From an optimization exercise on the open Yosys and OpenROAD flow, aimed at small area and a short achievable clock period; shortcuts taken in it are not production practice. Where RTL was checked, it was by simulation tests only, not by an equivalence proof against the original. Not every run is shown, and edits may drop behaviour that the tests do not exercise. No functional check of the RTL was part of runs 2 to 4. The flow treats the clock pin as an ideal source. Dropping or thinning the clock tree relies on that and would not hold on a real chip. Power and IR drop assume default switching activity.

**flow/design.v**
```verilog
`timescale 1ns / 1ps
module alu128_top(
    input  logic         clk,
    input  logic [127:0] op1,
    input  logic [127:0] op2,
    input  logic [2:0]   opsel,
    input  logic         mode,
    output logic [127:0] result
    );
    logic [127:0] op1_q;
    logic [127:0] op2_q;
    logic [2:0]   opsel_q;
    logic         mode_q;
    logic [127:0] result_d;
    always_ff @(posedge clk) begin
        op1_q   <= op1;
        op2_q   <= op2;
        opsel_q <= opsel;
        mode_q  <= mode;
        result  <= result_d;
    end
    midterm128bit ALU (
        .op1(op1_q),
        .op2(op2_q),
        .opsel(opsel_q),
        .mode(mode_q),
        .result(result_d)
    );
endmodule

`timescale 1ns / 1ps
module complementer(
    input A,
    output Y
    );
    assign Y = ~A;  
endmodule
`timescale 1ns / 1ps    
module mux2to1(  
    input logic A,
    input logic B,
    input logic sel,
    output Y
    );   
    assign Y = (sel == 1'b0)? A : B;
endmodule
`timescale 1ns / 1ps
module fulladder (
		input logic thing_a, thing_b, thing_cin,
		output logic arith_result, arith_Cout);
	assign arith_result = thing_a^thing_b^thing_cin;
	assign arith_Cout = (thing_a&thing_b)|(thing_cin&(thing_a^thing_b));
endmodule
`timescale 1ns / 1ps
module c_selector(
    input logic [2:0]opsel,
    input logic mode,
    output logic Cin_initial
    );
    wire net1;
    wire net2;
    wire comp_opsel2;
    wire comp_mode;
    complementer comp_two(
        .A(opsel[2]),
        .Y(comp_opsel2)
    );
    complementer comp_Mode(
        .A(mode),
        .Y(comp_mode)
    );
    mux2to1 OneLevel1(
        .A(opsel[1]),
        .B(opsel[0]),
        .sel(opsel[1]),
        .Y(net1)
    );
    mux2to1 OneLevel2(
        .A(net1),
        .B(comp_opsel2),
        .sel(opsel[2]),
        .Y(net2)
    );
    mux2to1 OneLevel3(
        .A(net2),
        .B(comp_mode),
        .sel(mode),
        .Y(Cin_initial)
    );
endmodule
`timescale 1ns / 1ps
module arth_unit(
    input logic op1,
    input logic op2,
    input logic Cin_final,
    input logic [2:0]opsel,
    output logic arith_result,
    output logic arith_Cout
    );
    wire net1;
    wire net2;
    wire net3;
    wire net4;
    wire net5;
    wire comp_op2;
    complementer comp_one(
        .A(op2),
        .Y(comp_op2)
    );   
    mux2to1 OneLevel1(
        .A(op2),
        .B(comp_op2),
        .sel(opsel[0]),
        .Y(net1)
    );
    mux2to1 TwoLevel1(
        .A(opsel[0]),
        .B(net1),
        .sel(opsel[0]),
        .Y(net2)
    );
    mux2to1 OneLevel2(
        .A(net1),
        .B(net2),
        .sel(opsel[1]),
        .Y(net3)
    );
    mux2to1 TwoLevel2(
        .A(opsel[0]),
        .B(op2),
        .sel(opsel[1]),
        .Y(net4)
    );
    mux2to1 OneLevel3(
        .A(net3),
        .B(net4),
        .sel(opsel[2]),
        .Y(net5)
    );
    fulladder FA(
        .thing_a(op1),
        .thing_b(net5),
        .thing_cin(Cin_final),
        .arith_result(arith_result),
        .arith_Cout(arith_Cout)
    );
endmodule
`timescale 1ns / 1ps
module logic_unit(
    input logic op1,
    input logic op2,
    input logic [2:0] opsel,
    input logic Cin_final,
    output logic logic_result,
    output logic logic_Cout
    );
    wire logic_net1;
    wire logic_net2;
    wire logic_net3;
    wire op1_op2_AND;
    wire op1_op2_OR;
    wire op1_op2_XOR;
    assign op1_op2_AND = op1 && op2;
    assign op1_op2_OR = op1 || op2;
    assign op1_op2_XOR = op1 ^ op2;
    wire comp_op1;
    mux2to1 logic_OneLevel1(
        .A(op1_op2_AND),
        .B(op1_op2_OR),
        .sel(opsel[0]),
        .Y(logic_net1)
    );
    complementer comp_one(
        .A(op1),
        .Y(comp_op1)
    );
    mux2to1 logic_TwoLevel1(
        .A(op1_op2_XOR),
        .B(comp_op1),
        .sel(opsel[0]),
        .Y(logic_net2)
    );
    mux2to1 logic_OneLevel2(
        .A(logic_net1),
        .B(logic_net2),
        .sel(opsel[1]),
        .Y(logic_net3)
    );
    mux2to1 logic_OneLevel3(
        .A(logic_net3),
        .B(Cin_final),
        .sel(opsel[2]),
        .Y(logic_result)
    );
    assign logic_Cout = (op1 && opsel[2]);
endmodule
`timescale 1ns / 1ps
module mode_mux(
    input logic arith_result_mux,
    input logic arith_Cout_mux,
    input logic logic_result_mux,
    input logic logic_Cout_mux,
    input logic mode_mux,
    output logic result_final,
    output logic Cout_final
    );
    mux2to1 OneLevel1(
        .A(arith_result_mux),
        .B(logic_result_mux),
        .sel(mode_mux),
        .Y(result_final)
    );
    mux2to1 TwoLevel1(
        .A(arith_Cout_mux),
        .B(logic_Cout_mux),
        .sel(mode_mux),
        .Y(Cout_final)
    );
endmodule
`timescale 1ns / 1ps
module midterm1bit(
    input logic op1,
    input logic op2,
    input logic mode,
    input logic [2:0]opsel,
    input logic Cin_final,
    output logic result_final,
    output logic Cout_final
    );
    logic arith_result;
    logic arith_Cout;
    logic logic_result;
    logic logic_Cout;
    arth_unit AU(
        .op1(op1),
        .op2(op2),
        .Cin_final(Cin_final),
        .opsel(opsel),
        .arith_result(arith_result),
        .arith_Cout(arith_Cout)
    );
    logic_unit LU(
        .op1(op1),
        .op2(op2),
        .opsel(opsel),
        .Cin_final(Cin_final),
        .logic_result(logic_result),
        .logic_Cout(logic_Cout)
    );
    mode_mux ModeMux(
        .arith_result_mux(arith_result),
        .arith_Cout_mux(arith_Cout),
        .logic_result_mux(logic_result),
        .logic_Cout_mux(logic_Cout),
        .mode_mux(mode),
        .result_final(result_final),
        .Cout_final(Cout_final)
    );
endmodule
`timescale 1ns / 1ps
module midterm128bit(
    input logic [127:0] op1,
    input logic [127:0] op2,
    input logic [2:0] opsel,
    input logic mode,
    output logic [127:0] result
    );
    logic Cin_initial;
    logic [128:0]Cin_final;  
    c_selector InitialC(
        .opsel(opsel),
        .mode(mode),
        .Cin_initial(Cin_initial)
    );
    assign Cin_final[0] = Cin_initial;
    genvar i;
    generate
        for (i = 0; i < 128; i++) begin: inst
            midterm1bit M1Bit(op1[i], op2[i], mode, opsel, Cin_final[i], result[i], Cin_final[i+1]);
        end
    endgenerate
endmodule
```
**flow/run.sh**
```bash
#!/bin/bash
# synth_recipe.tcl (not shown) runs the flow's synth.tcl, then flattens the netlist and writes it again
# the make line also repeats each setting of config.mk as NAME=value (left out here)
make -C /OpenROAD-flow-scripts/flow DESIGN_CONFIG=/design/flow/config.mk WORK_HOME=/design/flow/orfs CLKGATE_MAP_FILE= SYNTH_SCRIPT=/design/flow/synth_recipe.tcl finish
```
**flow/config.mk**
```make
export PLATFORM = sky130hd
export DESIGN_NAME = alu128_top
export DESIGN_NICKNAME = alu128_top
export VERILOG_FILES = /design/flow/design.v
export SDC_FILE = /design/flow/constraint.sdc
export NUM_CORES = 8
export LEC_CHECK = 0
export CAP_MARGIN = 20
export CORE_MARGIN = 2
export CORE_UTILIZATION = 40
export SLEW_MARGIN = 20
```
**flow/constraint.sdc**
```tcl
create_clock -name core_clock -period 80.0 [get_ports {clk}]
set_input_delay 16.0000 -clock core_clock [delete_from_list [all_inputs] [get_ports {clk}]]
set_output_delay 16.0000 -clock core_clock [all_outputs]
set_load 0.01 [all_outputs]
```
Run 1, routed metal per tile:
Drawn at 1.5 px/micron. The die is cut into 26 by 26 equal tiles; dark blue is low, red is high, scaled to the fullest tile. Values are wire area over tile area, all layers added.
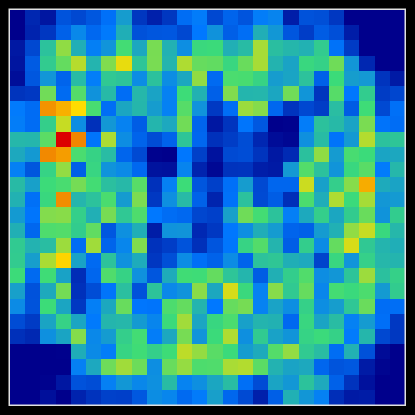
mean over tiles: 0.17
nearly empty tiles: 6.1%
tiles over half the peak: 19%
fullest tile: 0.53

Run 1, I/O pins on the die edge:
Drawn at 1.5 px/micron. Pins as bars across the die edge, other pins in gray.
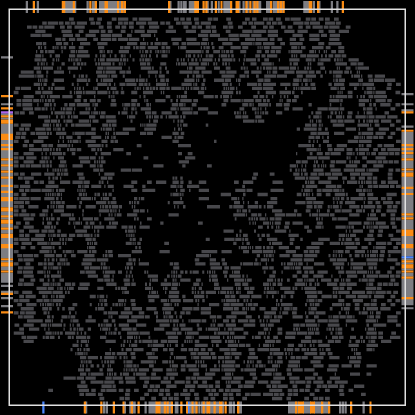
| port | color | pins | direction | edge |
|---|---|---|---|---|
| op2 | orange | 128 | input | 36 bottom, 34 top, 34 left, 24 right |
| mode | purple | 1 | input | left |
| opsel | blue | 3 | input | 2 bottom, 1 right |
all pins by edge: 103 bottom, 100 top, 94 left, 92 right

==> impl_metrics.ini, run 1 <==
[hold_path]
hold_class = reg -> reg
hold_depth = 2

[detailed_routing]
routed_wl_mm = 74.7
wl_met2_mm = 36.8
via_count = 21400
ant_nets = 0
drc_errors = 0

[power_and_ir_drop]
maxPowerGroup = clock
clock_power_share = 0.386
p_leak_nw = 14.9
p_sw_frac = 0.290
comb_power_share = 0.245

[global_routing]
grt_max_degree = 184
grt_pass1_vias = 22300
antenna_found_initial = 9
grtUsageMet3 = 0.0387
grtUsageMet2 = 0.365
gr-usage-met1 = 0.259
grt_pass1_wl_mm = 118

[logic_synthesis]
ys_top_cells_by_area = dfxtp_1 (29%), ha_1 (18%), fa_1 (9.5%), mux2i_1 (9.2%), mux4_2 (5.8%)
synth_nets = 3606
syn_area_per_cell_sq_um = 9.47
synth_warnings = 1
synth_mux_area_frac = 0.150
synth_cell_type_count = 27
synthArstFlopShare = 0
dominantRegCellSynth = dfxtp_1
synth-edff-count = 0
syn_area_sq_mm = 0.0268
synth-seq-cells = 388
synth_compound_area_frac = 0.146

[final_layout]
multi_input_area_share = 0.513
clkCellAreaFrac = 0.0522
n_all_buffers = 419
antenna_cells = 3
drive_gt1_frac = 0.0596
multi_input_comb_cells = 1916
seq_cells = 388

[placed_design]
hpwlAfterDp_mm = 51.1
io_buffers = 388
place_area_sq_mm = 0.0311

[setup_path]
crit_family = adder cells
worstSetupPathType = reg -> reg
cp.depth = 384
max_stage_delay_ps = 570
startpoint_type = flop
crit-reg2reg-launch = opsel_q[0]
worstSetupEndpoint = result[127]
cp_max_fo = 18
arrival_ps = 74670
startpoint = opsel_q[0]
r2r_slack_ps = 5770

[cts]
tritoncts = yes
hold_buffers = 0
clk_latency_ps = 600
cts.clk_slew.worst_paths_ps = 50

[flow_run]
drv_cap = 0

[status]
status = finished clean

[sta]
hold_viol = 0
tns_ps = 0
post-route-min-period_ps = 74230
relSlewSlack = 0.335
rsz0062_at_grt = false
slew_viol_final = 0
fin_crit_sh = 0.928
setup_ws_ps = 5770

[floorplan]
initial_core_util = 0.406
die_w_microns = 263
Run 1, IR drop over the die:
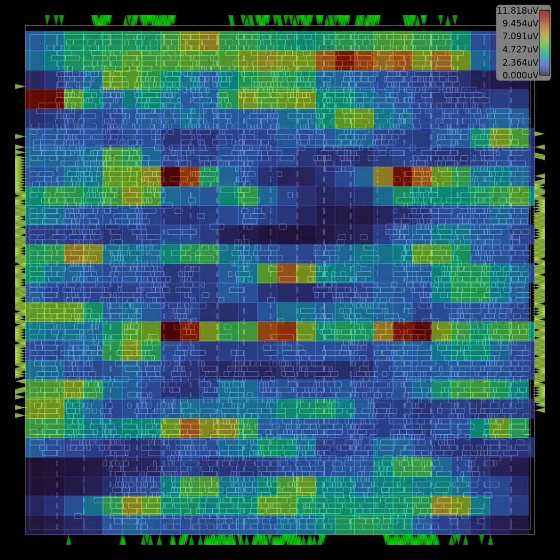
sw power: 178 uW
PwrDens: 18.7 mW/mm^2
PnR Total Power: 615 uW
internal power: 437 uW

Run 1, met4 routing:
Drawn at 2 px/micron. Supply wires on this layer in gray.
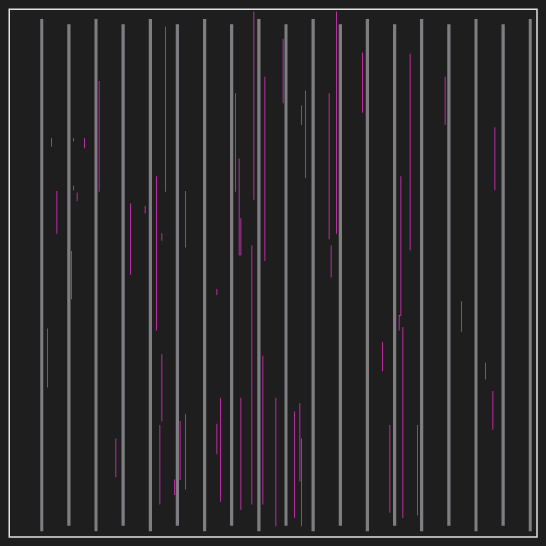
longest straight run: 129 microns
wire length on this layer: 2150 microns

Run 1, top view of the die:
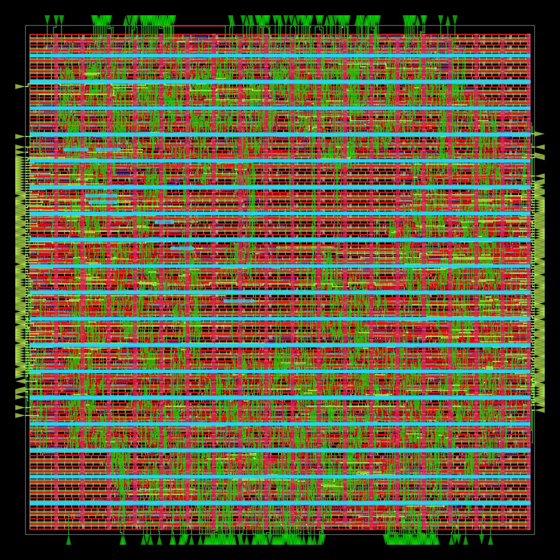

==> run 2: changes to the inputs <==
==> flow/design.v (replaced) <==
`timescale 1ns / 1ps
module alu128_top(
    input  logic         clk,
    input  logic [127:0] op1,
    input  logic [127:0] op2,
    input  logic [2:0]   opsel,
    input  logic         mode,
    output logic [127:0] result
    );
    logic [127:0] op1_q;
    logic [127:0] op2_q;
    logic [2:0]   opsel_q;
    logic         mode_q;
    logic [127:0] result_d;
    always_ff @(posedge clk) begin
        op1_q   <= op1;
        op2_q   <= op2;
        opsel_q <= opsel;
        mode_q  <= mode;
        result  <= result_d;
    end
    midterm128bit ALU (
        .op1(op1_q),
        .op2(op2_q),
        .opsel(opsel_q),
        .mode(mode_q),
        .result(result_d)
    );
endmodule

module complementer(input A, output Y);
    assign Y = ~A;
endmodule
module mux2to1(input logic A, input logic B, input logic sel, output Y);
    assign Y = sel ? B : A;
endmodule
module fulladder(input logic thing_a, thing_b, thing_cin, output logic arith_result, arith_Cout);
    assign arith_result = thing_a ^ thing_b ^ thing_cin;
    assign arith_Cout = (thing_a & thing_b) | (thing_cin & (thing_a ^ thing_b));
endmodule
module alu_mux2i(input logic s, input logic a0, input logic a1, output logic y);
    assign y = ~(s ? a1 : a0);
endmodule
module alu_xnor2(input logic a, input logic b, output logic y);
    assign y = ~(a ^ b);
endmodule
module alu_nand2(input logic a, input logic b, output logic y);
    assign y = ~(a & b);
endmodule
module alu_nor2(input logic a, input logic b, output logic y);
    assign y = ~(a | b);
endmodule
module alu_o22ai(input logic a1, input logic a2, input logic b1, input logic b2, output logic y);
    assign y = ~((a1 | a2) & (b1 | b2));
endmodule
module midterm1bit(
    input  logic a, b, cin, y0n, y1n, kp, kpn, kgn, kc,
    output logic r, cout
    );
    logic y, pn, gn, pk, x, u, vn;
    alu_mux2i ys(.s(b), .a0(y0n), .a1(y1n), .y(y));           
    alu_xnor2 pp(.a(a), .b(y), .y(pn));                        
    alu_nand2 gg(.a(a), .b(y), .y(gn));                        
    alu_nor2  pq(.a(pn), .b(kpn), .y(pk));                     
    alu_nand2 cx(.a(pk), .b(cin), .y(x));                      
    alu_nand2 co(.a(x), .b(gn), .y(cout));                     
    alu_o22ai uu(.a1(pn), .a2(kpn), .b1(gn), .b2(kgn), .y(u));  
    alu_nand2 vv(.a(cin), .b(kc), .y(vn));                     
    alu_xnor2 rs(.a(u), .b(vn), .y(r));                        
endmodule
module midterm128bit(
    input  logic [127:0] op1,
    input  logic [127:0] op2,
    input  logic [2:0]   opsel,
    input  logic         mode,
    output logic [127:0] result
    );
    logic y0n, y1n, cin, kp, kg, kc;
    always_comb begin
        kp = 1'b1; kg = 1'b0; kc = 1'b1; cin = 1'b0;
        y0n = 1'b1; y1n = 1'b0;
        if (!mode) begin
            case (opsel)
                3'b001: begin y0n = 1'b0; y1n = 1'b1; end                     
                3'b011: begin y0n = 1'b0; y1n = 1'b1; cin = 1'b1; end         
                3'b010, 3'b100: begin y0n = 1'b1; y1n = 1'b1; end             
                3'b101: begin y0n = 1'b0; y1n = 1'b0; end                     
                default: ;                                                     
            endcase
        end else begin
            kc = 1'b0;
            case (opsel)
                3'b000: begin kp = 1'b0; kg = 1'b1; end                       
                3'b001: kg = 1'b1;                                             
                3'b010: ;                                                      
                3'b011: begin y0n = 1'b0; y1n = 1'b0; end                     
                default: begin kp = 1'b0; kc = 1'b1; y0n = 1'b0; y1n = 1'b0; end  
            endcase
        end
    end
    logic [128:0] c;    
    assign c[0] = cin;
    genvar i;
    for (i = 0; i < 128; i++) begin : bit_
        midterm1bit M(
            .a(op1[i]), .b(op2[i]), .cin(c[i]), .y0n(y0n), .y1n(y1n),
            .kp(kp), .kpn(~kp), .kgn(~kg), .kc(kc), .r(result[i]), .cout(c[i+1]));
    end
endmodule
--- a/flow/config.mk
+++ b/flow/config.mk
@@ -11 +11,2 @@
 export SLEW_MARGIN = 20
+export SYNTH_HIERARCHICAL = 1
Run 2, top view of the die:
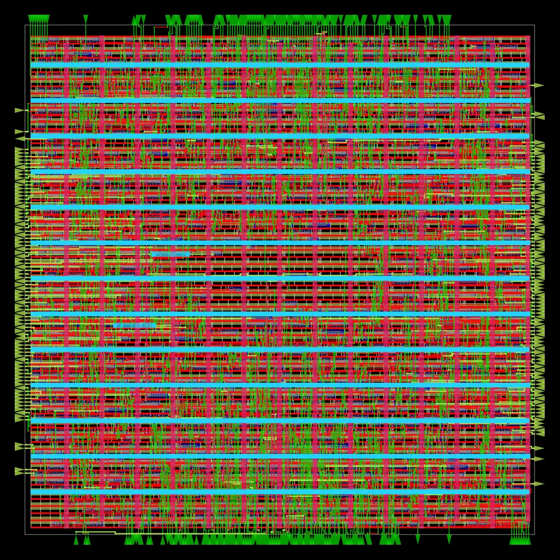
post-route cell area: 0.0205 sq mm
Core Util, Final: 0.575
row count: 69
Post-Layout Cell Count: 2490

Run 2, routed metal per tile:
Drawn at 2 px/micron. The die is cut into 39 by 39 equal tiles; dark blue is low, red is high, scaled to the fullest tile. Values are wire area over tile area, all layers added.
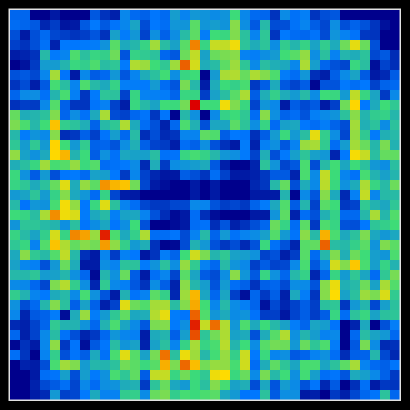
tiles over half the peak: 19%
emptiest ninth of the die: middle
fullest tile: 0.51
nearly empty tiles: 4.0%

Run 2, met4 routing:
Drawn at 3 px/micron. Supply wires on this layer in gray.
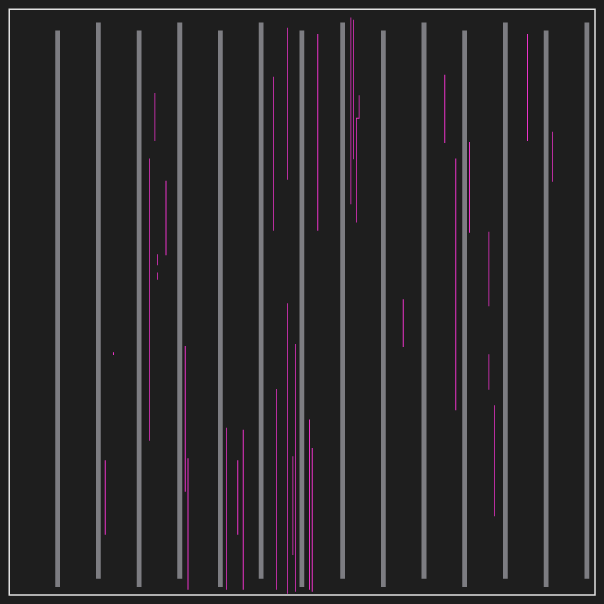
share of all routed wire: 3.5%
nets with wire on the layer: 21
longest straight run: 96.6 microns
wire length on this layer: 1360 microns
main direction: vertical

Run 2, clock distribution:
Drawn at 4 px/micron.
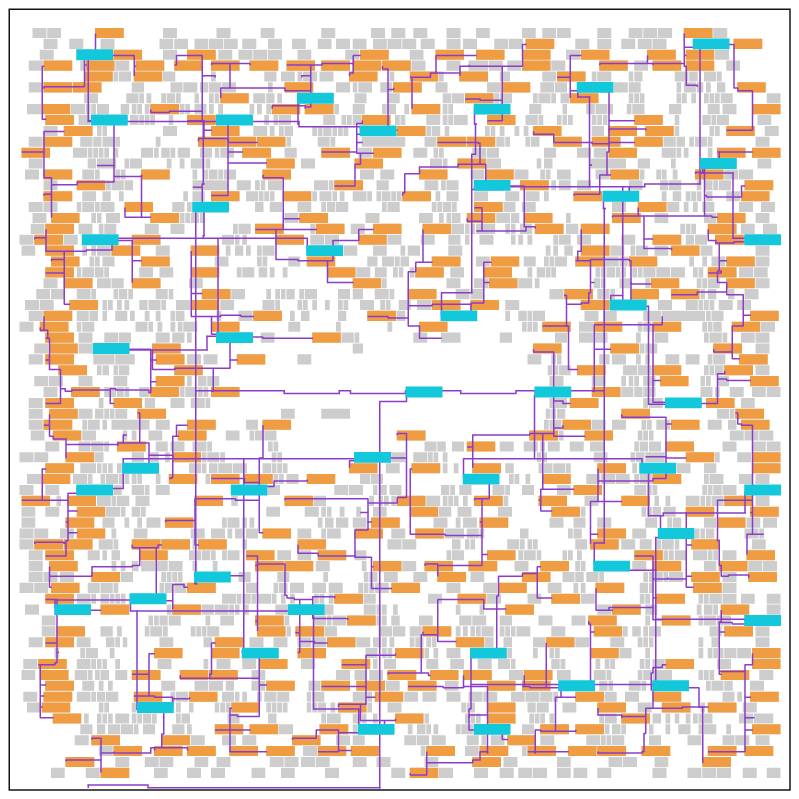
[clock drivers] cyan | count: 43
[clock wires] purple | length: 4850 microns
[flip-flops] orange | count: 388
flops lie: all over the die
clk latency of the worst-skew pair: 550 ps
clk_skew: 14.6 ps
Clk network pwr share: 0.346

==> run 2 against run 1 <==
Still clean on timing, DRC and antenna. Sequential power is essentially flat. Sequential cell count is the same. Sequential share of layout area grew 14 points. Register-to-register slack gained 55000 ps. Critical endpoint unchanged. Worst setup slack gained 55000 ps. Maximum frequency grew to 3.9 times the previous value. Clock skew shrank 11 ps. Synthesized cell count shrank 45%.
==> impl_metrics.ini, run 2 <==
[global_routing]
grt_pass1_wl_mm = 59.1
grtUsageMet3 = 0.0569
grtUsageMet2 = 0.328
antenna_found_initial = 9
grt_pass1_vias = 11200
grt_max_degree = 109
gr-usage-met1 = 0.238

[hold_path]
hold_class = reg -> reg
hold_depth = 3

[floorplan]
die_w_microns = 195
fp.coreArea_sq_mm = 0.0357

[setup_path]
worstSetupPathType = reg -> reg
startpoint = mode_q
cp_max_fo = 6
startpoint_type = flop
arrival_ps = 19500
max_stage_delay_ps = 550
crit-reg2reg-launch = mode_q
worstSetupEndpoint = result[127]
crit_family = simple AND/OR/NAND/NOR gates
cp.depth = 261

[sta]
rsz0062_at_grt = false
slew_viol_final = 0
post-route-min-period_ps = 19060
hold_viol = 0
setup_ws_ps = 60940
tns_ps = 0
worst_slew_pin_slew_ps = 1000
relSlewSlack = 0.332

[final_layout]
top_area_cell_class = sequential cells
seq_cells = 388
drive_gt1_frac = 0.0376
clkCellAreaFrac = 0.0673
multi_input_area_share = 0.332
n_all_buffers = 398
antenna_cells = 6
multi_input_comb_cells = 1161
fillers = 3188

[power_and_ir_drop]
powerDensity_mw_per_mm2 = 27.1
internal-power_uw = 410
comb_power_share = 0.245
p_leak_nw = 8.68
p_total_uw = 557
vdd_drop_max_v = 0.0000143
p_sw_frac = 0.264
maxPowerGroup = sequential cells
p_sw_uw = 147

[detailed_routing]
via_count = 11700
ant_nets = 0
routed_wl_mm = 38.5
wl_met2_mm = 17.9
drc_errors = 0

[cts]
tritoncts = yes
cts.clk_slew.worst_paths_ps = 60

[status]
status = finished clean

[flow_run]
drv_cap = 0

[placed_design]
place_area_sq_mm = 0.0191
hpwlAfterDp_mm = 26.0
io_buffers = 388

[logic_synthesis]
synth_warnings = 8
synth_nets = 1810
syn_area_sq_mm = 0.0146
syn_area_per_cell_sq_um = 9.40
==> run 3: changes to the inputs <==
==> flow/flow/run.sh (new file) <==
#!/bin/bash
# Layout flow: the standard ORFS flow (standard.sh) with the I/O port
# buffers made the smallest buffer, sky130_fd_sc_hd__buf_1.
set -euo pipefail
cd "$(dirname "$0")/.."
export BUFFER_PORTS_ARGS="-buffer_cell sky130_fd_sc_hd__buf_1"
bash standard.sh > orfs_make.log 2>&1
==> flow/standard.sh (new file) <==
#!/bin/bash
# synth_recipe.tcl (not shown) runs the flow's synth.tcl, then flattens the netlist and writes it again
# the make line also repeats each setting of config.mk as NAME=value (left out here)
make -C /OpenROAD-flow-scripts/flow DESIGN_CONFIG=/design/flow/config.mk WORK_HOME=/design/flow/orfs CLKGATE_MAP_FILE= SYNTH_SCRIPT=/design/flow/synth_recipe.tcl "${@:-finish}"
removed: flow/run.sh
==> run 3 against run 2 <==
Synthesized area stayed put. Clock skew is 4.8 ps higher. Still clean on timing, DRC and antenna. Worst hold slack better by 6.3 ps. Non-clock buffer count is 2 lower. Sequential cell count stayed put. Critical path type unchanged. Critical path depth stayed put. Largest cell class unchanged. Combinational power is 23% lower.
==> impl_metrics.ini, run 3 <==
[final_layout]
drive_gt1_frac = 0.0387
final_core_utilization = 0.507
multi_input_comb_cells = 1161
top_area_cell_class = sequential cells
n_all_buffers = 396
antenna_cells = 6

[global_routing]
grtUsageMet2 = 0.320
grt_pass1_wl_mm = 57.5
antenna_found_initial = 6
grtUsageMet3 = 0.0500
gr-usage-met1 = 0.222

[placed_design]
io_buffers = 388

[setup_path]
cp_max_fo = 12
cp.depth = 261
worstSetupPathType = reg -> reg
crit_family = simple AND/OR/NAND/NOR gates
startpoint_type = flop
arrival_ps = 19730
max_stage_delay_ps = 590

[floorplan]
row_count = 69
fp.coreArea_sq_mm = 0.0357

[sta]
slew_viol_final = 0
rsz0062_at_grt = false
hold_viol = 0
finalClockSkew_ps = 19.4
tns_ps = 0
setup_ws_ps = 60700
post-route-min-period_ps = 19300

[logic_synthesis]
syn_area_sq_mm = 0.0146
syn_area_per_cell_sq_um = 9.40
synth_nets = 1810

[flow_run]
drv_cap = 0

[status]
status = finished clean

[power_and_ir_drop]
p_sw_frac = 0.282
clock_power_share = 0.367
p_leak_nw = 7.61
maxPowerGroup = sequential cells
p_sw_uw = 149

[cts]
clk_latency_ps = 560
cts.clk_slew.worst_paths_ps = 60
tritoncts = yes

[hold_path]
hold_class = reg -> reg
Run 3, routed metal per tile:
Drawn at 2 px/micron. The die is cut into 39 by 39 equal tiles; dark blue is low, red is high, scaled to the fullest tile. Values are wire area over tile area, all layers added.
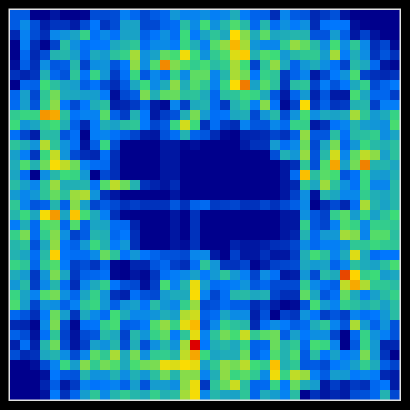
fullest tile: 0.57
densest ninth of the die: bottom middle
tiles over half the peak: 13%
emptiest ninth of the die: middle
mean over tiles: 0.16

Run 3, clock distribution:
Drawn at 4 px/micron.
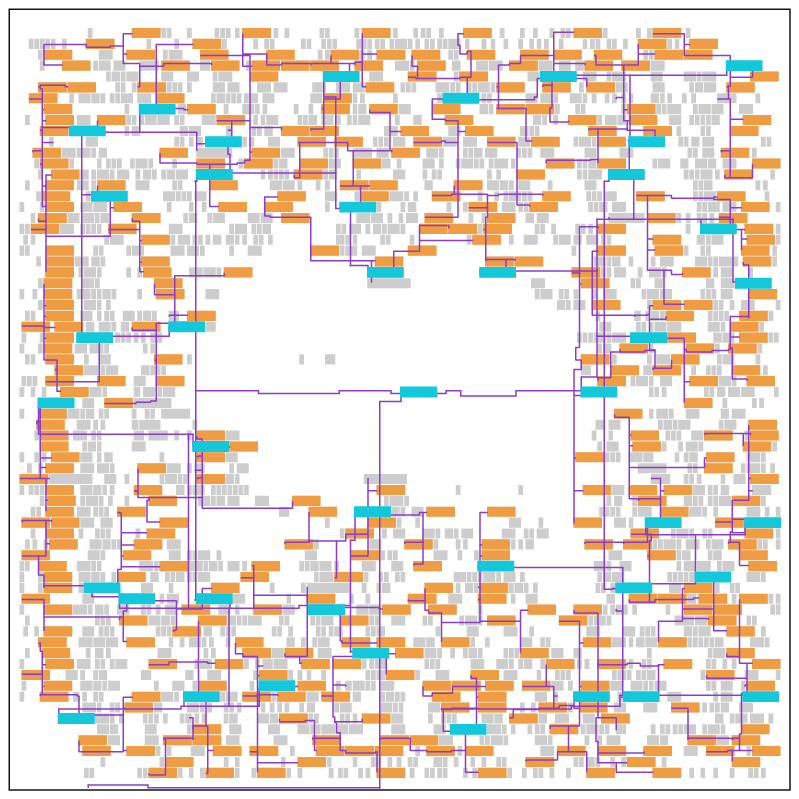
[flip-flops] orange | count: 388
[clock drivers] cyan | count: 41
[clock wires] purple | length: 4700 microns
flops lie: all over the die
routed clock nets: 42

Run 3, met4 routing:
Drawn at 3 px/micron. Supply wires on this layer in gray.
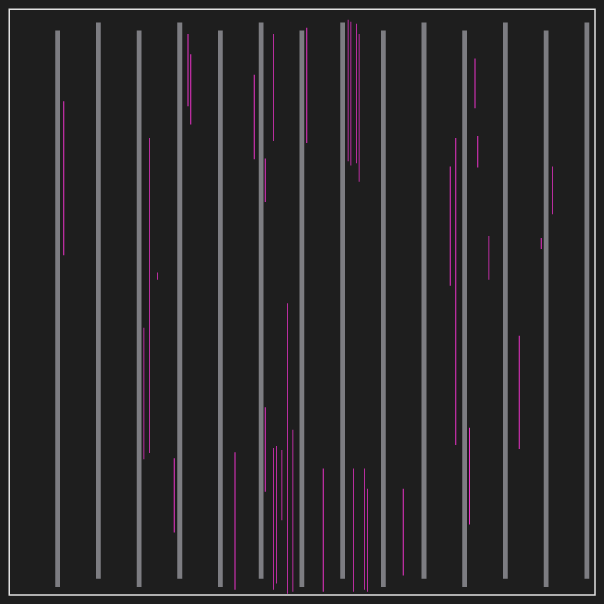
share of all routed wire: 3.7%
nets with wire on the layer: 28
total wire length: 36.9 mm
routed via count: 11800

Run 3, top view of the die:
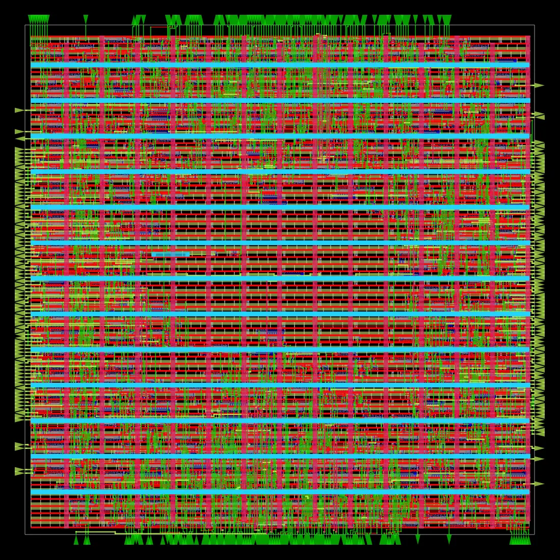
Post-Layout Cell Count: 2484
die area: 0.0379 sq mm
Die Height: 195 microns
die width: 195 microns

Run 3, I/O pins on the die edge:
Drawn at 2 px/micron. Pins as bars across the die edge, other pins in gray.
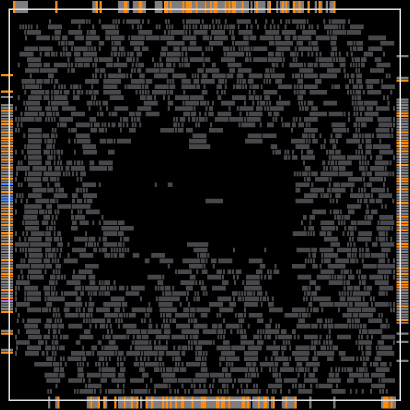

==> run 4: changes to the inputs <==
--- a/flow/design.v
+++ b/flow/design.v
@@ -57,5 +57,5 @@
     input  logic a, b, cin, y0n, y1n, kp, kpn, kgn, kc,
-    output logic r, cout
+    output logic r, cout, pk, gn
     );
-    logic y, pn, gn, pk, x, u, vn;
+    logic y, pn, x, u, vn;
     alu_mux2i ys(.s(b), .a0(y0n), .a1(y1n), .y(y));           
@@ -69,2 +69,16 @@
     alu_xnor2 rs(.a(u), .b(vn), .y(r));                        
+endmodule
+module alu_carry(input logic pk, input logic gn, input logic c, output logic cout);
+    logic x;
+    alu_nand2 cx(.a(pk), .b(c), .y(x));
+    alu_nand2 co(.a(x), .b(gn), .y(cout));
+endmodule
+module alu_inv(input logic a, output logic y);
+    assign y = ~a;
+endmodule
+module alu_skip(input logic z, input logic allp, input logic c, output logic cout);
+    assign cout = z | (allp & c);
+endmodule
+module alu_and_reduce #(parameter int N = 2) (input logic [N-1:0] a, output logic y);
+    assign y = &a;
 endmodule
@@ -100,3 +114,6 @@
     end
+    localparam int SK = 52, SE = 76;
     logic [128:0] c;    
+    logic [127:0] pk, gn;
+    logic allp, cs;
     assign c[0] = cin;
@@ -104,6 +121,20 @@
     for (i = 0; i < 128; i++) begin : bit_
+        logic ci;
+        if (i == SE) begin : sk
+            assign ci = cs;
+        end else begin : rp
+            assign ci = c[i];
+        end
         midterm1bit M(
-            .a(op1[i]), .b(op2[i]), .cin(c[i]), .y0n(y0n), .y1n(y1n),
-            .kp(kp), .kpn(~kp), .kgn(~kg), .kc(kc), .r(result[i]), .cout(c[i+1]));
+            .a(op1[i]), .b(op2[i]), .cin(ci), .y0n(y0n), .y1n(y1n),
+            .kp(kp), .kpn(~kp), .kgn(~kg), .kc(kc), .r(result[i]), .cout(c[i+1]),
+            .pk(pk[i]), .gn(gn[i]));
     end
+    logic [SE:SK+1] z;
+    alu_inv z0(.a(gn[SK]), .y(z[SK+1]));
+    for (i = SK + 1; i < SE; i++) begin : zc
+        alu_carry zk(.pk(pk[i]), .gn(gn[i]), .c(z[i]), .cout(z[i+1]));
+    end
+    alu_and_reduce #(.N(SE - SK)) ap(.a(pk[SE-1:SK]), .y(allp));
+    alu_skip sk(.z(z[SE]), .allp(allp), .c(c[SK]), .cout(cs));
 endmodule
Run 4, I/O pins on the die edge:
Drawn at 2 px/micron. Pins as bars across the die edge, other pins in gray.
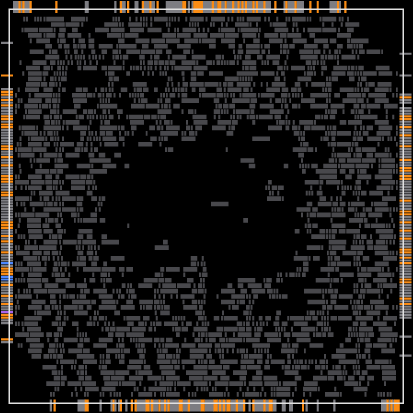
| port | color | pins | direction | edge |
|---|---|---|---|---|
| mode | purple | 1 | input | left |
| opsel | blue | 3 | input | left |
| op2 | orange | 128 | input | 36 bottom, 34 top, 33 left, 25 right |

Run 4, IR drop over the die:
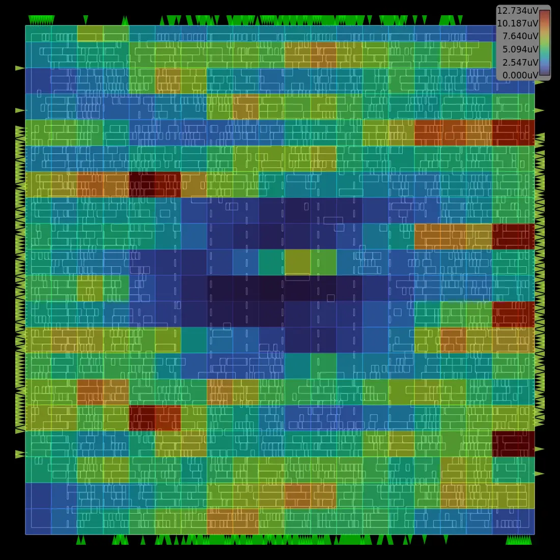
sw power: 152 uW
PwrDens: 29.4 mW/mm^2

Run 4, clock distribution:
Drawn at 4 px/micron.
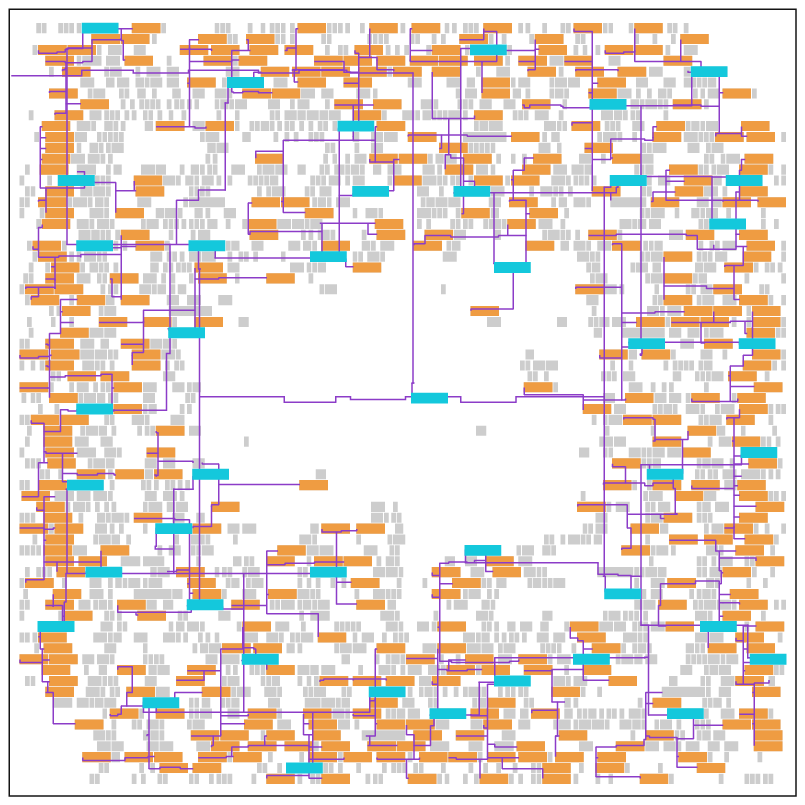
[clock wires] purple | length: 4720 microns
[clock drivers] cyan | count: 42
[flip-flops] orange | count: 388
flops lie: all over the die
routed clock nets: 43
clk_skew: 13.3 ps
Clk network pwr share: 0.380
Clk power: 206 uW

Run 4, top view of the die:
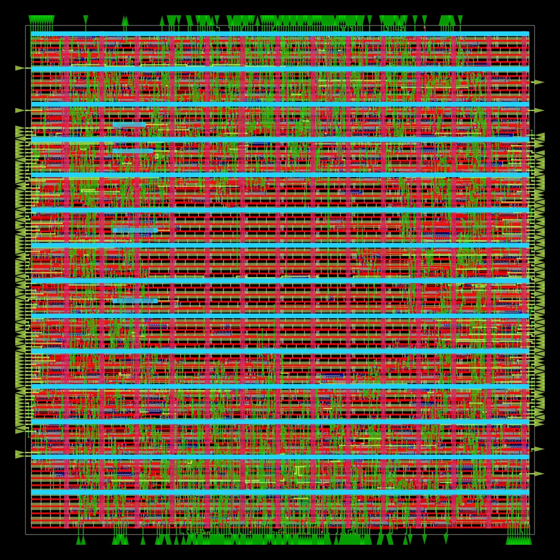
Die Height: 196 microns
die width: 196 microns
die area: 0.0385 sq mm

==> run 4 against run 3 <==
Register-to-register slack better by 2300 ps. Utilization is 0.12 points lower. Count of clock-buffer cells in the layout is 3 higher. Critical path depth is 260 lower. Synthesized area is 1.6% higher. Worst setup slack better by 2200 ps. Worst hold slack better by 7.3 ps. Sequential cell count stayed put. Clock power is 6% higher. Final area is 1.9% higher. Via count is 2.9% higher. Synthesized cell count is 3.5% higher.
==> impl_metrics.ini, run 4 <==
[setup_path]
max_stage_delay_ps = 340
cp_max_fo = 1
worstSetupPathType = reg -> out
startpoint_type = flop
crit_family = flip-flops
cp.depth = 1

[floorplan]
io_pins = 389
fp.coreArea_sq_mm = 0.0365
row_count = 70

[placed_design]
pre_cts_ws_ps = 62960
io_buffers = 388

[detailed_routing]
via_count = 12100
routed.top_layer = met5
routed_wl_mm = 38.3

[final_layout]
top_area_cell_class = sequential cells
multi_input_comb_cells = 1214
regArea_sq_mm = 0.00777
n_all_buffers = 399
area.growth.synth_to_final_pct = 24.8
drive_gt1_frac = 0.0424
antenna_cells = 3
post_layout_nonfiller_instances = 2548
final_core_utilization = 0.506

[power_and_ir_drop]
maxPowerGroup = sequential cells
p_leak_nw = 7.84
p_sw_frac = 0.280

[global_routing]
grtUsageMet3 = 0.0407
gr-usage-met1 = 0.247
grt_pass1_wl_mm = 59.5
grtUsageMet2 = 0.320
antenna_found_initial = 6

[sta]
hold_viol = 0
relSlewSlack = 0.242
slew_viol_final = 0
post-route-min-period_ps = 17050
setup_ws_ps = 62950
rsz0062_at_grt = false

[cts]
cts.clk_slew.worst_paths_ps = 60
clk_latency_ps = 550

[flow_run]
drv_cap = 0

[logic_synthesis]
syn_area_sq_mm = 0.0148
synth_nets = 1864
syn_area_per_cell_sq_um = 9.23

[status]
status = finished clean

[hold_path]
hold-path-endpoint = result[6]
hold_class = reg -> reg
==> run 5: changes to the inputs <==
--- a/flow/design.v
+++ b/flow/design.v
@@ -84,10 +84,8 @@
 endmodule
-module midterm128bit(
-    input  logic [127:0] op1,
-    input  logic [127:0] op2,
-    input  logic [2:0]   opsel,
-    input  logic         mode,
-    output logic [127:0] result
+module alu_ctrl(
+    input  logic [2:0] opsel,
+    input  logic       mode,
+    output logic       y0n, y1n, cin, kp, kpn, kgn, kc
     );
-    logic y0n, y1n, cin, kp, kg, kc;
+    logic kg;
     always_comb begin
@@ -114,2 +112,18 @@
     end
+    assign kpn = ~kp;
+    assign kgn = ~kg;
+endmodule
+module midterm128bit(
+    input  logic [127:0] op1,
+    input  logic [127:0] op2,
+    input  logic [2:0]   opsel,
+    input  logic         mode,
+    output logic [127:0] result
+    );
+    localparam int NF = 16;
+    logic [1:0] y0n, y1n, cin, kp, kpn, kgn, kc;
+    for (genvar j = 0; j < 2; j++) begin : ctl
+        alu_ctrl C(.opsel(opsel), .mode(mode), .y0n(y0n[j]), .y1n(y1n[j]), .cin(cin[j]),
+                   .kp(kp[j]), .kpn(kpn[j]), .kgn(kgn[j]), .kc(kc[j]));
+    end
     localparam int SK = 52, SE = 76;
@@ -118,3 +132,3 @@
     logic allp, cs;
-    assign c[0] = cin;
+    assign c[0] = cin[0];
     genvar i;
@@ -127,5 +141,6 @@
         end
+        localparam int H = (i < NF) ? 0 : 1;
         midterm1bit M(
-            .a(op1[i]), .b(op2[i]), .cin(ci), .y0n(y0n), .y1n(y1n),
-            .kp(kp), .kpn(~kp), .kgn(~kg), .kc(kc), .r(result[i]), .cout(c[i+1]),
+            .a(op1[i]), .b(op2[i]), .cin(ci), .y0n(y0n[H]), .y1n(y1n[H]),
+            .kp(kp[H]), .kpn(kpn[H]), .kgn(kgn[H]), .kc(kc[H]), .r(result[i]), .cout(c[i+1]),
             .pk(pk[i]), .gn(gn[i]));
Run 5, routed metal per tile:
Drawn at 2 px/micron. The die is cut into 39 by 39 equal tiles; dark blue is low, red is high, scaled to the fullest tile. Values are wire area over tile area, all layers added.
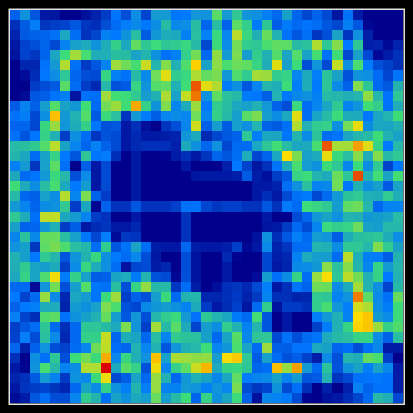
emptiest ninth of the die: middle
mean over tiles: 0.16
tiles over half the peak: 12%
fullest tile: 0.57

Run 5, clock distribution:
Drawn at 4 px/micron.
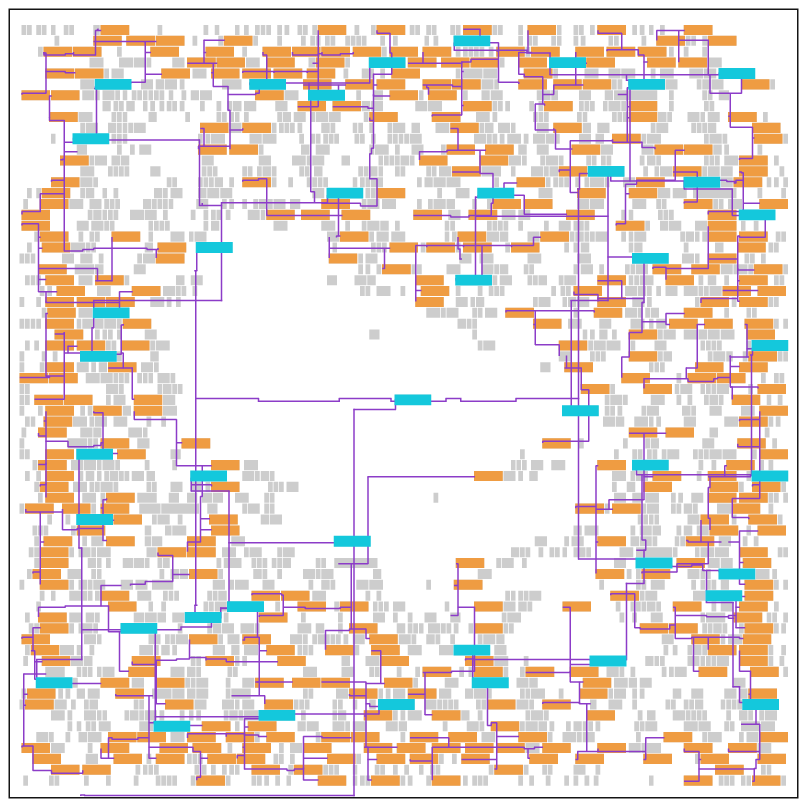
[clock wires] purple | length: 4660 microns
[clock drivers] cyan | count: 42
[flip-flops] orange | count: 388
flops lie: all over the die
routed clock nets: 43

==> run 5 against run 4 <==
Clock skew decreased by 0.98 ps. Via count increased by 2.1%. First-iteration DRC count unchanged. Synthesized cell count increased by 0.62%. Worst hold slack improved by 3.9 ps. Synthesized area increased by 0.47%. Register-to-register slack improved by 320 ps. Largest cell class unchanged.
==> impl_metrics.ini, run 5 <==
[global_routing]
grtUsageMet3 = 0.0361
grt_pass1_wl_mm = 60.0

[logic_synthesis]
synth_nets = 1874

[setup_path]
max_stage_delay_ps = 330
crit-reg2reg-launch = opsel_q[2]
crit_family = flip-flops
cp.depth = 1
reg2reg_depth = 215
cp_max_fo = 1
startpoint_type = flop

[hold_path]
hold-path-endpoint = result[107]
hold_class = reg -> reg

[final_layout]
drive_gt1_frac = 0.0455
post_layout_nonfiller_instances = 2565
area.growth.synth_to_final_pct = 24.4
top_area_cell_class = sequential cells
antenna_cells = 7
regArea_sq_mm = 0.00777

[floorplan]
io_pins = 389
fp.coreArea_sq_mm = 0.0366
dieArea_sq_mm = 0.0387

[sta]
slew_viol_final = 0
hold_viol = 0
post-route-min-period_ps = 17030
finalClockSkew_ps = 12.3
relSlewSlack = 0.303
setup_ws_ps = 62970

[power_and_ir_drop]
clock_power_share = 0.369
p_sw_frac = 0.287
powerDensity_mw_per_mm2 = 28.9
p_sw_uw = 154
p_leak_nw = 7.83
clock_power_uw = 198

[placed_design]
io_buffers = 388
pre_cts_ws_ps = 63320

[status]
status = finished clean

[flow_run]
drv_cap = 0

[cts]
cts.clk_slew.worst_paths_ps = 60
clk_latency_ps = 550

[detailed_routing]
routed.top_layer = met4
Run 5, met4 routing:
Drawn at 3 px/micron. Supply wires on this layer in gray.
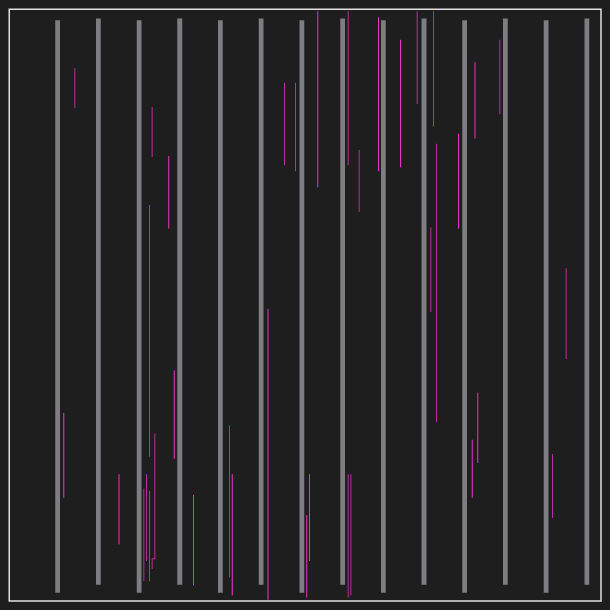
nets with wire on the layer: 27
wire length on this layer: 1350 microns
share of all routed wire: 3.5%
longest straight run: 96.6 microns
main direction: vertical

Run 5, top view of the die:
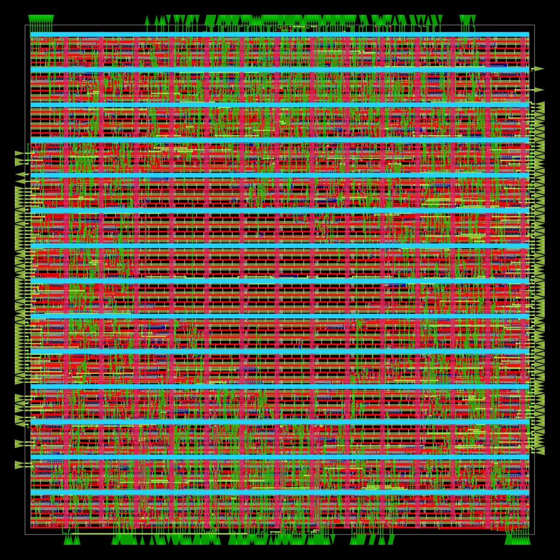
row count: 70
die width: 197 microns
total wire length: 38.7 mm
Core Util, Final: 0.505

Run 5, IR drop over the die:
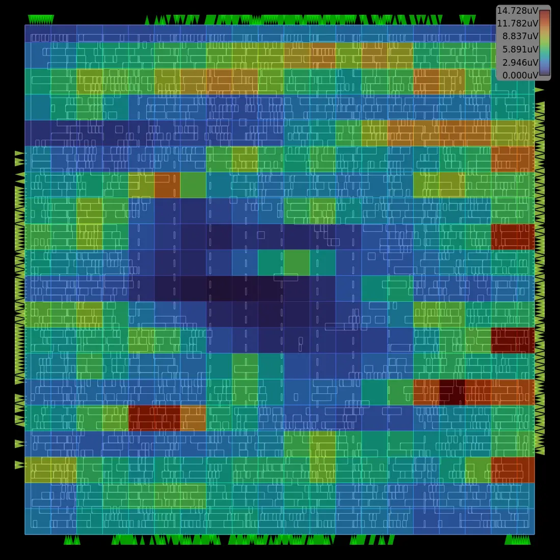

==> run 6: changes to the inputs <==
--- a/flow/design.v
+++ b/flow/design.v
@@ -128,3 +128,3 @@
     end
-    localparam int SK = 52, SE = 76;
+    localparam int SK = 50, SE = 78;
     logic [128:0] c;    
==> flow/flow/run.sh (replaced) <==
#!/bin/bash
# Layout flow: the standard ORFS flow (standard.sh) with the I/O port
# buffers made the smallest buffer, sky130_fd_sc_hd__buf_1, and a clock tree
# without dummy loads.
set -euo pipefail
cd "$(dirname "$0")/.."
export BUFFER_PORTS_ARGS="-buffer_cell sky130_fd_sc_hd__buf_1"
export CTS_ARGS="-sink_clustering_enable -repair_clock_nets -dont_use_dummy_load -sink_clustering_size 24 -buf_list sky130_fd_sc_hd__clkbuf_8"
bash standard.sh > orfs_make.log 2>&1
Run 6, IR drop over the die:
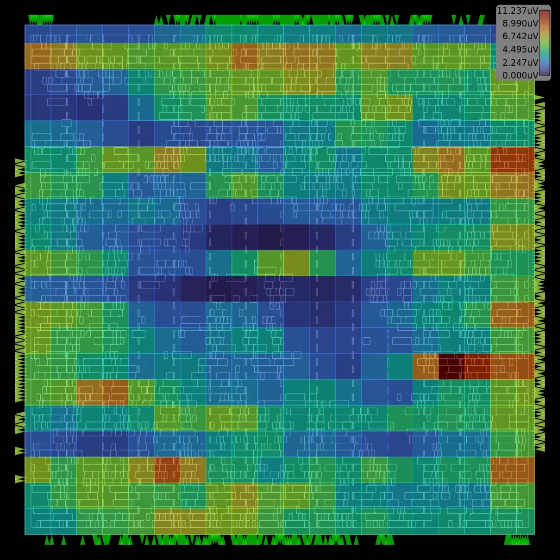
PnR Total Power: 481 uW
sw power: 144 uW
PwrDens: 26.7 mW/mm^2

Run 6, met4 routing:
Drawn at 3 px/micron. Supply wires on this layer in gray.
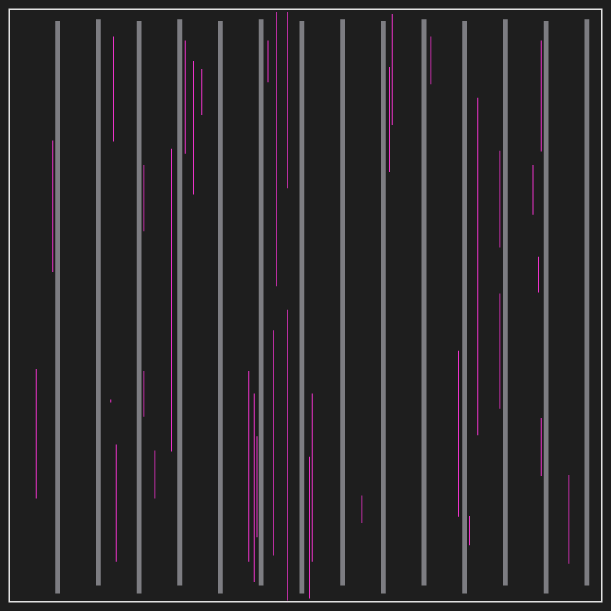
longest straight run: 112 microns
main direction: vertical
routed via count: 12300
total wire length: 39.2 mm

==> run 6 against run 5 <==
Worst hold slack got worse by 26 ps. Global-route usage rose by 0.60 points. Sequential power about the same. Synthesized area grew 0.26%.
==> impl_metrics.ini, run 6 <==
[detailed_routing]
wl_met1_mm = 16.3
met3_length_mm = 2.75
routed.top_layer = met5
via_per_inst = 4.79

[setup_path]
max_stage_delay_ps = 380
cp_max_fo = 1
cp.depth = 1
crit_family = flip-flops
reg2reg_depth = 207
worstSetupEndpoint = result[103]
crit-reg2reg-launch = mode_q
startpoint = result[103]
startpoint_type = flop
crit_path_top_delay_cell = dfxtp_1
worstSetupPathType = reg -> out
cp_num_buf_inv = 1
worstSetupEndpointType = output pin

[global_routing]
grtUsageMet3 = 0.0532
top_usage_layer = met2
grtUsageMet2 = 0.337
grt_pass1_vias = 12100
grt_pass1_wl_mm = 61.0
gr-usage-met1 = 0.236
grt_max_degree = 135

[sta]
hold_ws_ps = 595
setup_viol = 0
hold_viol = 0
setup_ws_ps = 62850
rsz0062_at_grt = false
finalClockSkew_ps = 54.4
fmax_ghz = 0.0583
slew_viol_final = 0
tns_ps = 0
relSlewSlack = 0.289
post-route-min-period_ps = 17150

[placed_design]
dp_cells = 2488
gp_congestion = 0.799
io_buffers = 388
hpwlAfterDp_mm = 26.7
pre_cts_ws_ps = 63470

[final_layout]
seq_area_frac = 0.431
fin_nets = 2350
drive_gt1_frac = 0.0412
multi_input_area_sq_mm = 0.00717
nClkBuffers = 67
area.growth.synth_to_final_pct = 21.0
clkCellAreaFrac = 0.0511
multi_input_area_share = 0.398
multi_input_comb_cells = 1233
reg_top3 = op1_q: 128 flops, op2_q: 128 flops, result: 128 flops
top_area_cell_class = sequential cells
fillers = 3573
antenna_cells = 10
final_cell_mix = nand2_1 (563), buf_1 (388), dfxtp_1 (388), xnor2_1 (256), nor2_1 (131)
regArea_sq_mm = 0.00777

[hold_path]
hold-path-endpoint = result[116]
hold_class = reg -> reg
worstHoldStart = op1_q[116]

[floorplan]
initial_core_util = 0.407
io_pins = 389
fp.coreArea_sq_mm = 0.0366
row_count = 70
dieArea_sq_mm = 0.0388

[logic_synthesis]
syn_area_per_cell_sq_um = 9.19
synth_nets = 1883
synth_warnings = 8
syn_area_sq_mm = 0.0149

[power_and_ir_drop]
internal-power_uw = 337
clock_power_share = 0.298
p_sw_frac = 0.298
vdd_drop_max_v = 0.0000147
clock_power_uw = 144
comb_power_share = 0.226
p_leak_nw = 7.64
pg_comb_uw = 109
power_frac_seq = 0.475
maxPowerGroup = sequential cells

[cts]
tritoncts = yes
post_cts_resize_count = 0
cts.sinks = 388
hold_buffers = 0
clk_latency_ps = 610
cts_setup_buffers = 0
cts.clk_slew.worst_paths_ps = 60
cts_root_buffer = clkbuf_8

[flow_run]
drv_cap = 0

[status]
status = finished clean
Run 6, top view of the die:
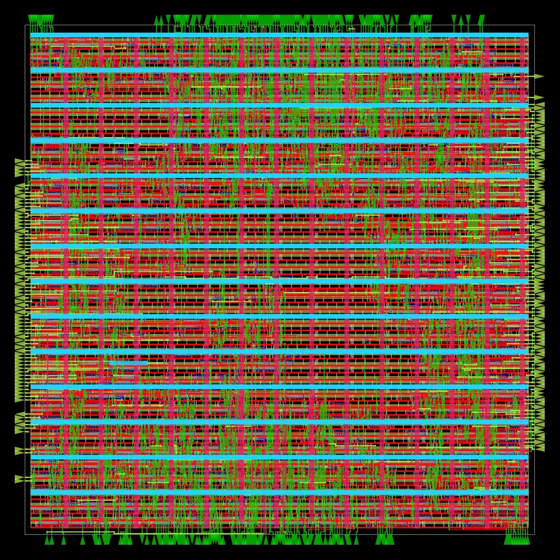
Post-Layout Cell Count: 2565
Core Util, Final: 0.493
Die Height: 197 microns
die width: 197 microns
post-route cell area: 0.0180 sq mm

Run 6, routed metal per tile:
Drawn at 2 px/micron. The die is cut into 39 by 39 equal tiles; dark blue is low, red is high, scaled to the fullest tile. Values are wire area over tile area, all layers added.
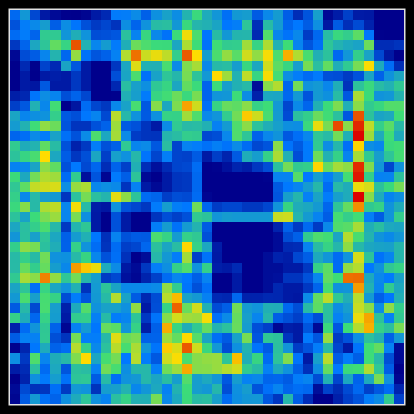
densest ninth of the die: top middle
mean over tiles: 0.17
emptiest ninth of the die: middle
fullest tile: 0.51
nearly empty tiles: 6.9%
tiles over half the peak: 18%

==> run 7: changes to the inputs <==
--- a/flow/flow/run.sh
+++ b/flow/flow/run.sh
@@ -7,3 +7,3 @@
 export BUFFER_PORTS_ARGS="-buffer_cell sky130_fd_sc_hd__buf_1"
-export CTS_ARGS="-sink_clustering_enable -repair_clock_nets -dont_use_dummy_load -sink_clustering_size 24 -buf_list sky130_fd_sc_hd__clkbuf_8"
+export CTS_ARGS="-sink_clustering_enable -repair_clock_nets -dont_use_dummy_load -sink_clustering_size 30 -sink_clustering_max_diameter 60"
 bash standard.sh > orfs_make.log 2>&1
==> run 7 against run 6 <==
Global-route usage decreased by 0.57 points. Critical path type unchanged. Sequential cell count unchanged. Clock power down 8%. Via count fell by 1.1%. Critical path depth stayed put. Die area stayed put. Sequential share of layout area up 0.34 points. Count of clock-buffer cells in the layout fell by 36. Still clean on timing, DRC and antenna. Worst setup slack better by 11 ps. First-iteration DRC count increased by 3.6%. Worst hold slack better by 23 ps.
==> impl_metrics.ini, run 7 <==
[status]
status = finished clean

[global_routing]
grt_pass1_wl_mm = 60.2
top_usage_layer = met2
antenna_found_initial = 10
overflow = 0
grtUsageMet3 = 0.0424
grtUsageMet2 = 0.334
grt_pass1_vias = 11900
grt_max_degree = 135
gr-usage-met1 = 0.237

[placed_design]
hpwlAfterDp_mm = 26.7
pre_cts_ws_ps = 63470
io_buffers = 388
dp_cells = 2488
gp_congestion = 0.799

[sta]
relSlewSlack = 0.295
slew_viol_final = 0
finalClockSkew_ps = 51.2
post-route-min-period_ps = 17140
hold_ws_ps = 618
hold_viol = 0
fmax_ghz = 0.0583
setup_ws_ps = 62860
setup_viol = 0
rsz0062_at_grt = false
tns_ps = 0

[final_layout]
fin_nets = 2314
final_cell_mix = nand2_1 (563), buf_1 (388), dfxtp_1 (388), xnor2_1 (256), nor2_1 (131)
clkCellAreaFrac = 0.0434
seq_cells = 388
multi_input_comb_cells = 1233
seq_area_frac = 0.434
antenna_cells = 12
reg_top3 = op1_q: 128 flops, op2_q: 128 flops, result: 128 flops
drive_gt1_frac = 0.0244
finalInstanceArea_sq_mm = 0.0179
multi_input_area_sq_mm = 0.00717
fillers = 3568
multi_input_area_share = 0.401
layout_commonest_cell = nand2_1
area.growth.synth_to_final_pct = 20.1
regArea_sq_mm = 0.00777
bufAreaShareNonClock = 0.0870
nClkBuffers = 31
inverters = 1
post_layout_nonfiller_instances = 2531
top_area_cell_class = sequential cells

[flow_run]
drv_cap = 0

[logic_synthesis]
synth_nets = 1883
syn_area_per_cell_sq_um = 9.19
synthCells = 1622
syn_area_sq_mm = 0.0149
synth_warnings = 8

[setup_path]
crit_path_top_delay_cell = dfxtp_1
max_stage_delay_ps = 370
cp_max_fo = 1
reg2reg_depth = 207
cp_num_buf_inv = 1
worstSetupEndpoint = result[70]
r2r_slack_ps = 64300
startpoint_type = flop
worstSetupPathType = reg -> out
crit_family = flip-flops
r2r-end = result[127]
crit-reg2reg-launch = mode_q
worstSetupEndpointType = output pin
startpoint = result[70]
cp.depth = 1

[cts]
cts.clk_slew.worst_paths_ps = 80
cts_root_buffer = clkbuf_16
post_cts_resize_count = 0
hold_buffers = 0
clk_latency_ps = 590
cts_htree_levels = 1
cts.sinks = 388
cts_buffers = 31
tritoncts = yes
cts_setup_buffers = 0

[power_and_ir_drop]
p_leak_nw = 7.54
vdd_drop_max_v = 0.0000176
maxPowerGroup = sequential cells
p_total_uw = 469
p_seq_uw = 228
p_sw_frac = 0.294
pg_comb_uw = 109
clock_power_uw = 132
power_frac_seq = 0.487
comb_power_share = 0.232
clock_power_share = 0.281

[detailed_routing]
wl_met1_mm = 16.1
wl_met2_mm = 18.6
drtIter0Drc = 465
routed.top_layer = met5
via_per_inst = 4.80
ant_nets = 0
met3_length_mm = 2.70

[floorplan]
die_w_microns = 197
initial_core_util = 0.407
dieHeight_microns = 197
fp.coreArea_sq_mm = 0.0366
taps = 468
dieArea_sq_mm = 0.0388
row_count = 70

[hold_path]
hold-path-endpoint = result[127]
worstHoldStart = op1_q[127]
hold_class = reg -> reg
Run 7, met4 routing:
Drawn at 3 px/micron. Supply wires on this layer in gray.
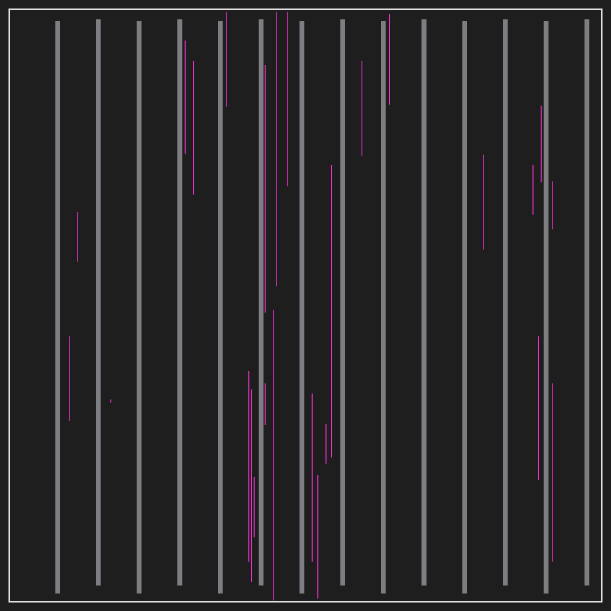
share of all routed wire: 2.9%
nets with wire on the layer: 18
main direction: vertical
longest straight run: 97.2 microns
wire length on this layer: 1110 microns
total wire length: 38.6 mm
routed via count: 12100

Run 7, IR drop over the die:
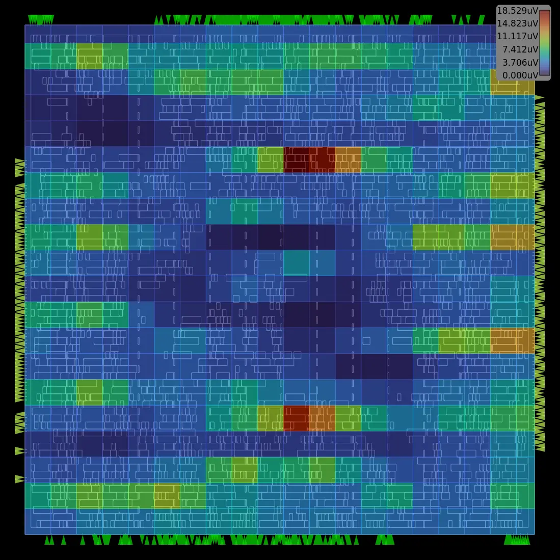
PwrDens: 26.2 mW/mm^2
sw power: 138 uW
internal power: 331 uW

Run 7, top view of the die:
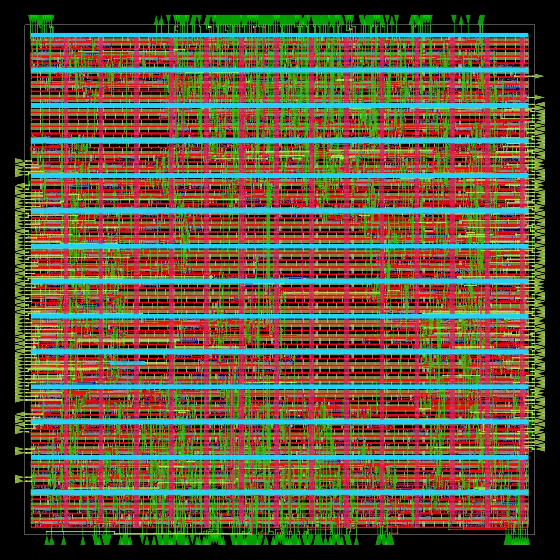
Top Ports: 389
Core Util, Final: 0.489

Run 7, routed metal per tile:
Drawn at 2 px/micron. The die is cut into 39 by 39 equal tiles; dark blue is low, red is high, scaled to the fullest tile. Values are wire area over tile area, all layers added.
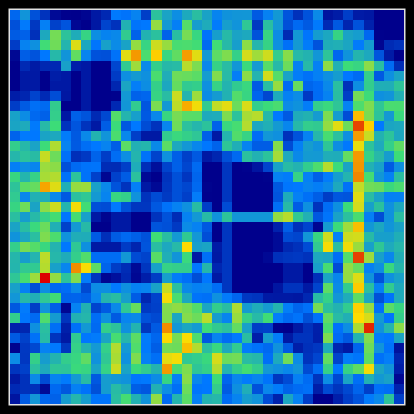
mean over tiles: 0.16
fullest tile: 0.53
nearly empty tiles: 7.9%
tiles over half the peak: 16%
emptiest ninth of the die: middle

==> run 8: changes to the inputs <==
--- a/flow/flow/run.sh
+++ b/flow/flow/run.sh
@@ -7,3 +7,3 @@
 export BUFFER_PORTS_ARGS="-buffer_cell sky130_fd_sc_hd__buf_1"
-export CTS_ARGS="-sink_clustering_enable -repair_clock_nets -dont_use_dummy_load -sink_clustering_size 30 -sink_clustering_max_diameter 60"
+export CTS_ARGS="-sink_clustering_enable -repair_clock_nets -dont_use_dummy_load -sink_clustering_size 36 -sink_clustering_max_diameter 70"
 bash standard.sh > orfs_make.log 2>&1
Run 8, met4 routing:
Drawn at 3 px/micron. Supply wires on this layer in gray.
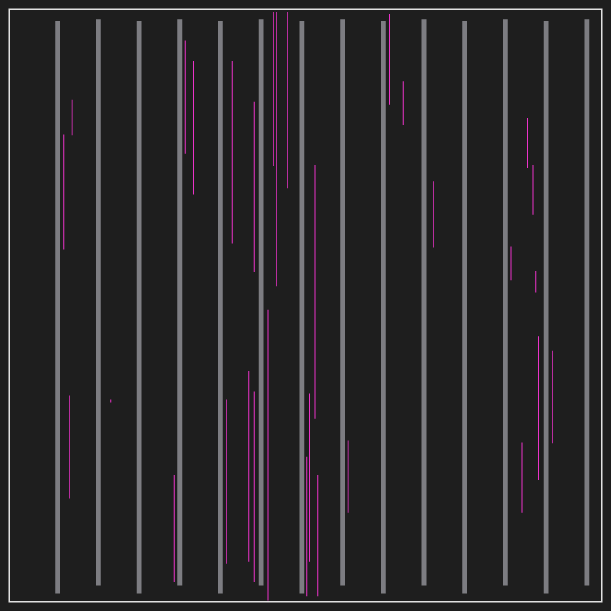
main direction: vertical
longest straight run: 96.6 microns
wire length on this layer: 1260 microns
nets with wire on the layer: 20
share of all routed wire: 3.3%
total wire length: 38.3 mm
routed via count: 12100

Run 8, IR drop over the die:
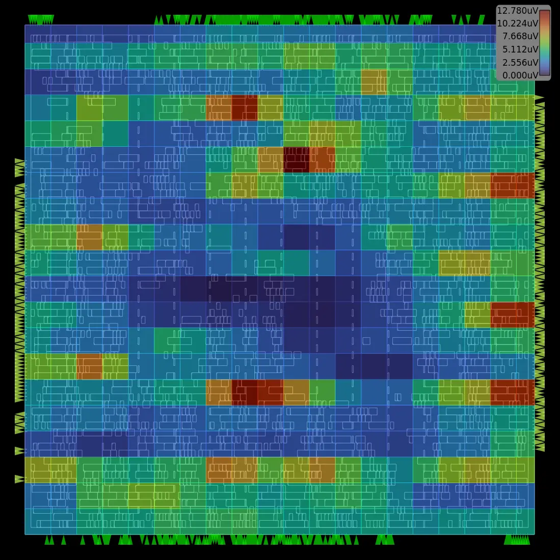
PnR Total Power: 455 uW
internal power: 321 uW
PwrDens: 25.6 mW/mm^2
sw power: 135 uW

Run 8, clock distribution:
Drawn at 4 px/micron.
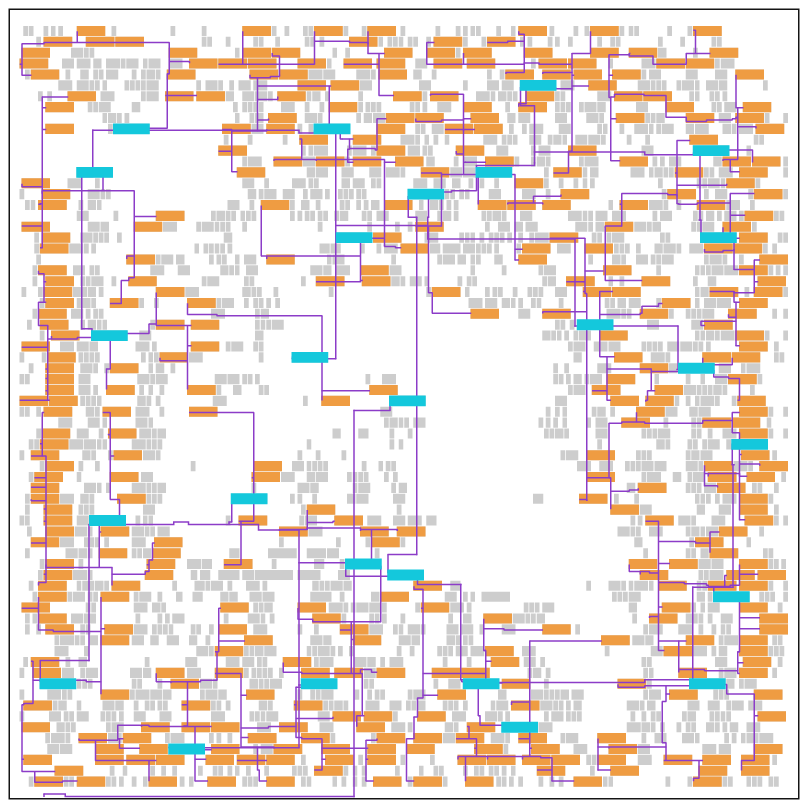
[flip-flops] orange | count: 388
[clock drivers] cyan | count: 26
[clock wires] purple | length: 4250 microns
routed clock nets: 27
clk_skew: 71.8 ps
clk latency of the worst-skew pair: 580 ps
Clk power: 119 uW

Run 8, top view of the die:
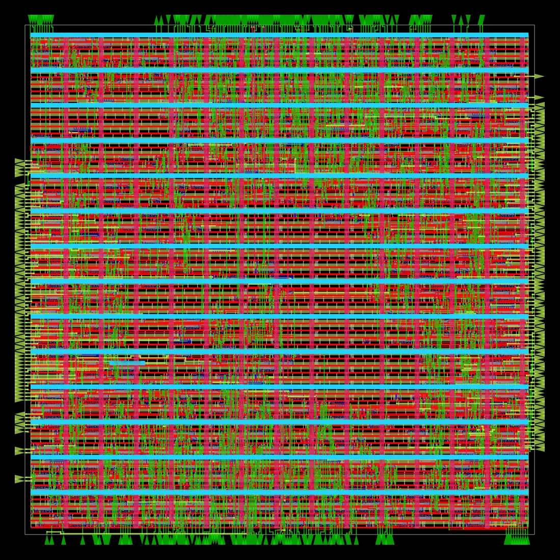
post-route cell area: 0.0178 sq mm
Core Util, Final: 0.485
Post-Layout Cell Count: 2526

==> run 8 against run 7 <==
Synthesized area unchanged. Sequential share of layout area is 0.31 points higher. Still clean. Critical endpoint is now result[58]. Maximum frequency grew 0.32%. Combinational power about the same. Largest power group unchanged. Critical path depth unchanged. Highest routed layer unchanged.
==> impl_metrics.ini, run 8 <==
[sta]
hold_viol = 0
fmax_ghz = 0.0585
setup_viol = 0
setup_ws_ps = 62920
post-route-min-period_ps = 17080
worst_slew_pin_slew_ps = 1050
hold_ws_ps = 593
tns_ps = 0
rsz0062_at_grt = false
slew_viol_final = 0

[floorplan]
taps = 468
fp.coreArea_sq_mm = 0.0366
initial_core_util = 0.407
dieHeight_microns = 197
dieArea_sq_mm = 0.0388
io_pins = 389
die_w_microns = 197

[logic_synthesis]
synth_warnings = 8
synth_nets = 1883
syn_area_sq_mm = 0.0149
synthCells = 1622
syn_area_per_cell_sq_um = 9.19

[detailed_routing]
drtIter0Drc = 378
routed.top_layer = met5
wl_met2_mm = 18.3
met3_length_mm = 2.47
via_per_inst = 4.79
wl_met1_mm = 16.3
ant_nets = 0

[global_routing]
antenna_found_initial = 12
grt_pass1_wl_mm = 59.8
grt_pass1_vias = 11800
grtUsageMet3 = 0.0407
gr-usage-all-layers = 0.193
gr-usage-met1 = 0.235
grt_max_degree = 135
top_usage_layer = met2
grtUsageMet2 = 0.331

[final_layout]
inverters = 1
fillers = 3583
seq_cells = 388
drive_gt1_frac = 0.0220
final_cell_mix = nand2_1 (563), buf_1 (388), dfxtp_1 (388), xnor2_1 (256), nor2_1 (131)
top_area_cell_class = sequential cells
layout_commonest_cell = nand2_1
area.growth.synth_to_final_pct = 19.2
antenna_cells = 12
multi_input_area_sq_mm = 0.00717
regArea_sq_mm = 0.00777
multi_input_comb_cells = 1233
reg_top3 = op1_q: 128 flops, op2_q: 128 flops, result: 128 flops
multi_input_area_share = 0.404
fin_nets = 2309
nClkBuffers = 26
seq_area_frac = 0.437
clkCellAreaFrac = 0.0366
bufAreaShareNonClock = 0.0876

[power_and_ir_drop]
p_leak_nw = 7.48
clock_power_share = 0.260
power_frac_seq = 0.501
pg_comb_uw = 109
maxPowerGroup = sequential cells
vdd_drop_max_v = 0.0000165
p_sw_frac = 0.296
comb_power_share = 0.239

[cts]
cts_htree_levels = 1
cts_root_buffer = clkbuf_16
cts_setup_buffers = 0
cts.sinks = 388
cts.clk_slew.worst_paths_ps = 110
hold_buffers = 0
tritoncts = yes
post_cts_resize_count = 0
cts_buffers = 26

[setup_path]
worstSetupEndpoint = result[58]
crit_family = flip-flops
r2r_slack_ps = 64330
cp_num_buf_inv = 1
crit-reg2reg-launch = mode_q
crit_path_top_delay_cell = dfxtp_1
startpoint = result[58]
cp.depth = 1
worstSetupEndpointType = output pin
worstSetupPathType = reg -> out
startpoint_type = flop
reg2reg_depth = 207
cp_max_fo = 1
r2r-end = result[127]

[placed_design]
dp_cells = 2488
gp_congestion = 0.799
io_buffers = 388
pre_cts_ws_ps = 63470

[status]
status = finished clean

[flow_run]
drv_cap = 0

[hold_path]
hold-path-endpoint = result[83]
hold_class = reg -> reg
worstHoldStart = op1_q[83]
==> run 9: changes to the inputs <==
--- a/flow/design.v
+++ b/flow/design.v
@@ -128,3 +128,3 @@
     end
-    localparam int SK = 50, SE = 78;
+    localparam int SK = 52, SE = 76;
     logic [128:0] c;    
--- a/flow/flow/run.sh
+++ b/flow/flow/run.sh
@@ -7,3 +7,3 @@
 export BUFFER_PORTS_ARGS="-buffer_cell sky130_fd_sc_hd__buf_1"
-export CTS_ARGS="-sink_clustering_enable -repair_clock_nets -dont_use_dummy_load -sink_clustering_size 36 -sink_clustering_max_diameter 70"
+export CTS_ARGS="-sink_clustering_enable -repair_clock_nets -dont_use_dummy_load -sink_clustering_size 24"
 bash standard.sh > orfs_make.log 2>&1
==> run 9 against run 8 <==
Still clean on timing, DRC and antenna. Worst setup slack gained 56 ps. Maximum frequency grew 0.33%. Global-route usage is essentially flat. Routed wire length shrank 0.23%. Register-to-register slack lost 920 ps. Final area grew 1.9%. Non-clock buffer count grew 2. Critical path depth is the same. Cell count grew 0.24%. Worst hold slack gained 16 ps. Utilization grew 0.91 points. Clock skew shrank 38 ps. Critical path type unchanged.
==> impl_metrics.ini, run 9 <==
[setup_path]
worstSetupPathType = reg -> out
startpoint = result[83]
r2r_slack_ps = 63410
cp_max_fo = 1
worstSetupEndpoint = result[83]
reg2reg_depth = 215
crit_family = flip-flops
startpoint_type = flop
cp_num_buf_inv = 1
crit-reg2reg-launch = opsel_q[2]
cp.depth = 1
crit_path_top_delay_cell = dfxtp_1

[flow_run]
drv_cap = 0

[power_and_ir_drop]
vdd_drop_max_v = 0.0000173
p_leak_nw = 7.65
p_sw_frac = 0.287
p_sw_uw = 143
comb_power_share = 0.219
pg_comb_uw = 109

[floorplan]
dieArea_sq_mm = 0.0387
dieHeight_microns = 197
die_w_microns = 197
initial_core_util = 0.406
io_pins = 389
fp.coreArea_sq_mm = 0.0366

[cts]
post_cts_resize_count = 0
cts_root_buffer = clkbuf_16
cts_buffers = 42
cts_setup_buffers = 0
cts.sinks = 388
cts_htree_levels = 2
cts.clk_slew.worst_paths_ps = 60
tritoncts = yes
hold_buffers = 0

[final_layout]
inverters = 1
multi_input_comb_cells = 1224
finalInstanceArea_sq_mm = 0.0181
clkCellAreaFrac = 0.0581
drive_gt1_frac = 0.0302
nClkBuffers = 42
fillers = 3443
layout_commonest_cell = nand2_1
fin_nets = 2318
final_cell_mix = nand2_1 (555), buf_1 (388), dfxtp_1 (388), xnor2_1 (256), nor2_1 (131)
top_area_cell_class = sequential cells
post_layout_nonfiller_instances = 2532
seq_area_frac = 0.429
antenna_cells = 9
reg_top3 = op1_q: 128 flops, op2_q: 128 flops, result: 128 flops

[global_routing]
grt_pass1_wl_mm = 59.2
antenna_found_initial = 10
top_usage_layer = met2
grt_max_degree = 84
grtUsageMet3 = 0.0387
gr-usage-met1 = 0.244
grt_pass1_vias = 11800

[sta]
hold_ws_ps = 608
fmax_ghz = 0.0587
setup_viol = 0
tns_ps = 0
hold_viol = 0
setup_ws_ps = 62970
post-route-min-period_ps = 17030
slew_viol_final = 0

[placed_design]
pre_cts_ws_ps = 63320
dp_cells = 2481
gp_congestion = 0.831

[detailed_routing]
routed_wl_mm = 38.3
wl_met1_mm = 16.7
drtIter0Drc = 507
ant_nets = 0
routed.top_layer = met5
met3_length_mm = 2.49

[hold_path]
worstHoldStart = op1_q[127]
hold-path-endpoint = result[127]

[logic_synthesis]
synthCells = 1613
synth_warnings = 8
syn_area_sq_mm = 0.0149
synth_nets = 1874

[status]
status = finished clean
Run 9, IR drop over the die:
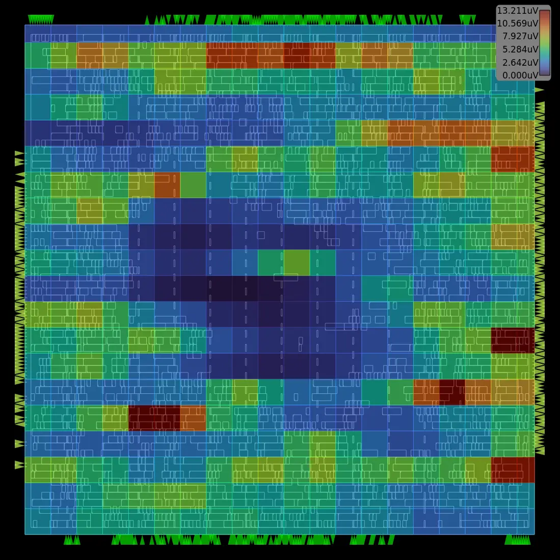
PnR Total Power: 498 uW
internal power: 355 uW
PwrDens: 27.5 mW/mm^2

Run 9, met4 routing:
Drawn at 3 px/micron. Supply wires on this layer in gray.
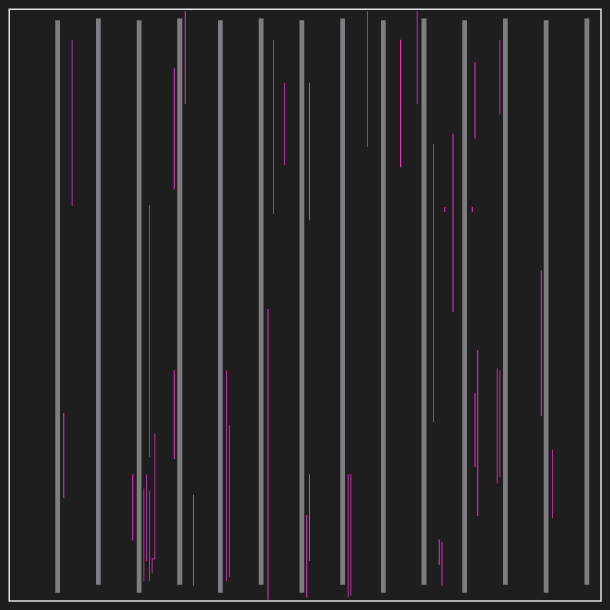
longest straight run: 96.6 microns
nets with wire on the layer: 31

Run 9, routed metal per tile:
Drawn at 2 px/micron. The die is cut into 39 by 39 equal tiles; dark blue is low, red is high, scaled to the fullest tile. Values are wire area over tile area, all layers added.
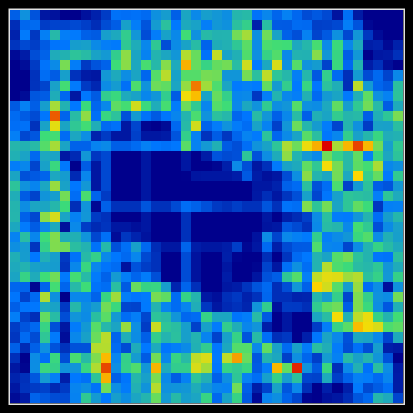
nearly empty tiles: 9.7%
tiles over half the peak: 12%
fullest tile: 0.58
routed via count: 12300
gr usage total: 0.193
wire length per cell: 15.1 microns

Run 9, clock distribution:
Drawn at 4 px/micron.
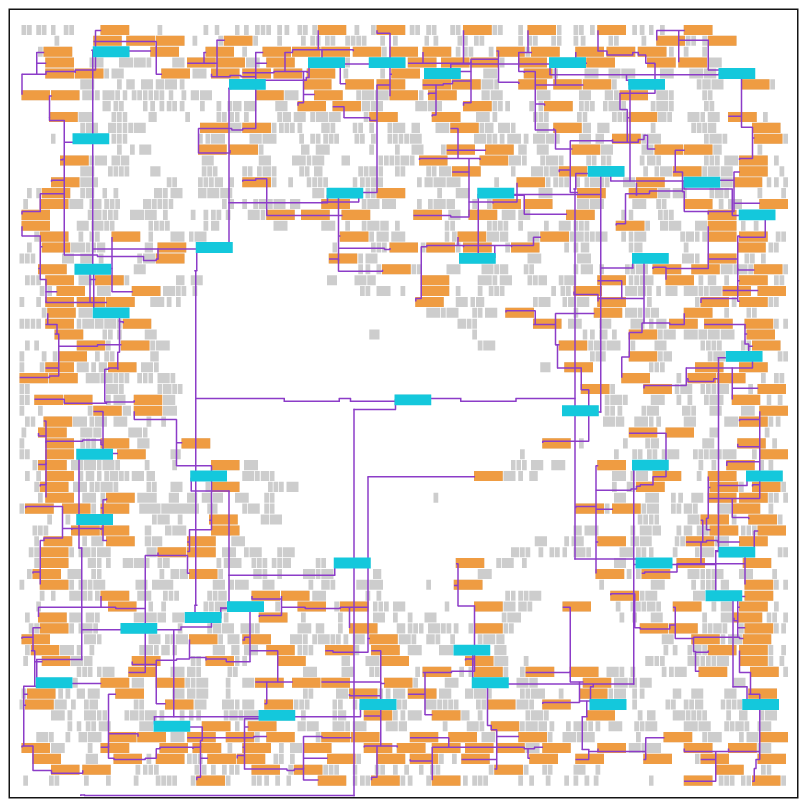
[clock wires] purple | length: 4560 microns
[flip-flops] orange | count: 388
[clock drivers] cyan | count: 42
routed clock nets: 43
flops lie: all over the die
Clk power: 161 uW
Clk network pwr share: 0.323

==> run 10: changes to the inputs <==
--- a/flow/design.v
+++ b/flow/design.v
@@ -128,3 +128,3 @@
     end
-    localparam int SK = 52, SE = 76;
+    localparam int SK = 50, SE = 78;
     logic [128:0] c;    
--- a/flow/flow/run.sh
+++ b/flow/flow/run.sh
@@ -7,3 +7,3 @@
 export BUFFER_PORTS_ARGS="-buffer_cell sky130_fd_sc_hd__buf_1"
-export CTS_ARGS="-sink_clustering_enable -repair_clock_nets -dont_use_dummy_load -sink_clustering_size 24"
+export CTS_ARGS="-sink_clustering_enable -repair_clock_nets -dont_use_dummy_load -sink_clustering_size 32 -sink_clustering_max_diameter 80"
 bash standard.sh > orfs_make.log 2>&1
Run 10, clock distribution:
Drawn at 4 px/micron.
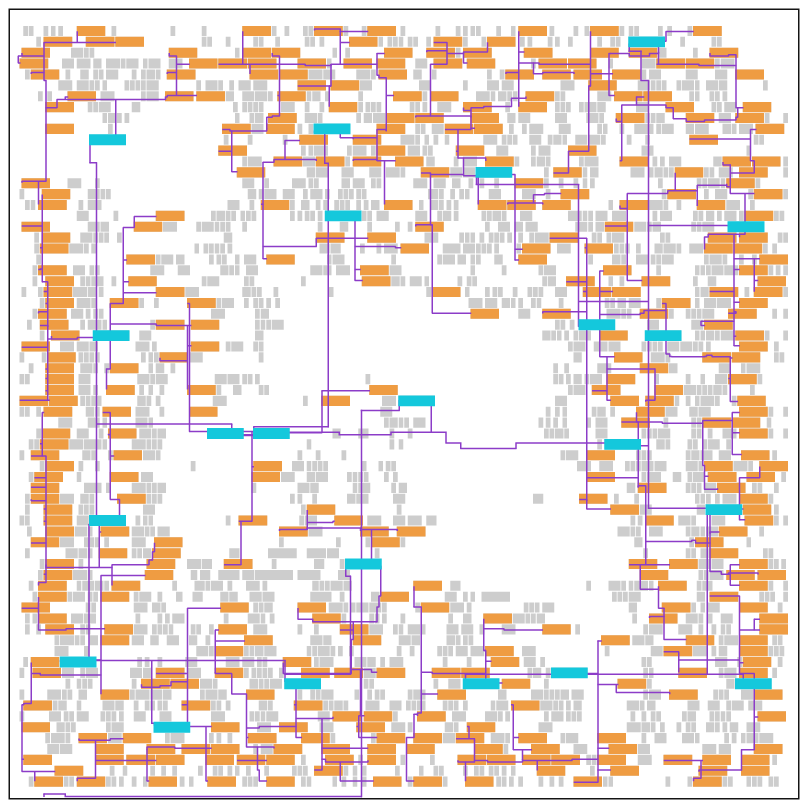
[flip-flops] orange | count: 388
[clock drivers] cyan | count: 22
[clock wires] purple | length: 4180 microns
routed clock nets: 23
flops lie: all over the die

Run 10, IR drop over the die:
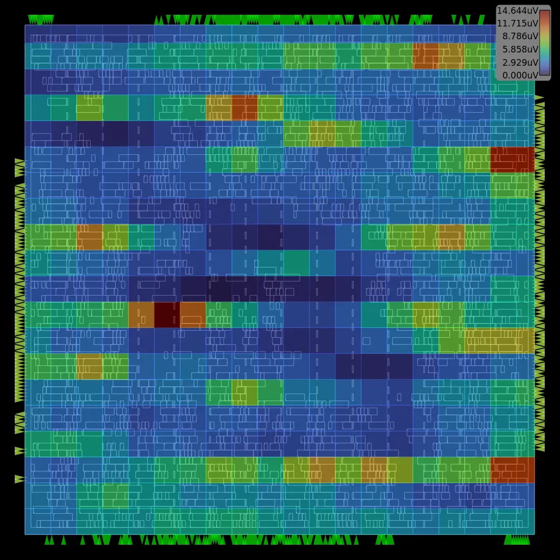
internal power: 312 uW
PnR Total Power: 446 uW
PwrDens: 25.2 mW/mm^2
sw power: 133 uW

==> run 10 against run 9 <==
Sequential share of layout area is 1.1 points higher. Cell count shrank 0.51%. Critical path type unchanged. Still clean on timing, DRC and antenna. Synthesized area is 0.26% higher. Routed wire length up 0.44%. Non-clock buffer count is 2 lower. Largest cell class unchanged. Largest power group unchanged.
==> impl_metrics.ini, run 10 <==
[global_routing]
top_usage_layer = met2
gr-usage-met1 = 0.234
grt_max_degree = 135
grt_pass1_wl_mm = 59.9
grt_pass1_vias = 11800
grtUsageMet3 = 0.0431

[placed_design]
pre_cts_ws_ps = 63470
gp_congestion = 0.799
dp_cells = 2488

[setup_path]
startpoint_type = flop
cp_num_buf_inv = 1
reg2reg_depth = 207
worstSetupEndpoint = result[103]
crit_family = flip-flops
startpoint = result[103]
worstSetupPathType = reg -> out
crit-reg2reg-launch = mode_q
cp_max_fo = 1
r2r_slack_ps = 64310

[sta]
post-route-min-period_ps = 17080
setup_ws_ps = 62920
fmax_ghz = 0.0585
slew_viol_final = 0
tns_ps = 0
hold_ws_ps = 596
setup_viol = 0

[final_layout]
layout_commonest_cell = nand2_1
nClkBuffers = 22
final_cell_mix = nand2_1 (563), buf_1 (388), dfxtp_1 (388), xnor2_1 (256), nor2_1 (131)
drive_gt1_frac = 0.0201
antenna_cells = 9
fillers = 3596
seq_area_frac = 0.440
fin_nets = 2305
clkCellAreaFrac = 0.0312
reg_top3 = op1_q: 128 flops, op2_q: 128 flops, result: 128 flops
post_layout_nonfiller_instances = 2519

[detailed_routing]
routed.top_layer = met5
wl_per_cell_microns = 15.3
routed_wl_mm = 38.4
via_count = 12100
drtIter0Drc = 401
met3_length_mm = 2.55

[cts]
cts.clk_slew.worst_paths_ps = 120
post_cts_resize_count = 0
tritoncts = yes
hold_buffers = 0
cts_setup_buffers = 0
cts_root_buffer = clkbuf_16

[logic_synthesis]
synth_warnings = 8
syn_area_sq_mm = 0.0149
synthCells = 1622
synth_nets = 1883

[power_and_ir_drop]
clock_power_uw = 109
clock_power_share = 0.244
comb_power_share = 0.244
p_sw_frac = 0.299

[floorplan]
dieArea_sq_mm = 0.0388
io_pins = 389
fp.coreArea_sq_mm = 0.0366
dieHeight_microns = 197
initial_core_util = 0.407

[flow_run]
drv_cap = 0

[hold_path]
hold-path-endpoint = result[39]
worstHoldStart = op1_q[39]

[status]
status = finished clean
Run 10, met4 routing:
Drawn at 3 px/micron. Supply wires on this layer in gray.
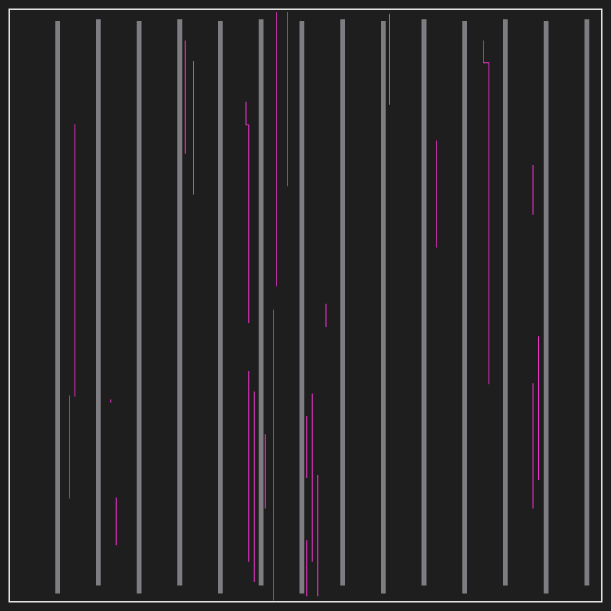
longest straight run: 107 microns
share of all routed wire: 2.9%
wire length on this layer: 1120 microns

Run 10, I/O pins on the die edge:
Drawn at 2 px/micron. Pins as bars across the die edge, other pins in gray.
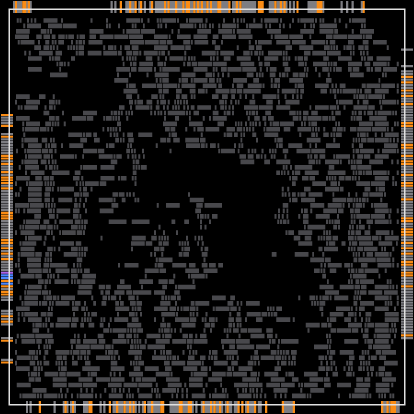
| port | color | pins | direction | edge |
|---|---|---|---|---|
| op2 | orange | 128 | input | 36 top, 35 bottom, 30 right, 27 left |
| opsel | blue | 3 | input | left |
| mode | purple | 1 | input | left |

==> run 11: changes to the inputs <==
--- a/flow/config.mk
+++ b/flow/config.mk
@@ -9,3 +9,4 @@
 export CORE_MARGIN = 2
-export CORE_UTILIZATION = 40
+export CORE_UTILIZATION = 50
+export PLACE_DENSITY = 0.65
 export SLEW_MARGIN = 20
==> run 11 against run 10 <==
Still clean. Synthesized cell count unchanged. Cell count down 3.4%. First-iteration DRC count up 81%. Sequential share of layout area up 0.62 points. Clock skew down 24 ps. Sequential cell count unchanged. Final area down 1.4%. Critical path depth unchanged. Combinational power about the same. Register-to-register slack worse by 70 ps. Non-clock buffer count unchanged. Via count up 0.93%. Critical path type unchanged.
==> impl_metrics.ini, run 11 <==
[hold_path]
hold_class = reg -> reg
hold_depth = 3
hold-path-endpoint = result[127]
worstHoldStart = op1_q[127]

[cts]
tritoncts = yes
hold_buffers = 0
cts_root_buffer = clkbuf_16
cts_setup_buffers = 0
cts_htree_levels = 1
cts.sinks = 388
cts_buffers = 17
cts_buffer_depth = 3
post_cts_resize_count = 0
cts.clk_slew.worst_paths_ps = 110

[power_and_ir_drop]
power_frac_seq = 0.531
p_seq_uw = 229
p_leak_nw = 7.36
maxPowerGroup = sequential cells
vdd_drop_max_v = 0.0000213
comb_power_share = 0.250
p_sw_frac = 0.300
pg_comb_uw = 108
internal-power_uw = 302

[setup_path]
startpoint_type = flop
worstSetupEndpoint = result[98]
startpoint = result[98]
max_stage_delay_ps = 360
worstPathRequired_ps = 64000
worstSetupPathType = reg -> out
reg2reg_depth = 207
crit_path_top_delay_cell = dfxtp_1
worstPathCellList = buf_1
crit-reg2reg-launch = mode_q
worstSetupEndpointType = output pin
r2r_slack_ps = 64240
arrival_ps = 1050
cp_num_buf_inv = 1
crit_family = flip-flops
cp_max_fo = 1
r2r-end = result[127]

[final_layout]
bufAreaShareNonClock = 0.0887
drive_gt1_frac = 0.0177
multi_input_area_share = 0.412
multi_input_comb_cells = 1233
regArea_sq_mm = 0.00777
antenna_cells = 7
finalInstanceArea_sq_mm = 0.0174
nClkBuffers = 17
reg_top3 = op1_q: 128 flops, op2_q: 128 flops, result: 128 flops
clkCellAreaFrac = 0.0244
seq_cells = 388
fillers = 2695
final_core_utilization = 0.591
layout_commonest_cell = nand2_1
fin_nets = 2300
final_cell_mix = nand2_1 (563), buf_1 (388), dfxtp_1 (388), xnor2_1 (256), nor2_1 (131)
seq_area_frac = 0.446
post_layout_nonfiller_instances = 2434
area.growth.synth_to_final_pct = 16.9
top_area_cell_class = sequential cells
inverters = 1
n_all_buffers = 398

[detailed_routing]
wl_met2_mm = 17.8
routed.top_layer = met5
drtIter0Drc = 727
met3_length_mm = 2.51
drc_errors = 0
via_per_inst = 5.02
wl_per_cell_microns = 15.1
wl_met1_mm = 15.1
ant_nets = 0

[placed_design]
gp_congestion = 0.797
dp_cells = 2410
place_area_sq_mm = 0.0170
hpwlAfterDp_mm = 25.7
pre_cts_ws_ps = 63480

[floorplan]
taps = 390
io_pins = 389
initial_core_util = 0.505
fp.coreArea_sq_mm = 0.0295
dieArea_sq_mm = 0.0312
row_count = 63

[sta]
worst_slew_pin_slew_ps = 940
hold_ws_ps = 609
tns_ps = 0
post-route-min-period_ps = 17050
fmax_ghz = 0.0587
relSlewSlack = 0.370
hold_viol = 0
setup_ws_ps = 62950
rsz0062_at_grt = false
setup_viol = 0
slew_viol_final = 0
fin_crit_sh = 0.213

[global_routing]
grt_pass1_wl_mm = 55.9
top_usage_layer = met2
antenna_found_initial = 7
grtUsageMet2 = 0.392
grtUsageMet3 = 0.0438
grt_max_degree = 164
overflow = 0
gr-usage-met1 = 0.271
grt_pass1_vias = 11400

[logic_synthesis]
syn_area_sq_mm = 0.0149
synthCells = 1622
syn_area_per_cell_sq_um = 9.19
synth_warnings = 8
synth_nets = 1883

[status]
status = finished clean

[flow_run]
drv_cap = 0
Run 11, routed metal per tile:
Drawn at 2 px/micron. The die is cut into 35 by 35 equal tiles; dark blue is low, red is high, scaled to the fullest tile. Values are wire area over tile area, all layers added.
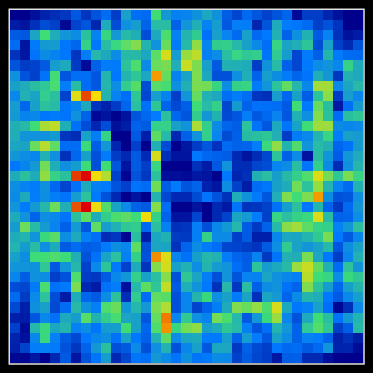
fullest tile: 0.65
nearly empty tiles: 2.7%
tiles over half the peak: 11%
emptiest ninth of the die: middle
mean over tiles: 0.20
total wire length: 36.7 mm
routed via count: 12200
gr usage total: 0.224

Run 11, IR drop over the die:
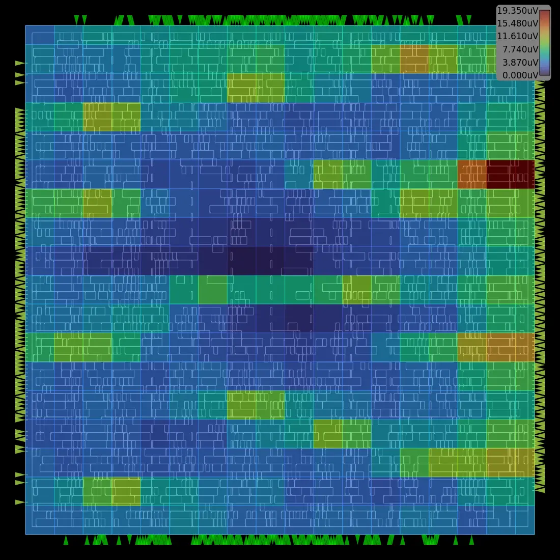
sw power: 129 uW
PwrDens: 24.7 mW/mm^2
PnR Total Power: 431 uW

Run 11, clock distribution:
Drawn at 4 px/micron.
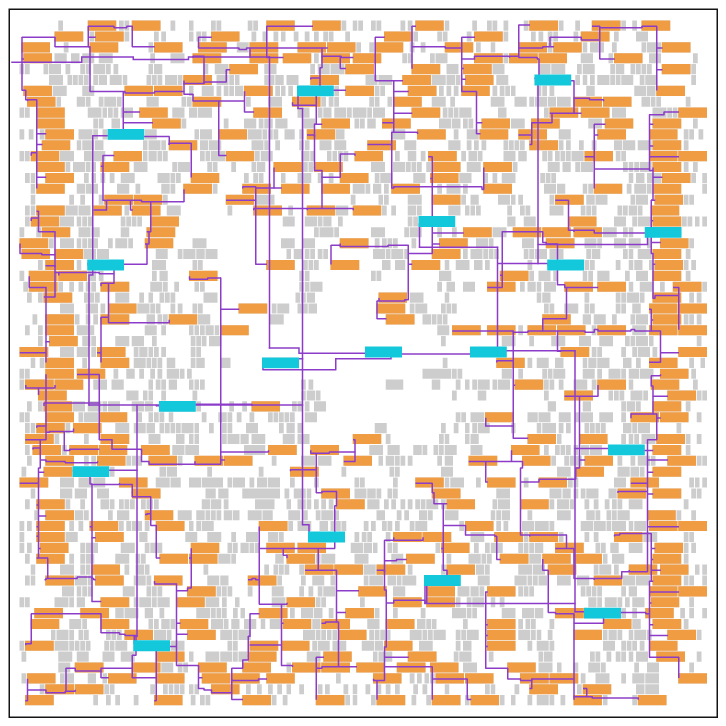
[clock drivers] cyan | count: 17
[flip-flops] orange | count: 388
[clock wires] purple | length: 3720 microns
flops lie: all over the die
routed clock nets: 18
Clk network pwr share: 0.219
Clk power: 94.2 uW
clk latency of the worst-skew pair: 530 ps
clk_skew: 38.9 ps

Run 11, I/O pins on the die edge:
Drawn at 2 px/micron. Pins as bars across the die edge, other pins in gray.
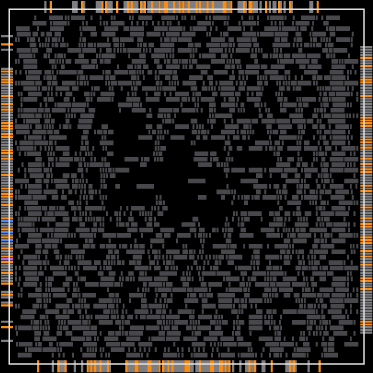
| port | color | pins | direction | edge |
|---|---|---|---|---|
| opsel | blue | 3 | input | left |
| mode | purple | 1 | input | left |
| op2 | orange | 128 | input | 33 right, 33 bottom, 31 left, 31 top |
die width: 177 microns
# port buffers: 388
Die Height: 177 microns

==> run 12: changes to the inputs <==
--- a/flow/config.mk
+++ b/flow/config.mk
@@ -9,4 +9,4 @@
 export CORE_MARGIN = 2
-export CORE_UTILIZATION = 50
-export PLACE_DENSITY = 0.65
+export CORE_UTILIZATION = 60
+export PLACE_DENSITY = 0.7
 export SLEW_MARGIN = 20
Run 12, top view of the die:
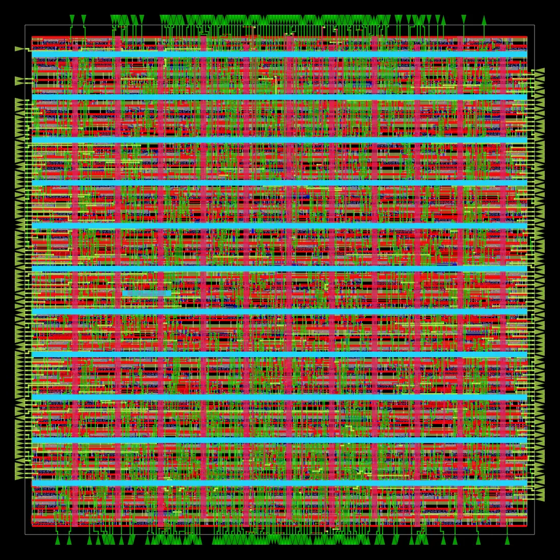
Die Height: 162 microns
Core Util, Final: 0.712

Run 12, met4 routing:
Drawn at 4 px/micron. Supply wires on this layer in gray.
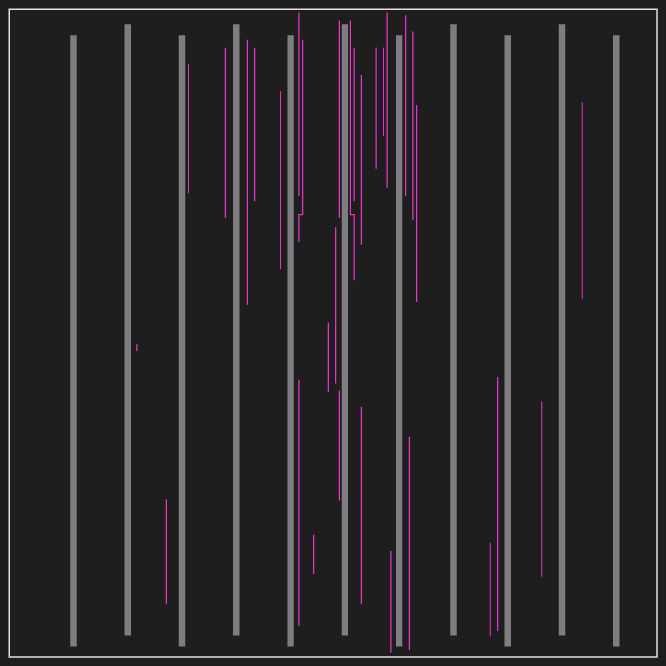
wire length on this layer: 1240 microns
main direction: vertical
longest straight run: 66.0 microns

==> run 12 against run 11 <==
Routed wire length is 0.21% higher. Clock skew is 9.2 ps lower. Highest routed layer unchanged. Non-clock buffer count is the same. Clock power is 2% lower. Worst hold slack improved by 22 ps. Critical endpoint is now result[72]. Synthesized area is the same. Via count rose by 0.37%. Cell count down 2.4%. Global-route usage is 4.6 points higher. Die area is 16% lower. Maximum frequency is essentially flat.
==> impl_metrics.ini, run 12 <==
[floorplan]
die_w_microns = 162
row_count = 57
dieArea_sq_mm = 0.0261
initial_core_util = 0.613
taps = 324

[placed_design]
hpwlAfterDp_mm = 25.8
gp_congestion = 0.830
place_area_sq_mm = 0.0169
io_buffers = 388
dp_cells = 2344

[global_routing]
grt_max_degree = 170
grtUsageMet2 = 0.463
overflow = 0
gr-usage-all-layers = 0.269
gr-usage-met1 = 0.329
antenna_found_initial = 14
grtUsageMet3 = 0.0547
grt_pass1_wl_mm = 56.4

[final_layout]
reg_top3 = op1_q: 128 flops, op2_q: 128 flops, result: 128 flops
antenna_cells = 16
multi_input_comb_cells = 1233
fillers = 2015
inverters = 1
multi_input_area_share = 0.413
seq_cells = 388
top_area_cell_class = sequential cells
fin_nets = 2299
nClkBuffers = 16
layout_commonest_cell = nand2_1
drive_gt1_frac = 0.0167
bufAreaShareNonClock = 0.0891
finalInstanceArea_sq_mm = 0.0173
seq_area_frac = 0.448
clkCellAreaFrac = 0.0231
post_layout_nonfiller_instances = 2376

[cts]
cts.sinks = 388
post_cts_resize_count = 0
cts_htree_levels = 1
cts_root_buffer = clkbuf_16
cts_buffers = 16
cts_buffer_depth = 3
cts_setup_buffers = 0
cts.clk_slew.worst_paths_ps = 110

[setup_path]
worstSetupPathType = reg -> out
worstPathCellList = buf_1
crit_family = flip-flops
worstSetupEndpoint = result[72]
max_stage_delay_ps = 390
reg2reg_depth = 207
cp_max_fo = 1
r2r_slack_ps = 64100
worstPathRequired_ps = 64000
crit_path_top_delay_cell = dfxtp_1
startpoint_type = flop
worstSetupEndpointType = output pin
startpoint = result[72]

[detailed_routing]
wl_met2_mm = 17.8
wl_met1_mm = 15.2
via_per_inst = 5.16
drc_errors = 0
ant_nets = 0
drtIter0Drc = 704

[sta]
fin_crit_sh = 0.213
setup_viol = 0
setup_ws_ps = 62940
worst_slew_pin_slew_ps = 1140
relSlewSlack = 0.237
post-route-min-period_ps = 17060
slew_viol_final = 0
hold_ws_ps = 631
tns_ps = 0

[power_and_ir_drop]
power_frac_seq = 0.532
p_total_uw = 429
powerDensity_mw_per_mm2 = 24.8
clock_power_share = 0.215
p_sw_uw = 130
maxPowerGroup = sequential cells
p_leak_nw = 7.35
internal-power_uw = 299

[status]
status = finished clean

[logic_synthesis]
synth_warnings = 8
syn_area_per_cell_sq_um = 9.19
syn_area_sq_mm = 0.0149
synth_nets = 1883

[hold_path]
worstHoldStart = op1_q[17]
hold-path-endpoint = result[17]

[flow_run]
drv_cap = 0
Run 12, routed metal per tile:
Drawn at 2 px/micron. The die is cut into 32 by 32 equal tiles; dark blue is low, red is high, scaled to the fullest tile. Values are wire area over tile area, all layers added.
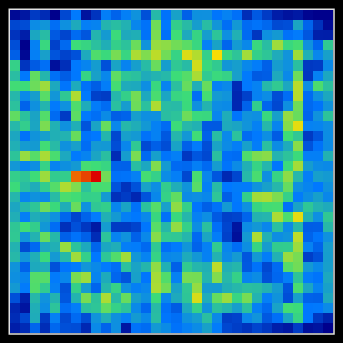
fullest tile: 0.68
nearly empty tiles: 0.80%
mean over tiles: 0.23
tiles over half the peak: 14%
total wire length: 36.8 mm
wire length per cell: 15.5 microns

Run 12, clock distribution:
Drawn at 4 px/micron.
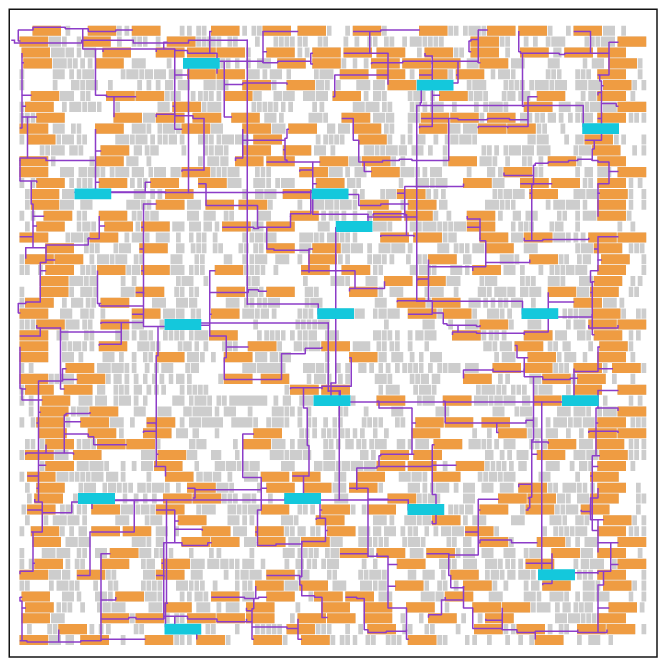
[clock drivers] cyan | count: 16
[flip-flops] orange | count: 388
[clock wires] purple | length: 3620 microns
flops lie: all over the die
Clk power: 92.2 uW
clk latency of the worst-skew pair: 520 ps

==> run 13: changes to the inputs <==
==> flow/flow/run.sh (replaced) <==
#!/bin/bash
# Layout flow: the standard ORFS flow (standard.sh) with
#  - the I/O port buffers made the smallest buffer, sky130_fd_sc_hd__buf_1;
#  - a clock tree of larger clusters and without dummy loads;
#  - after clock tree synthesis, the tree's root buffer taken out when it
#    drives only a few clock buffers, so that the clock port drives them.
set -euo pipefail
cd "$(dirname "$0")/.."
export BUFFER_PORTS_ARGS="-buffer_cell sky130_fd_sc_hd__buf_1"
export CTS_ARGS="-sink_clustering_enable -repair_clock_nets -dont_use_dummy_load -sink_clustering_size 32 -sink_clustering_max_diameter 80"
export POST_CTS_TCL="$PWD/flow/clock_root.tcl"
bash standard.sh > orfs_make.log 2>&1
==> flow/flow/clock_root.tcl (new file) <==
proc remove_clock_root {} {
  set block [ord::get_db_block]
  set clk_net [$block findNet clk]
  set loads {}
  foreach it [$clk_net getITerms] {
    if {[$it isInputSignal]} { lappend loads [$it getInst] }
  }
  if {[llength $loads] != 1} { puts "remove_clock_root: clock port has [llength $loads] loads, left as is"; return }
  set root [lindex $loads 0]
  if {![string match "*clkbuf*" [[$root getMaster] getName]]} { return }
  set rnet [[$root findITerm X] getNet]
  set below {}
  foreach it [$rnet getITerms] {
    if {[$it isInputSignal]} { lappend below $it }
  }
  if {[llength $below] > 4} { puts "remove_clock_root: root drives [llength $below] cells, left as is"; return }
  foreach it $below {
    if {![string match "*clkbuf*" [[[$it getInst] getMaster] getName]]} { puts "remove_clock_root: root drives a non-buffer, left as is"; return }
  }
  foreach it $below { $it disconnect; $it connect $clk_net }
  [$root findITerm A] disconnect
  [$root findITerm X] disconnect
  odb::dbInst_destroy $root
  odb::dbNet_destroy $rnet
  puts "remove_clock_root: clock port now drives [llength $below] clock buffers"
}
remove_clock_root
--- a/flow/config.mk
+++ b/flow/config.mk
@@ -9,4 +9,4 @@
 export CORE_MARGIN = 2
-export CORE_UTILIZATION = 60
-export PLACE_DENSITY = 0.7
+export CORE_UTILIZATION = 72
+export PLACE_DENSITY = 0.8
 export SLEW_MARGIN = 20
==> run 13 against run 12 <==
Final area down 0.71%. Non-clock buffer count unchanged. Sequential share of layout area grew 0.32 points. Critical path depth unchanged. Critical endpoint is now result[98]. Highest routed layer unchanged.
==> impl_metrics.ini, run 13 <==
[status]
status = finished clean

[power_and_ir_drop]
p_seq_uw = 229
p_sw_frac = 0.306
maxPowerGroup = sequential cells
powerDensity_mw_per_mm2 = 24.9
pg_comb_uw = 111
clock_power_uw = 88.8
clock_power_share = 0.207
p_total_uw = 428
internal-power_uw = 297
vdd_drop_max_v = 0.0000260
p_sw_uw = 131
power_frac_seq = 0.533
p_leak_nw = 7.33

[sta]
fin_crit_sh = 0.212
post-route-min-period_ps = 16930
relSlewSlack = 0.351
tns_ps = 0
rsz0062_at_grt = false
setup_ws_ps = 63070
hold_ws_ps = 625
hold_viol = 0
setup_viol = 0
slew_viol_final = 0
fmax_ghz = 0.0591
worst_slew_pin_slew_ps = 973

[global_routing]
grt_max_degree = 172
gr-usage-met1 = 0.393
grt_pass1_wl_mm = 59.7
grtUsageMet2 = 0.601
top_usage_layer = met2
overflow = 0
grtUsageMet3 = 0.0571
grt_pass1_vias = 12300
antenna_found_initial = 8
gr-usage-all-layers = 0.339

[final_layout]
post_layout_nonfiller_instances = 2309
final_core_utilization = 0.847
reg_top3 = op1_q: 128 flops, op2_q: 128 flops, result: 128 flops
seq_area_frac = 0.452
drive_gt1_frac = 0.0162
bufAreaShareNonClock = 0.0898
fin_nets = 2298
nClkBuffers = 15
inverters = 1
n_all_buffers = 398
antenna_cells = 4
fillers = 1186
multi_input_area_share = 0.416
multi_input_area_sq_mm = 0.00716
seq_cells = 388
multi_input_comb_cells = 1233
layout_commonest_cell = nand2_1
clkCellAreaFrac = 0.0218
top_area_cell_class = sequential cells

[setup_path]
crit_path_top_delay_cell = dfxtp_1
crit_family = flip-flops
worstPathCellList = buf_1
worstSetupEndpointType = output pin
worstPathRequired_ps = 64000
r2r_slack_ps = 63720
startpoint_type = flop
worstSetupEndpoint = result[98]
arrival_ps = 930
cp_max_fo = 1
crit-reg2reg-launch = mode_q
cp.depth = 1
max_stage_delay_ps = 370
worstSetupPathType = reg -> out
startpoint = result[98]
r2r-end = result[127]
reg2reg_depth = 207

[hold_path]
hold_class = reg -> reg
worstHoldStart = op1_q[98]
hold-path-endpoint = result[98]

[placed_design]
hpwlAfterDp_mm = 27.0
pre_cts_ws_ps = 63490
gp_congestion = 0.857
dp_cells = 2290
place_area_sq_mm = 0.0168
io_buffers = 388

[logic_synthesis]
syn_area_sq_mm = 0.0149
syn_area_per_cell_sq_um = 9.19
synth_warnings = 8
synth_nets = 1883

[cts]
clk_latency_ps = 400
cts.sinks = 388
cts.clk_slew.worst_paths_ps = 120

[detailed_routing]
ant_nets = 0
via_per_inst = 5.50
routed.top_layer = met5
drc_errors = 0
wl_per_cell_microns = 16.7
wl_met1_mm = 14.1
met3_length_mm = 3.00
drtIter0Drc = 830
drtPass1Iterations = 6
wl_met2_mm = 19.3

[floorplan]
taps = 270
fp.coreArea_sq_mm = 0.0203
initial_core_util = 0.734
dieArea_sq_mm = 0.0219
row_count = 52

[flow_run]
drv_cap = 0
Run 13, top view of the die:
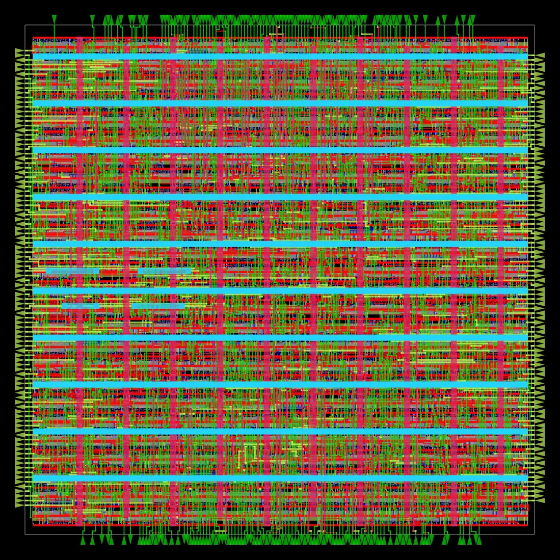
post-route cell area: 0.0172 sq mm
die width: 148 microns
total wire length: 38.5 mm

Run 13, met4 routing:
Drawn at 4 px/micron. Supply wires on this layer in gray.
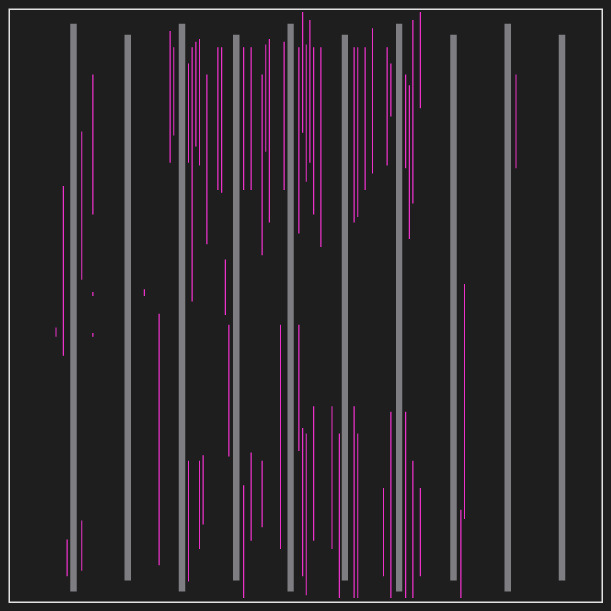
main direction: vertical
longest straight run: 63.2 microns
share of all routed wire: 5.5%
nets with wire on the layer: 60
routed via count: 12700

Run 13, clock distribution:
Drawn at 4 px/micron.
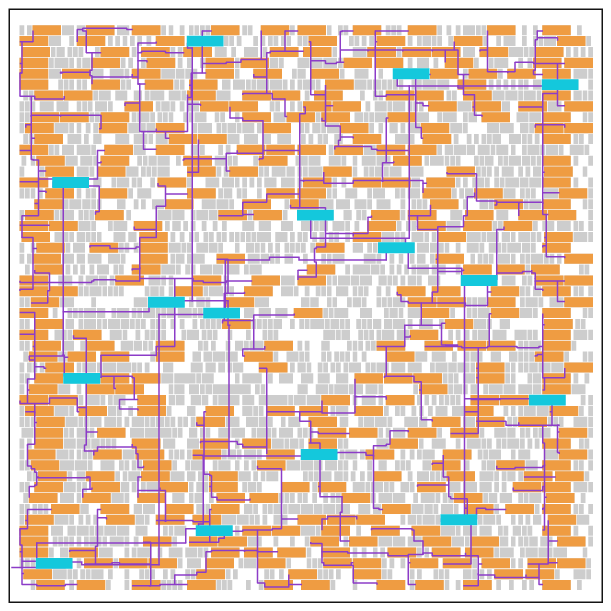
[clock wires] purple | length: 3340 microns
[flip-flops] orange | count: 388
[clock drivers] cyan | count: 15
flops lie: all over the die
routed clock nets: 16

Run 13, routed metal per tile:
Drawn at 2 px/micron. The die is cut into 30 by 30 equal tiles; dark blue is low, red is high, scaled to the fullest tile. Values are wire area over tile area, all layers added.
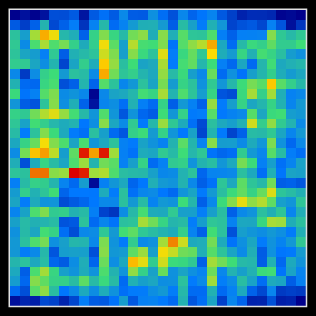
tiles over half the peak: 19%
fullest tile: 0.80
nearly empty tiles: 0.80%
mean over tiles: 0.30


## Gallery

I/O pins on the die edge.
Drawn at 2 px/micron. Pins as bars across the die edge, other pins in gray.
panel A
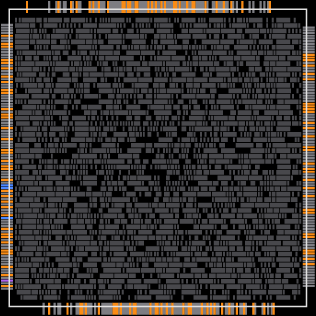
panel B
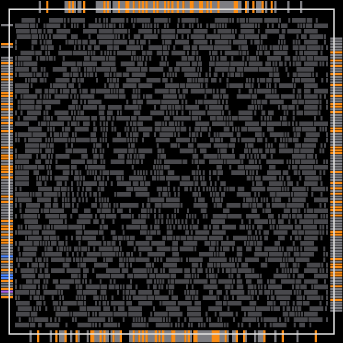
panel C
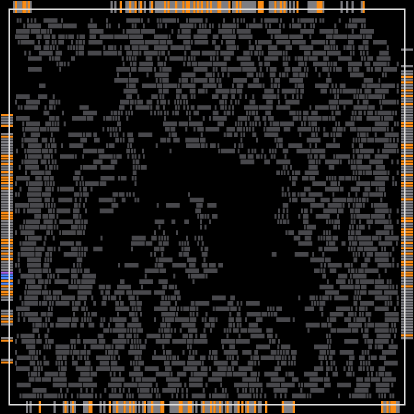
panel D
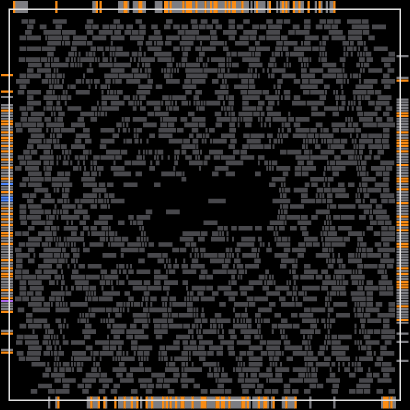
Run 2 is panel D.
Run 12 is panel B.
Run 13 is panel A.
Run 6 is panel C.

Key to panel C:
| port | color | pins | direction | edge |
|---|---|---|---|---|
| op2 | orange | 128 | input | 36 top, 35 bottom, 30 right, 27 left |
| opsel | blue | 3 | input | left |
| mode | purple | 1 | input | left |
all pins by edge: 108 top, 103 bottom, 101 right, 77 left

-- what the ideal ports hide --
The results above use ideal ports. As a check the final layouts listed here were re-extracted and re-timed, cells and wires unchanged.
Step 1 assumes that a clkbuf_16 drives the clock port and a buf_2 every other input.
Step 2 adds t to the input delays and takes it off the output delays; t is the mean of the earliest and latest rising clock arrival at the registers after step 1. Input paths then give back, and output paths get back, about the clock's delay inside the block.
a / b / c = no drivers / after step 1 / after step 2; a / b = the first two.
run	shift t [ns]	setup WS [ns]	worst setup path at the end	latest minus earliest clock arrival (ns)
run 1	0.647	5.768 / 5.768 / 5.768	register to register	0.026 / 0.026
run 2	0.592	60.937 / 60.937 / 60.937	register to register	0.015 / 0.014
run 3	0.597	60.702 / 60.702 / 60.702	register to register	0.019 / 0.020
run 4	0.601	62.951 / 62.898 / 63.027	register to register	0.014 / 0.013
run 5	0.592	62.966 / 62.917 / 63.347	register to register	0.012 / 0.012
run 6	0.633	62.850 / 62.804 / 63.437	register to output	0.055 / 0.055
run 7	0.617	62.861 / 62.807 / 63.425	register to output	0.051 / 0.051
run 8	0.597	62.916 / 62.863 / 63.460	register to output	0.072 / 0.072
run 9	0.580	62.973 / 62.924 / 63.410	register to register	0.033 / 0.034
run 10	0.587	62.916 / 62.863 / 63.450	register to output	0.063 / 0.063
run 11	0.558	62.950 / 62.900 / 63.458	register to output	0.039 / 0.039
run 12	0.555	62.940 / 62.890 / 63.445	register to output	0.030 / 0.030
run 13	0.432	63.069 / 63.004 / 63.436	register to output	0.063 / 0.063
After both steps setup and hold are still met in every run listed.
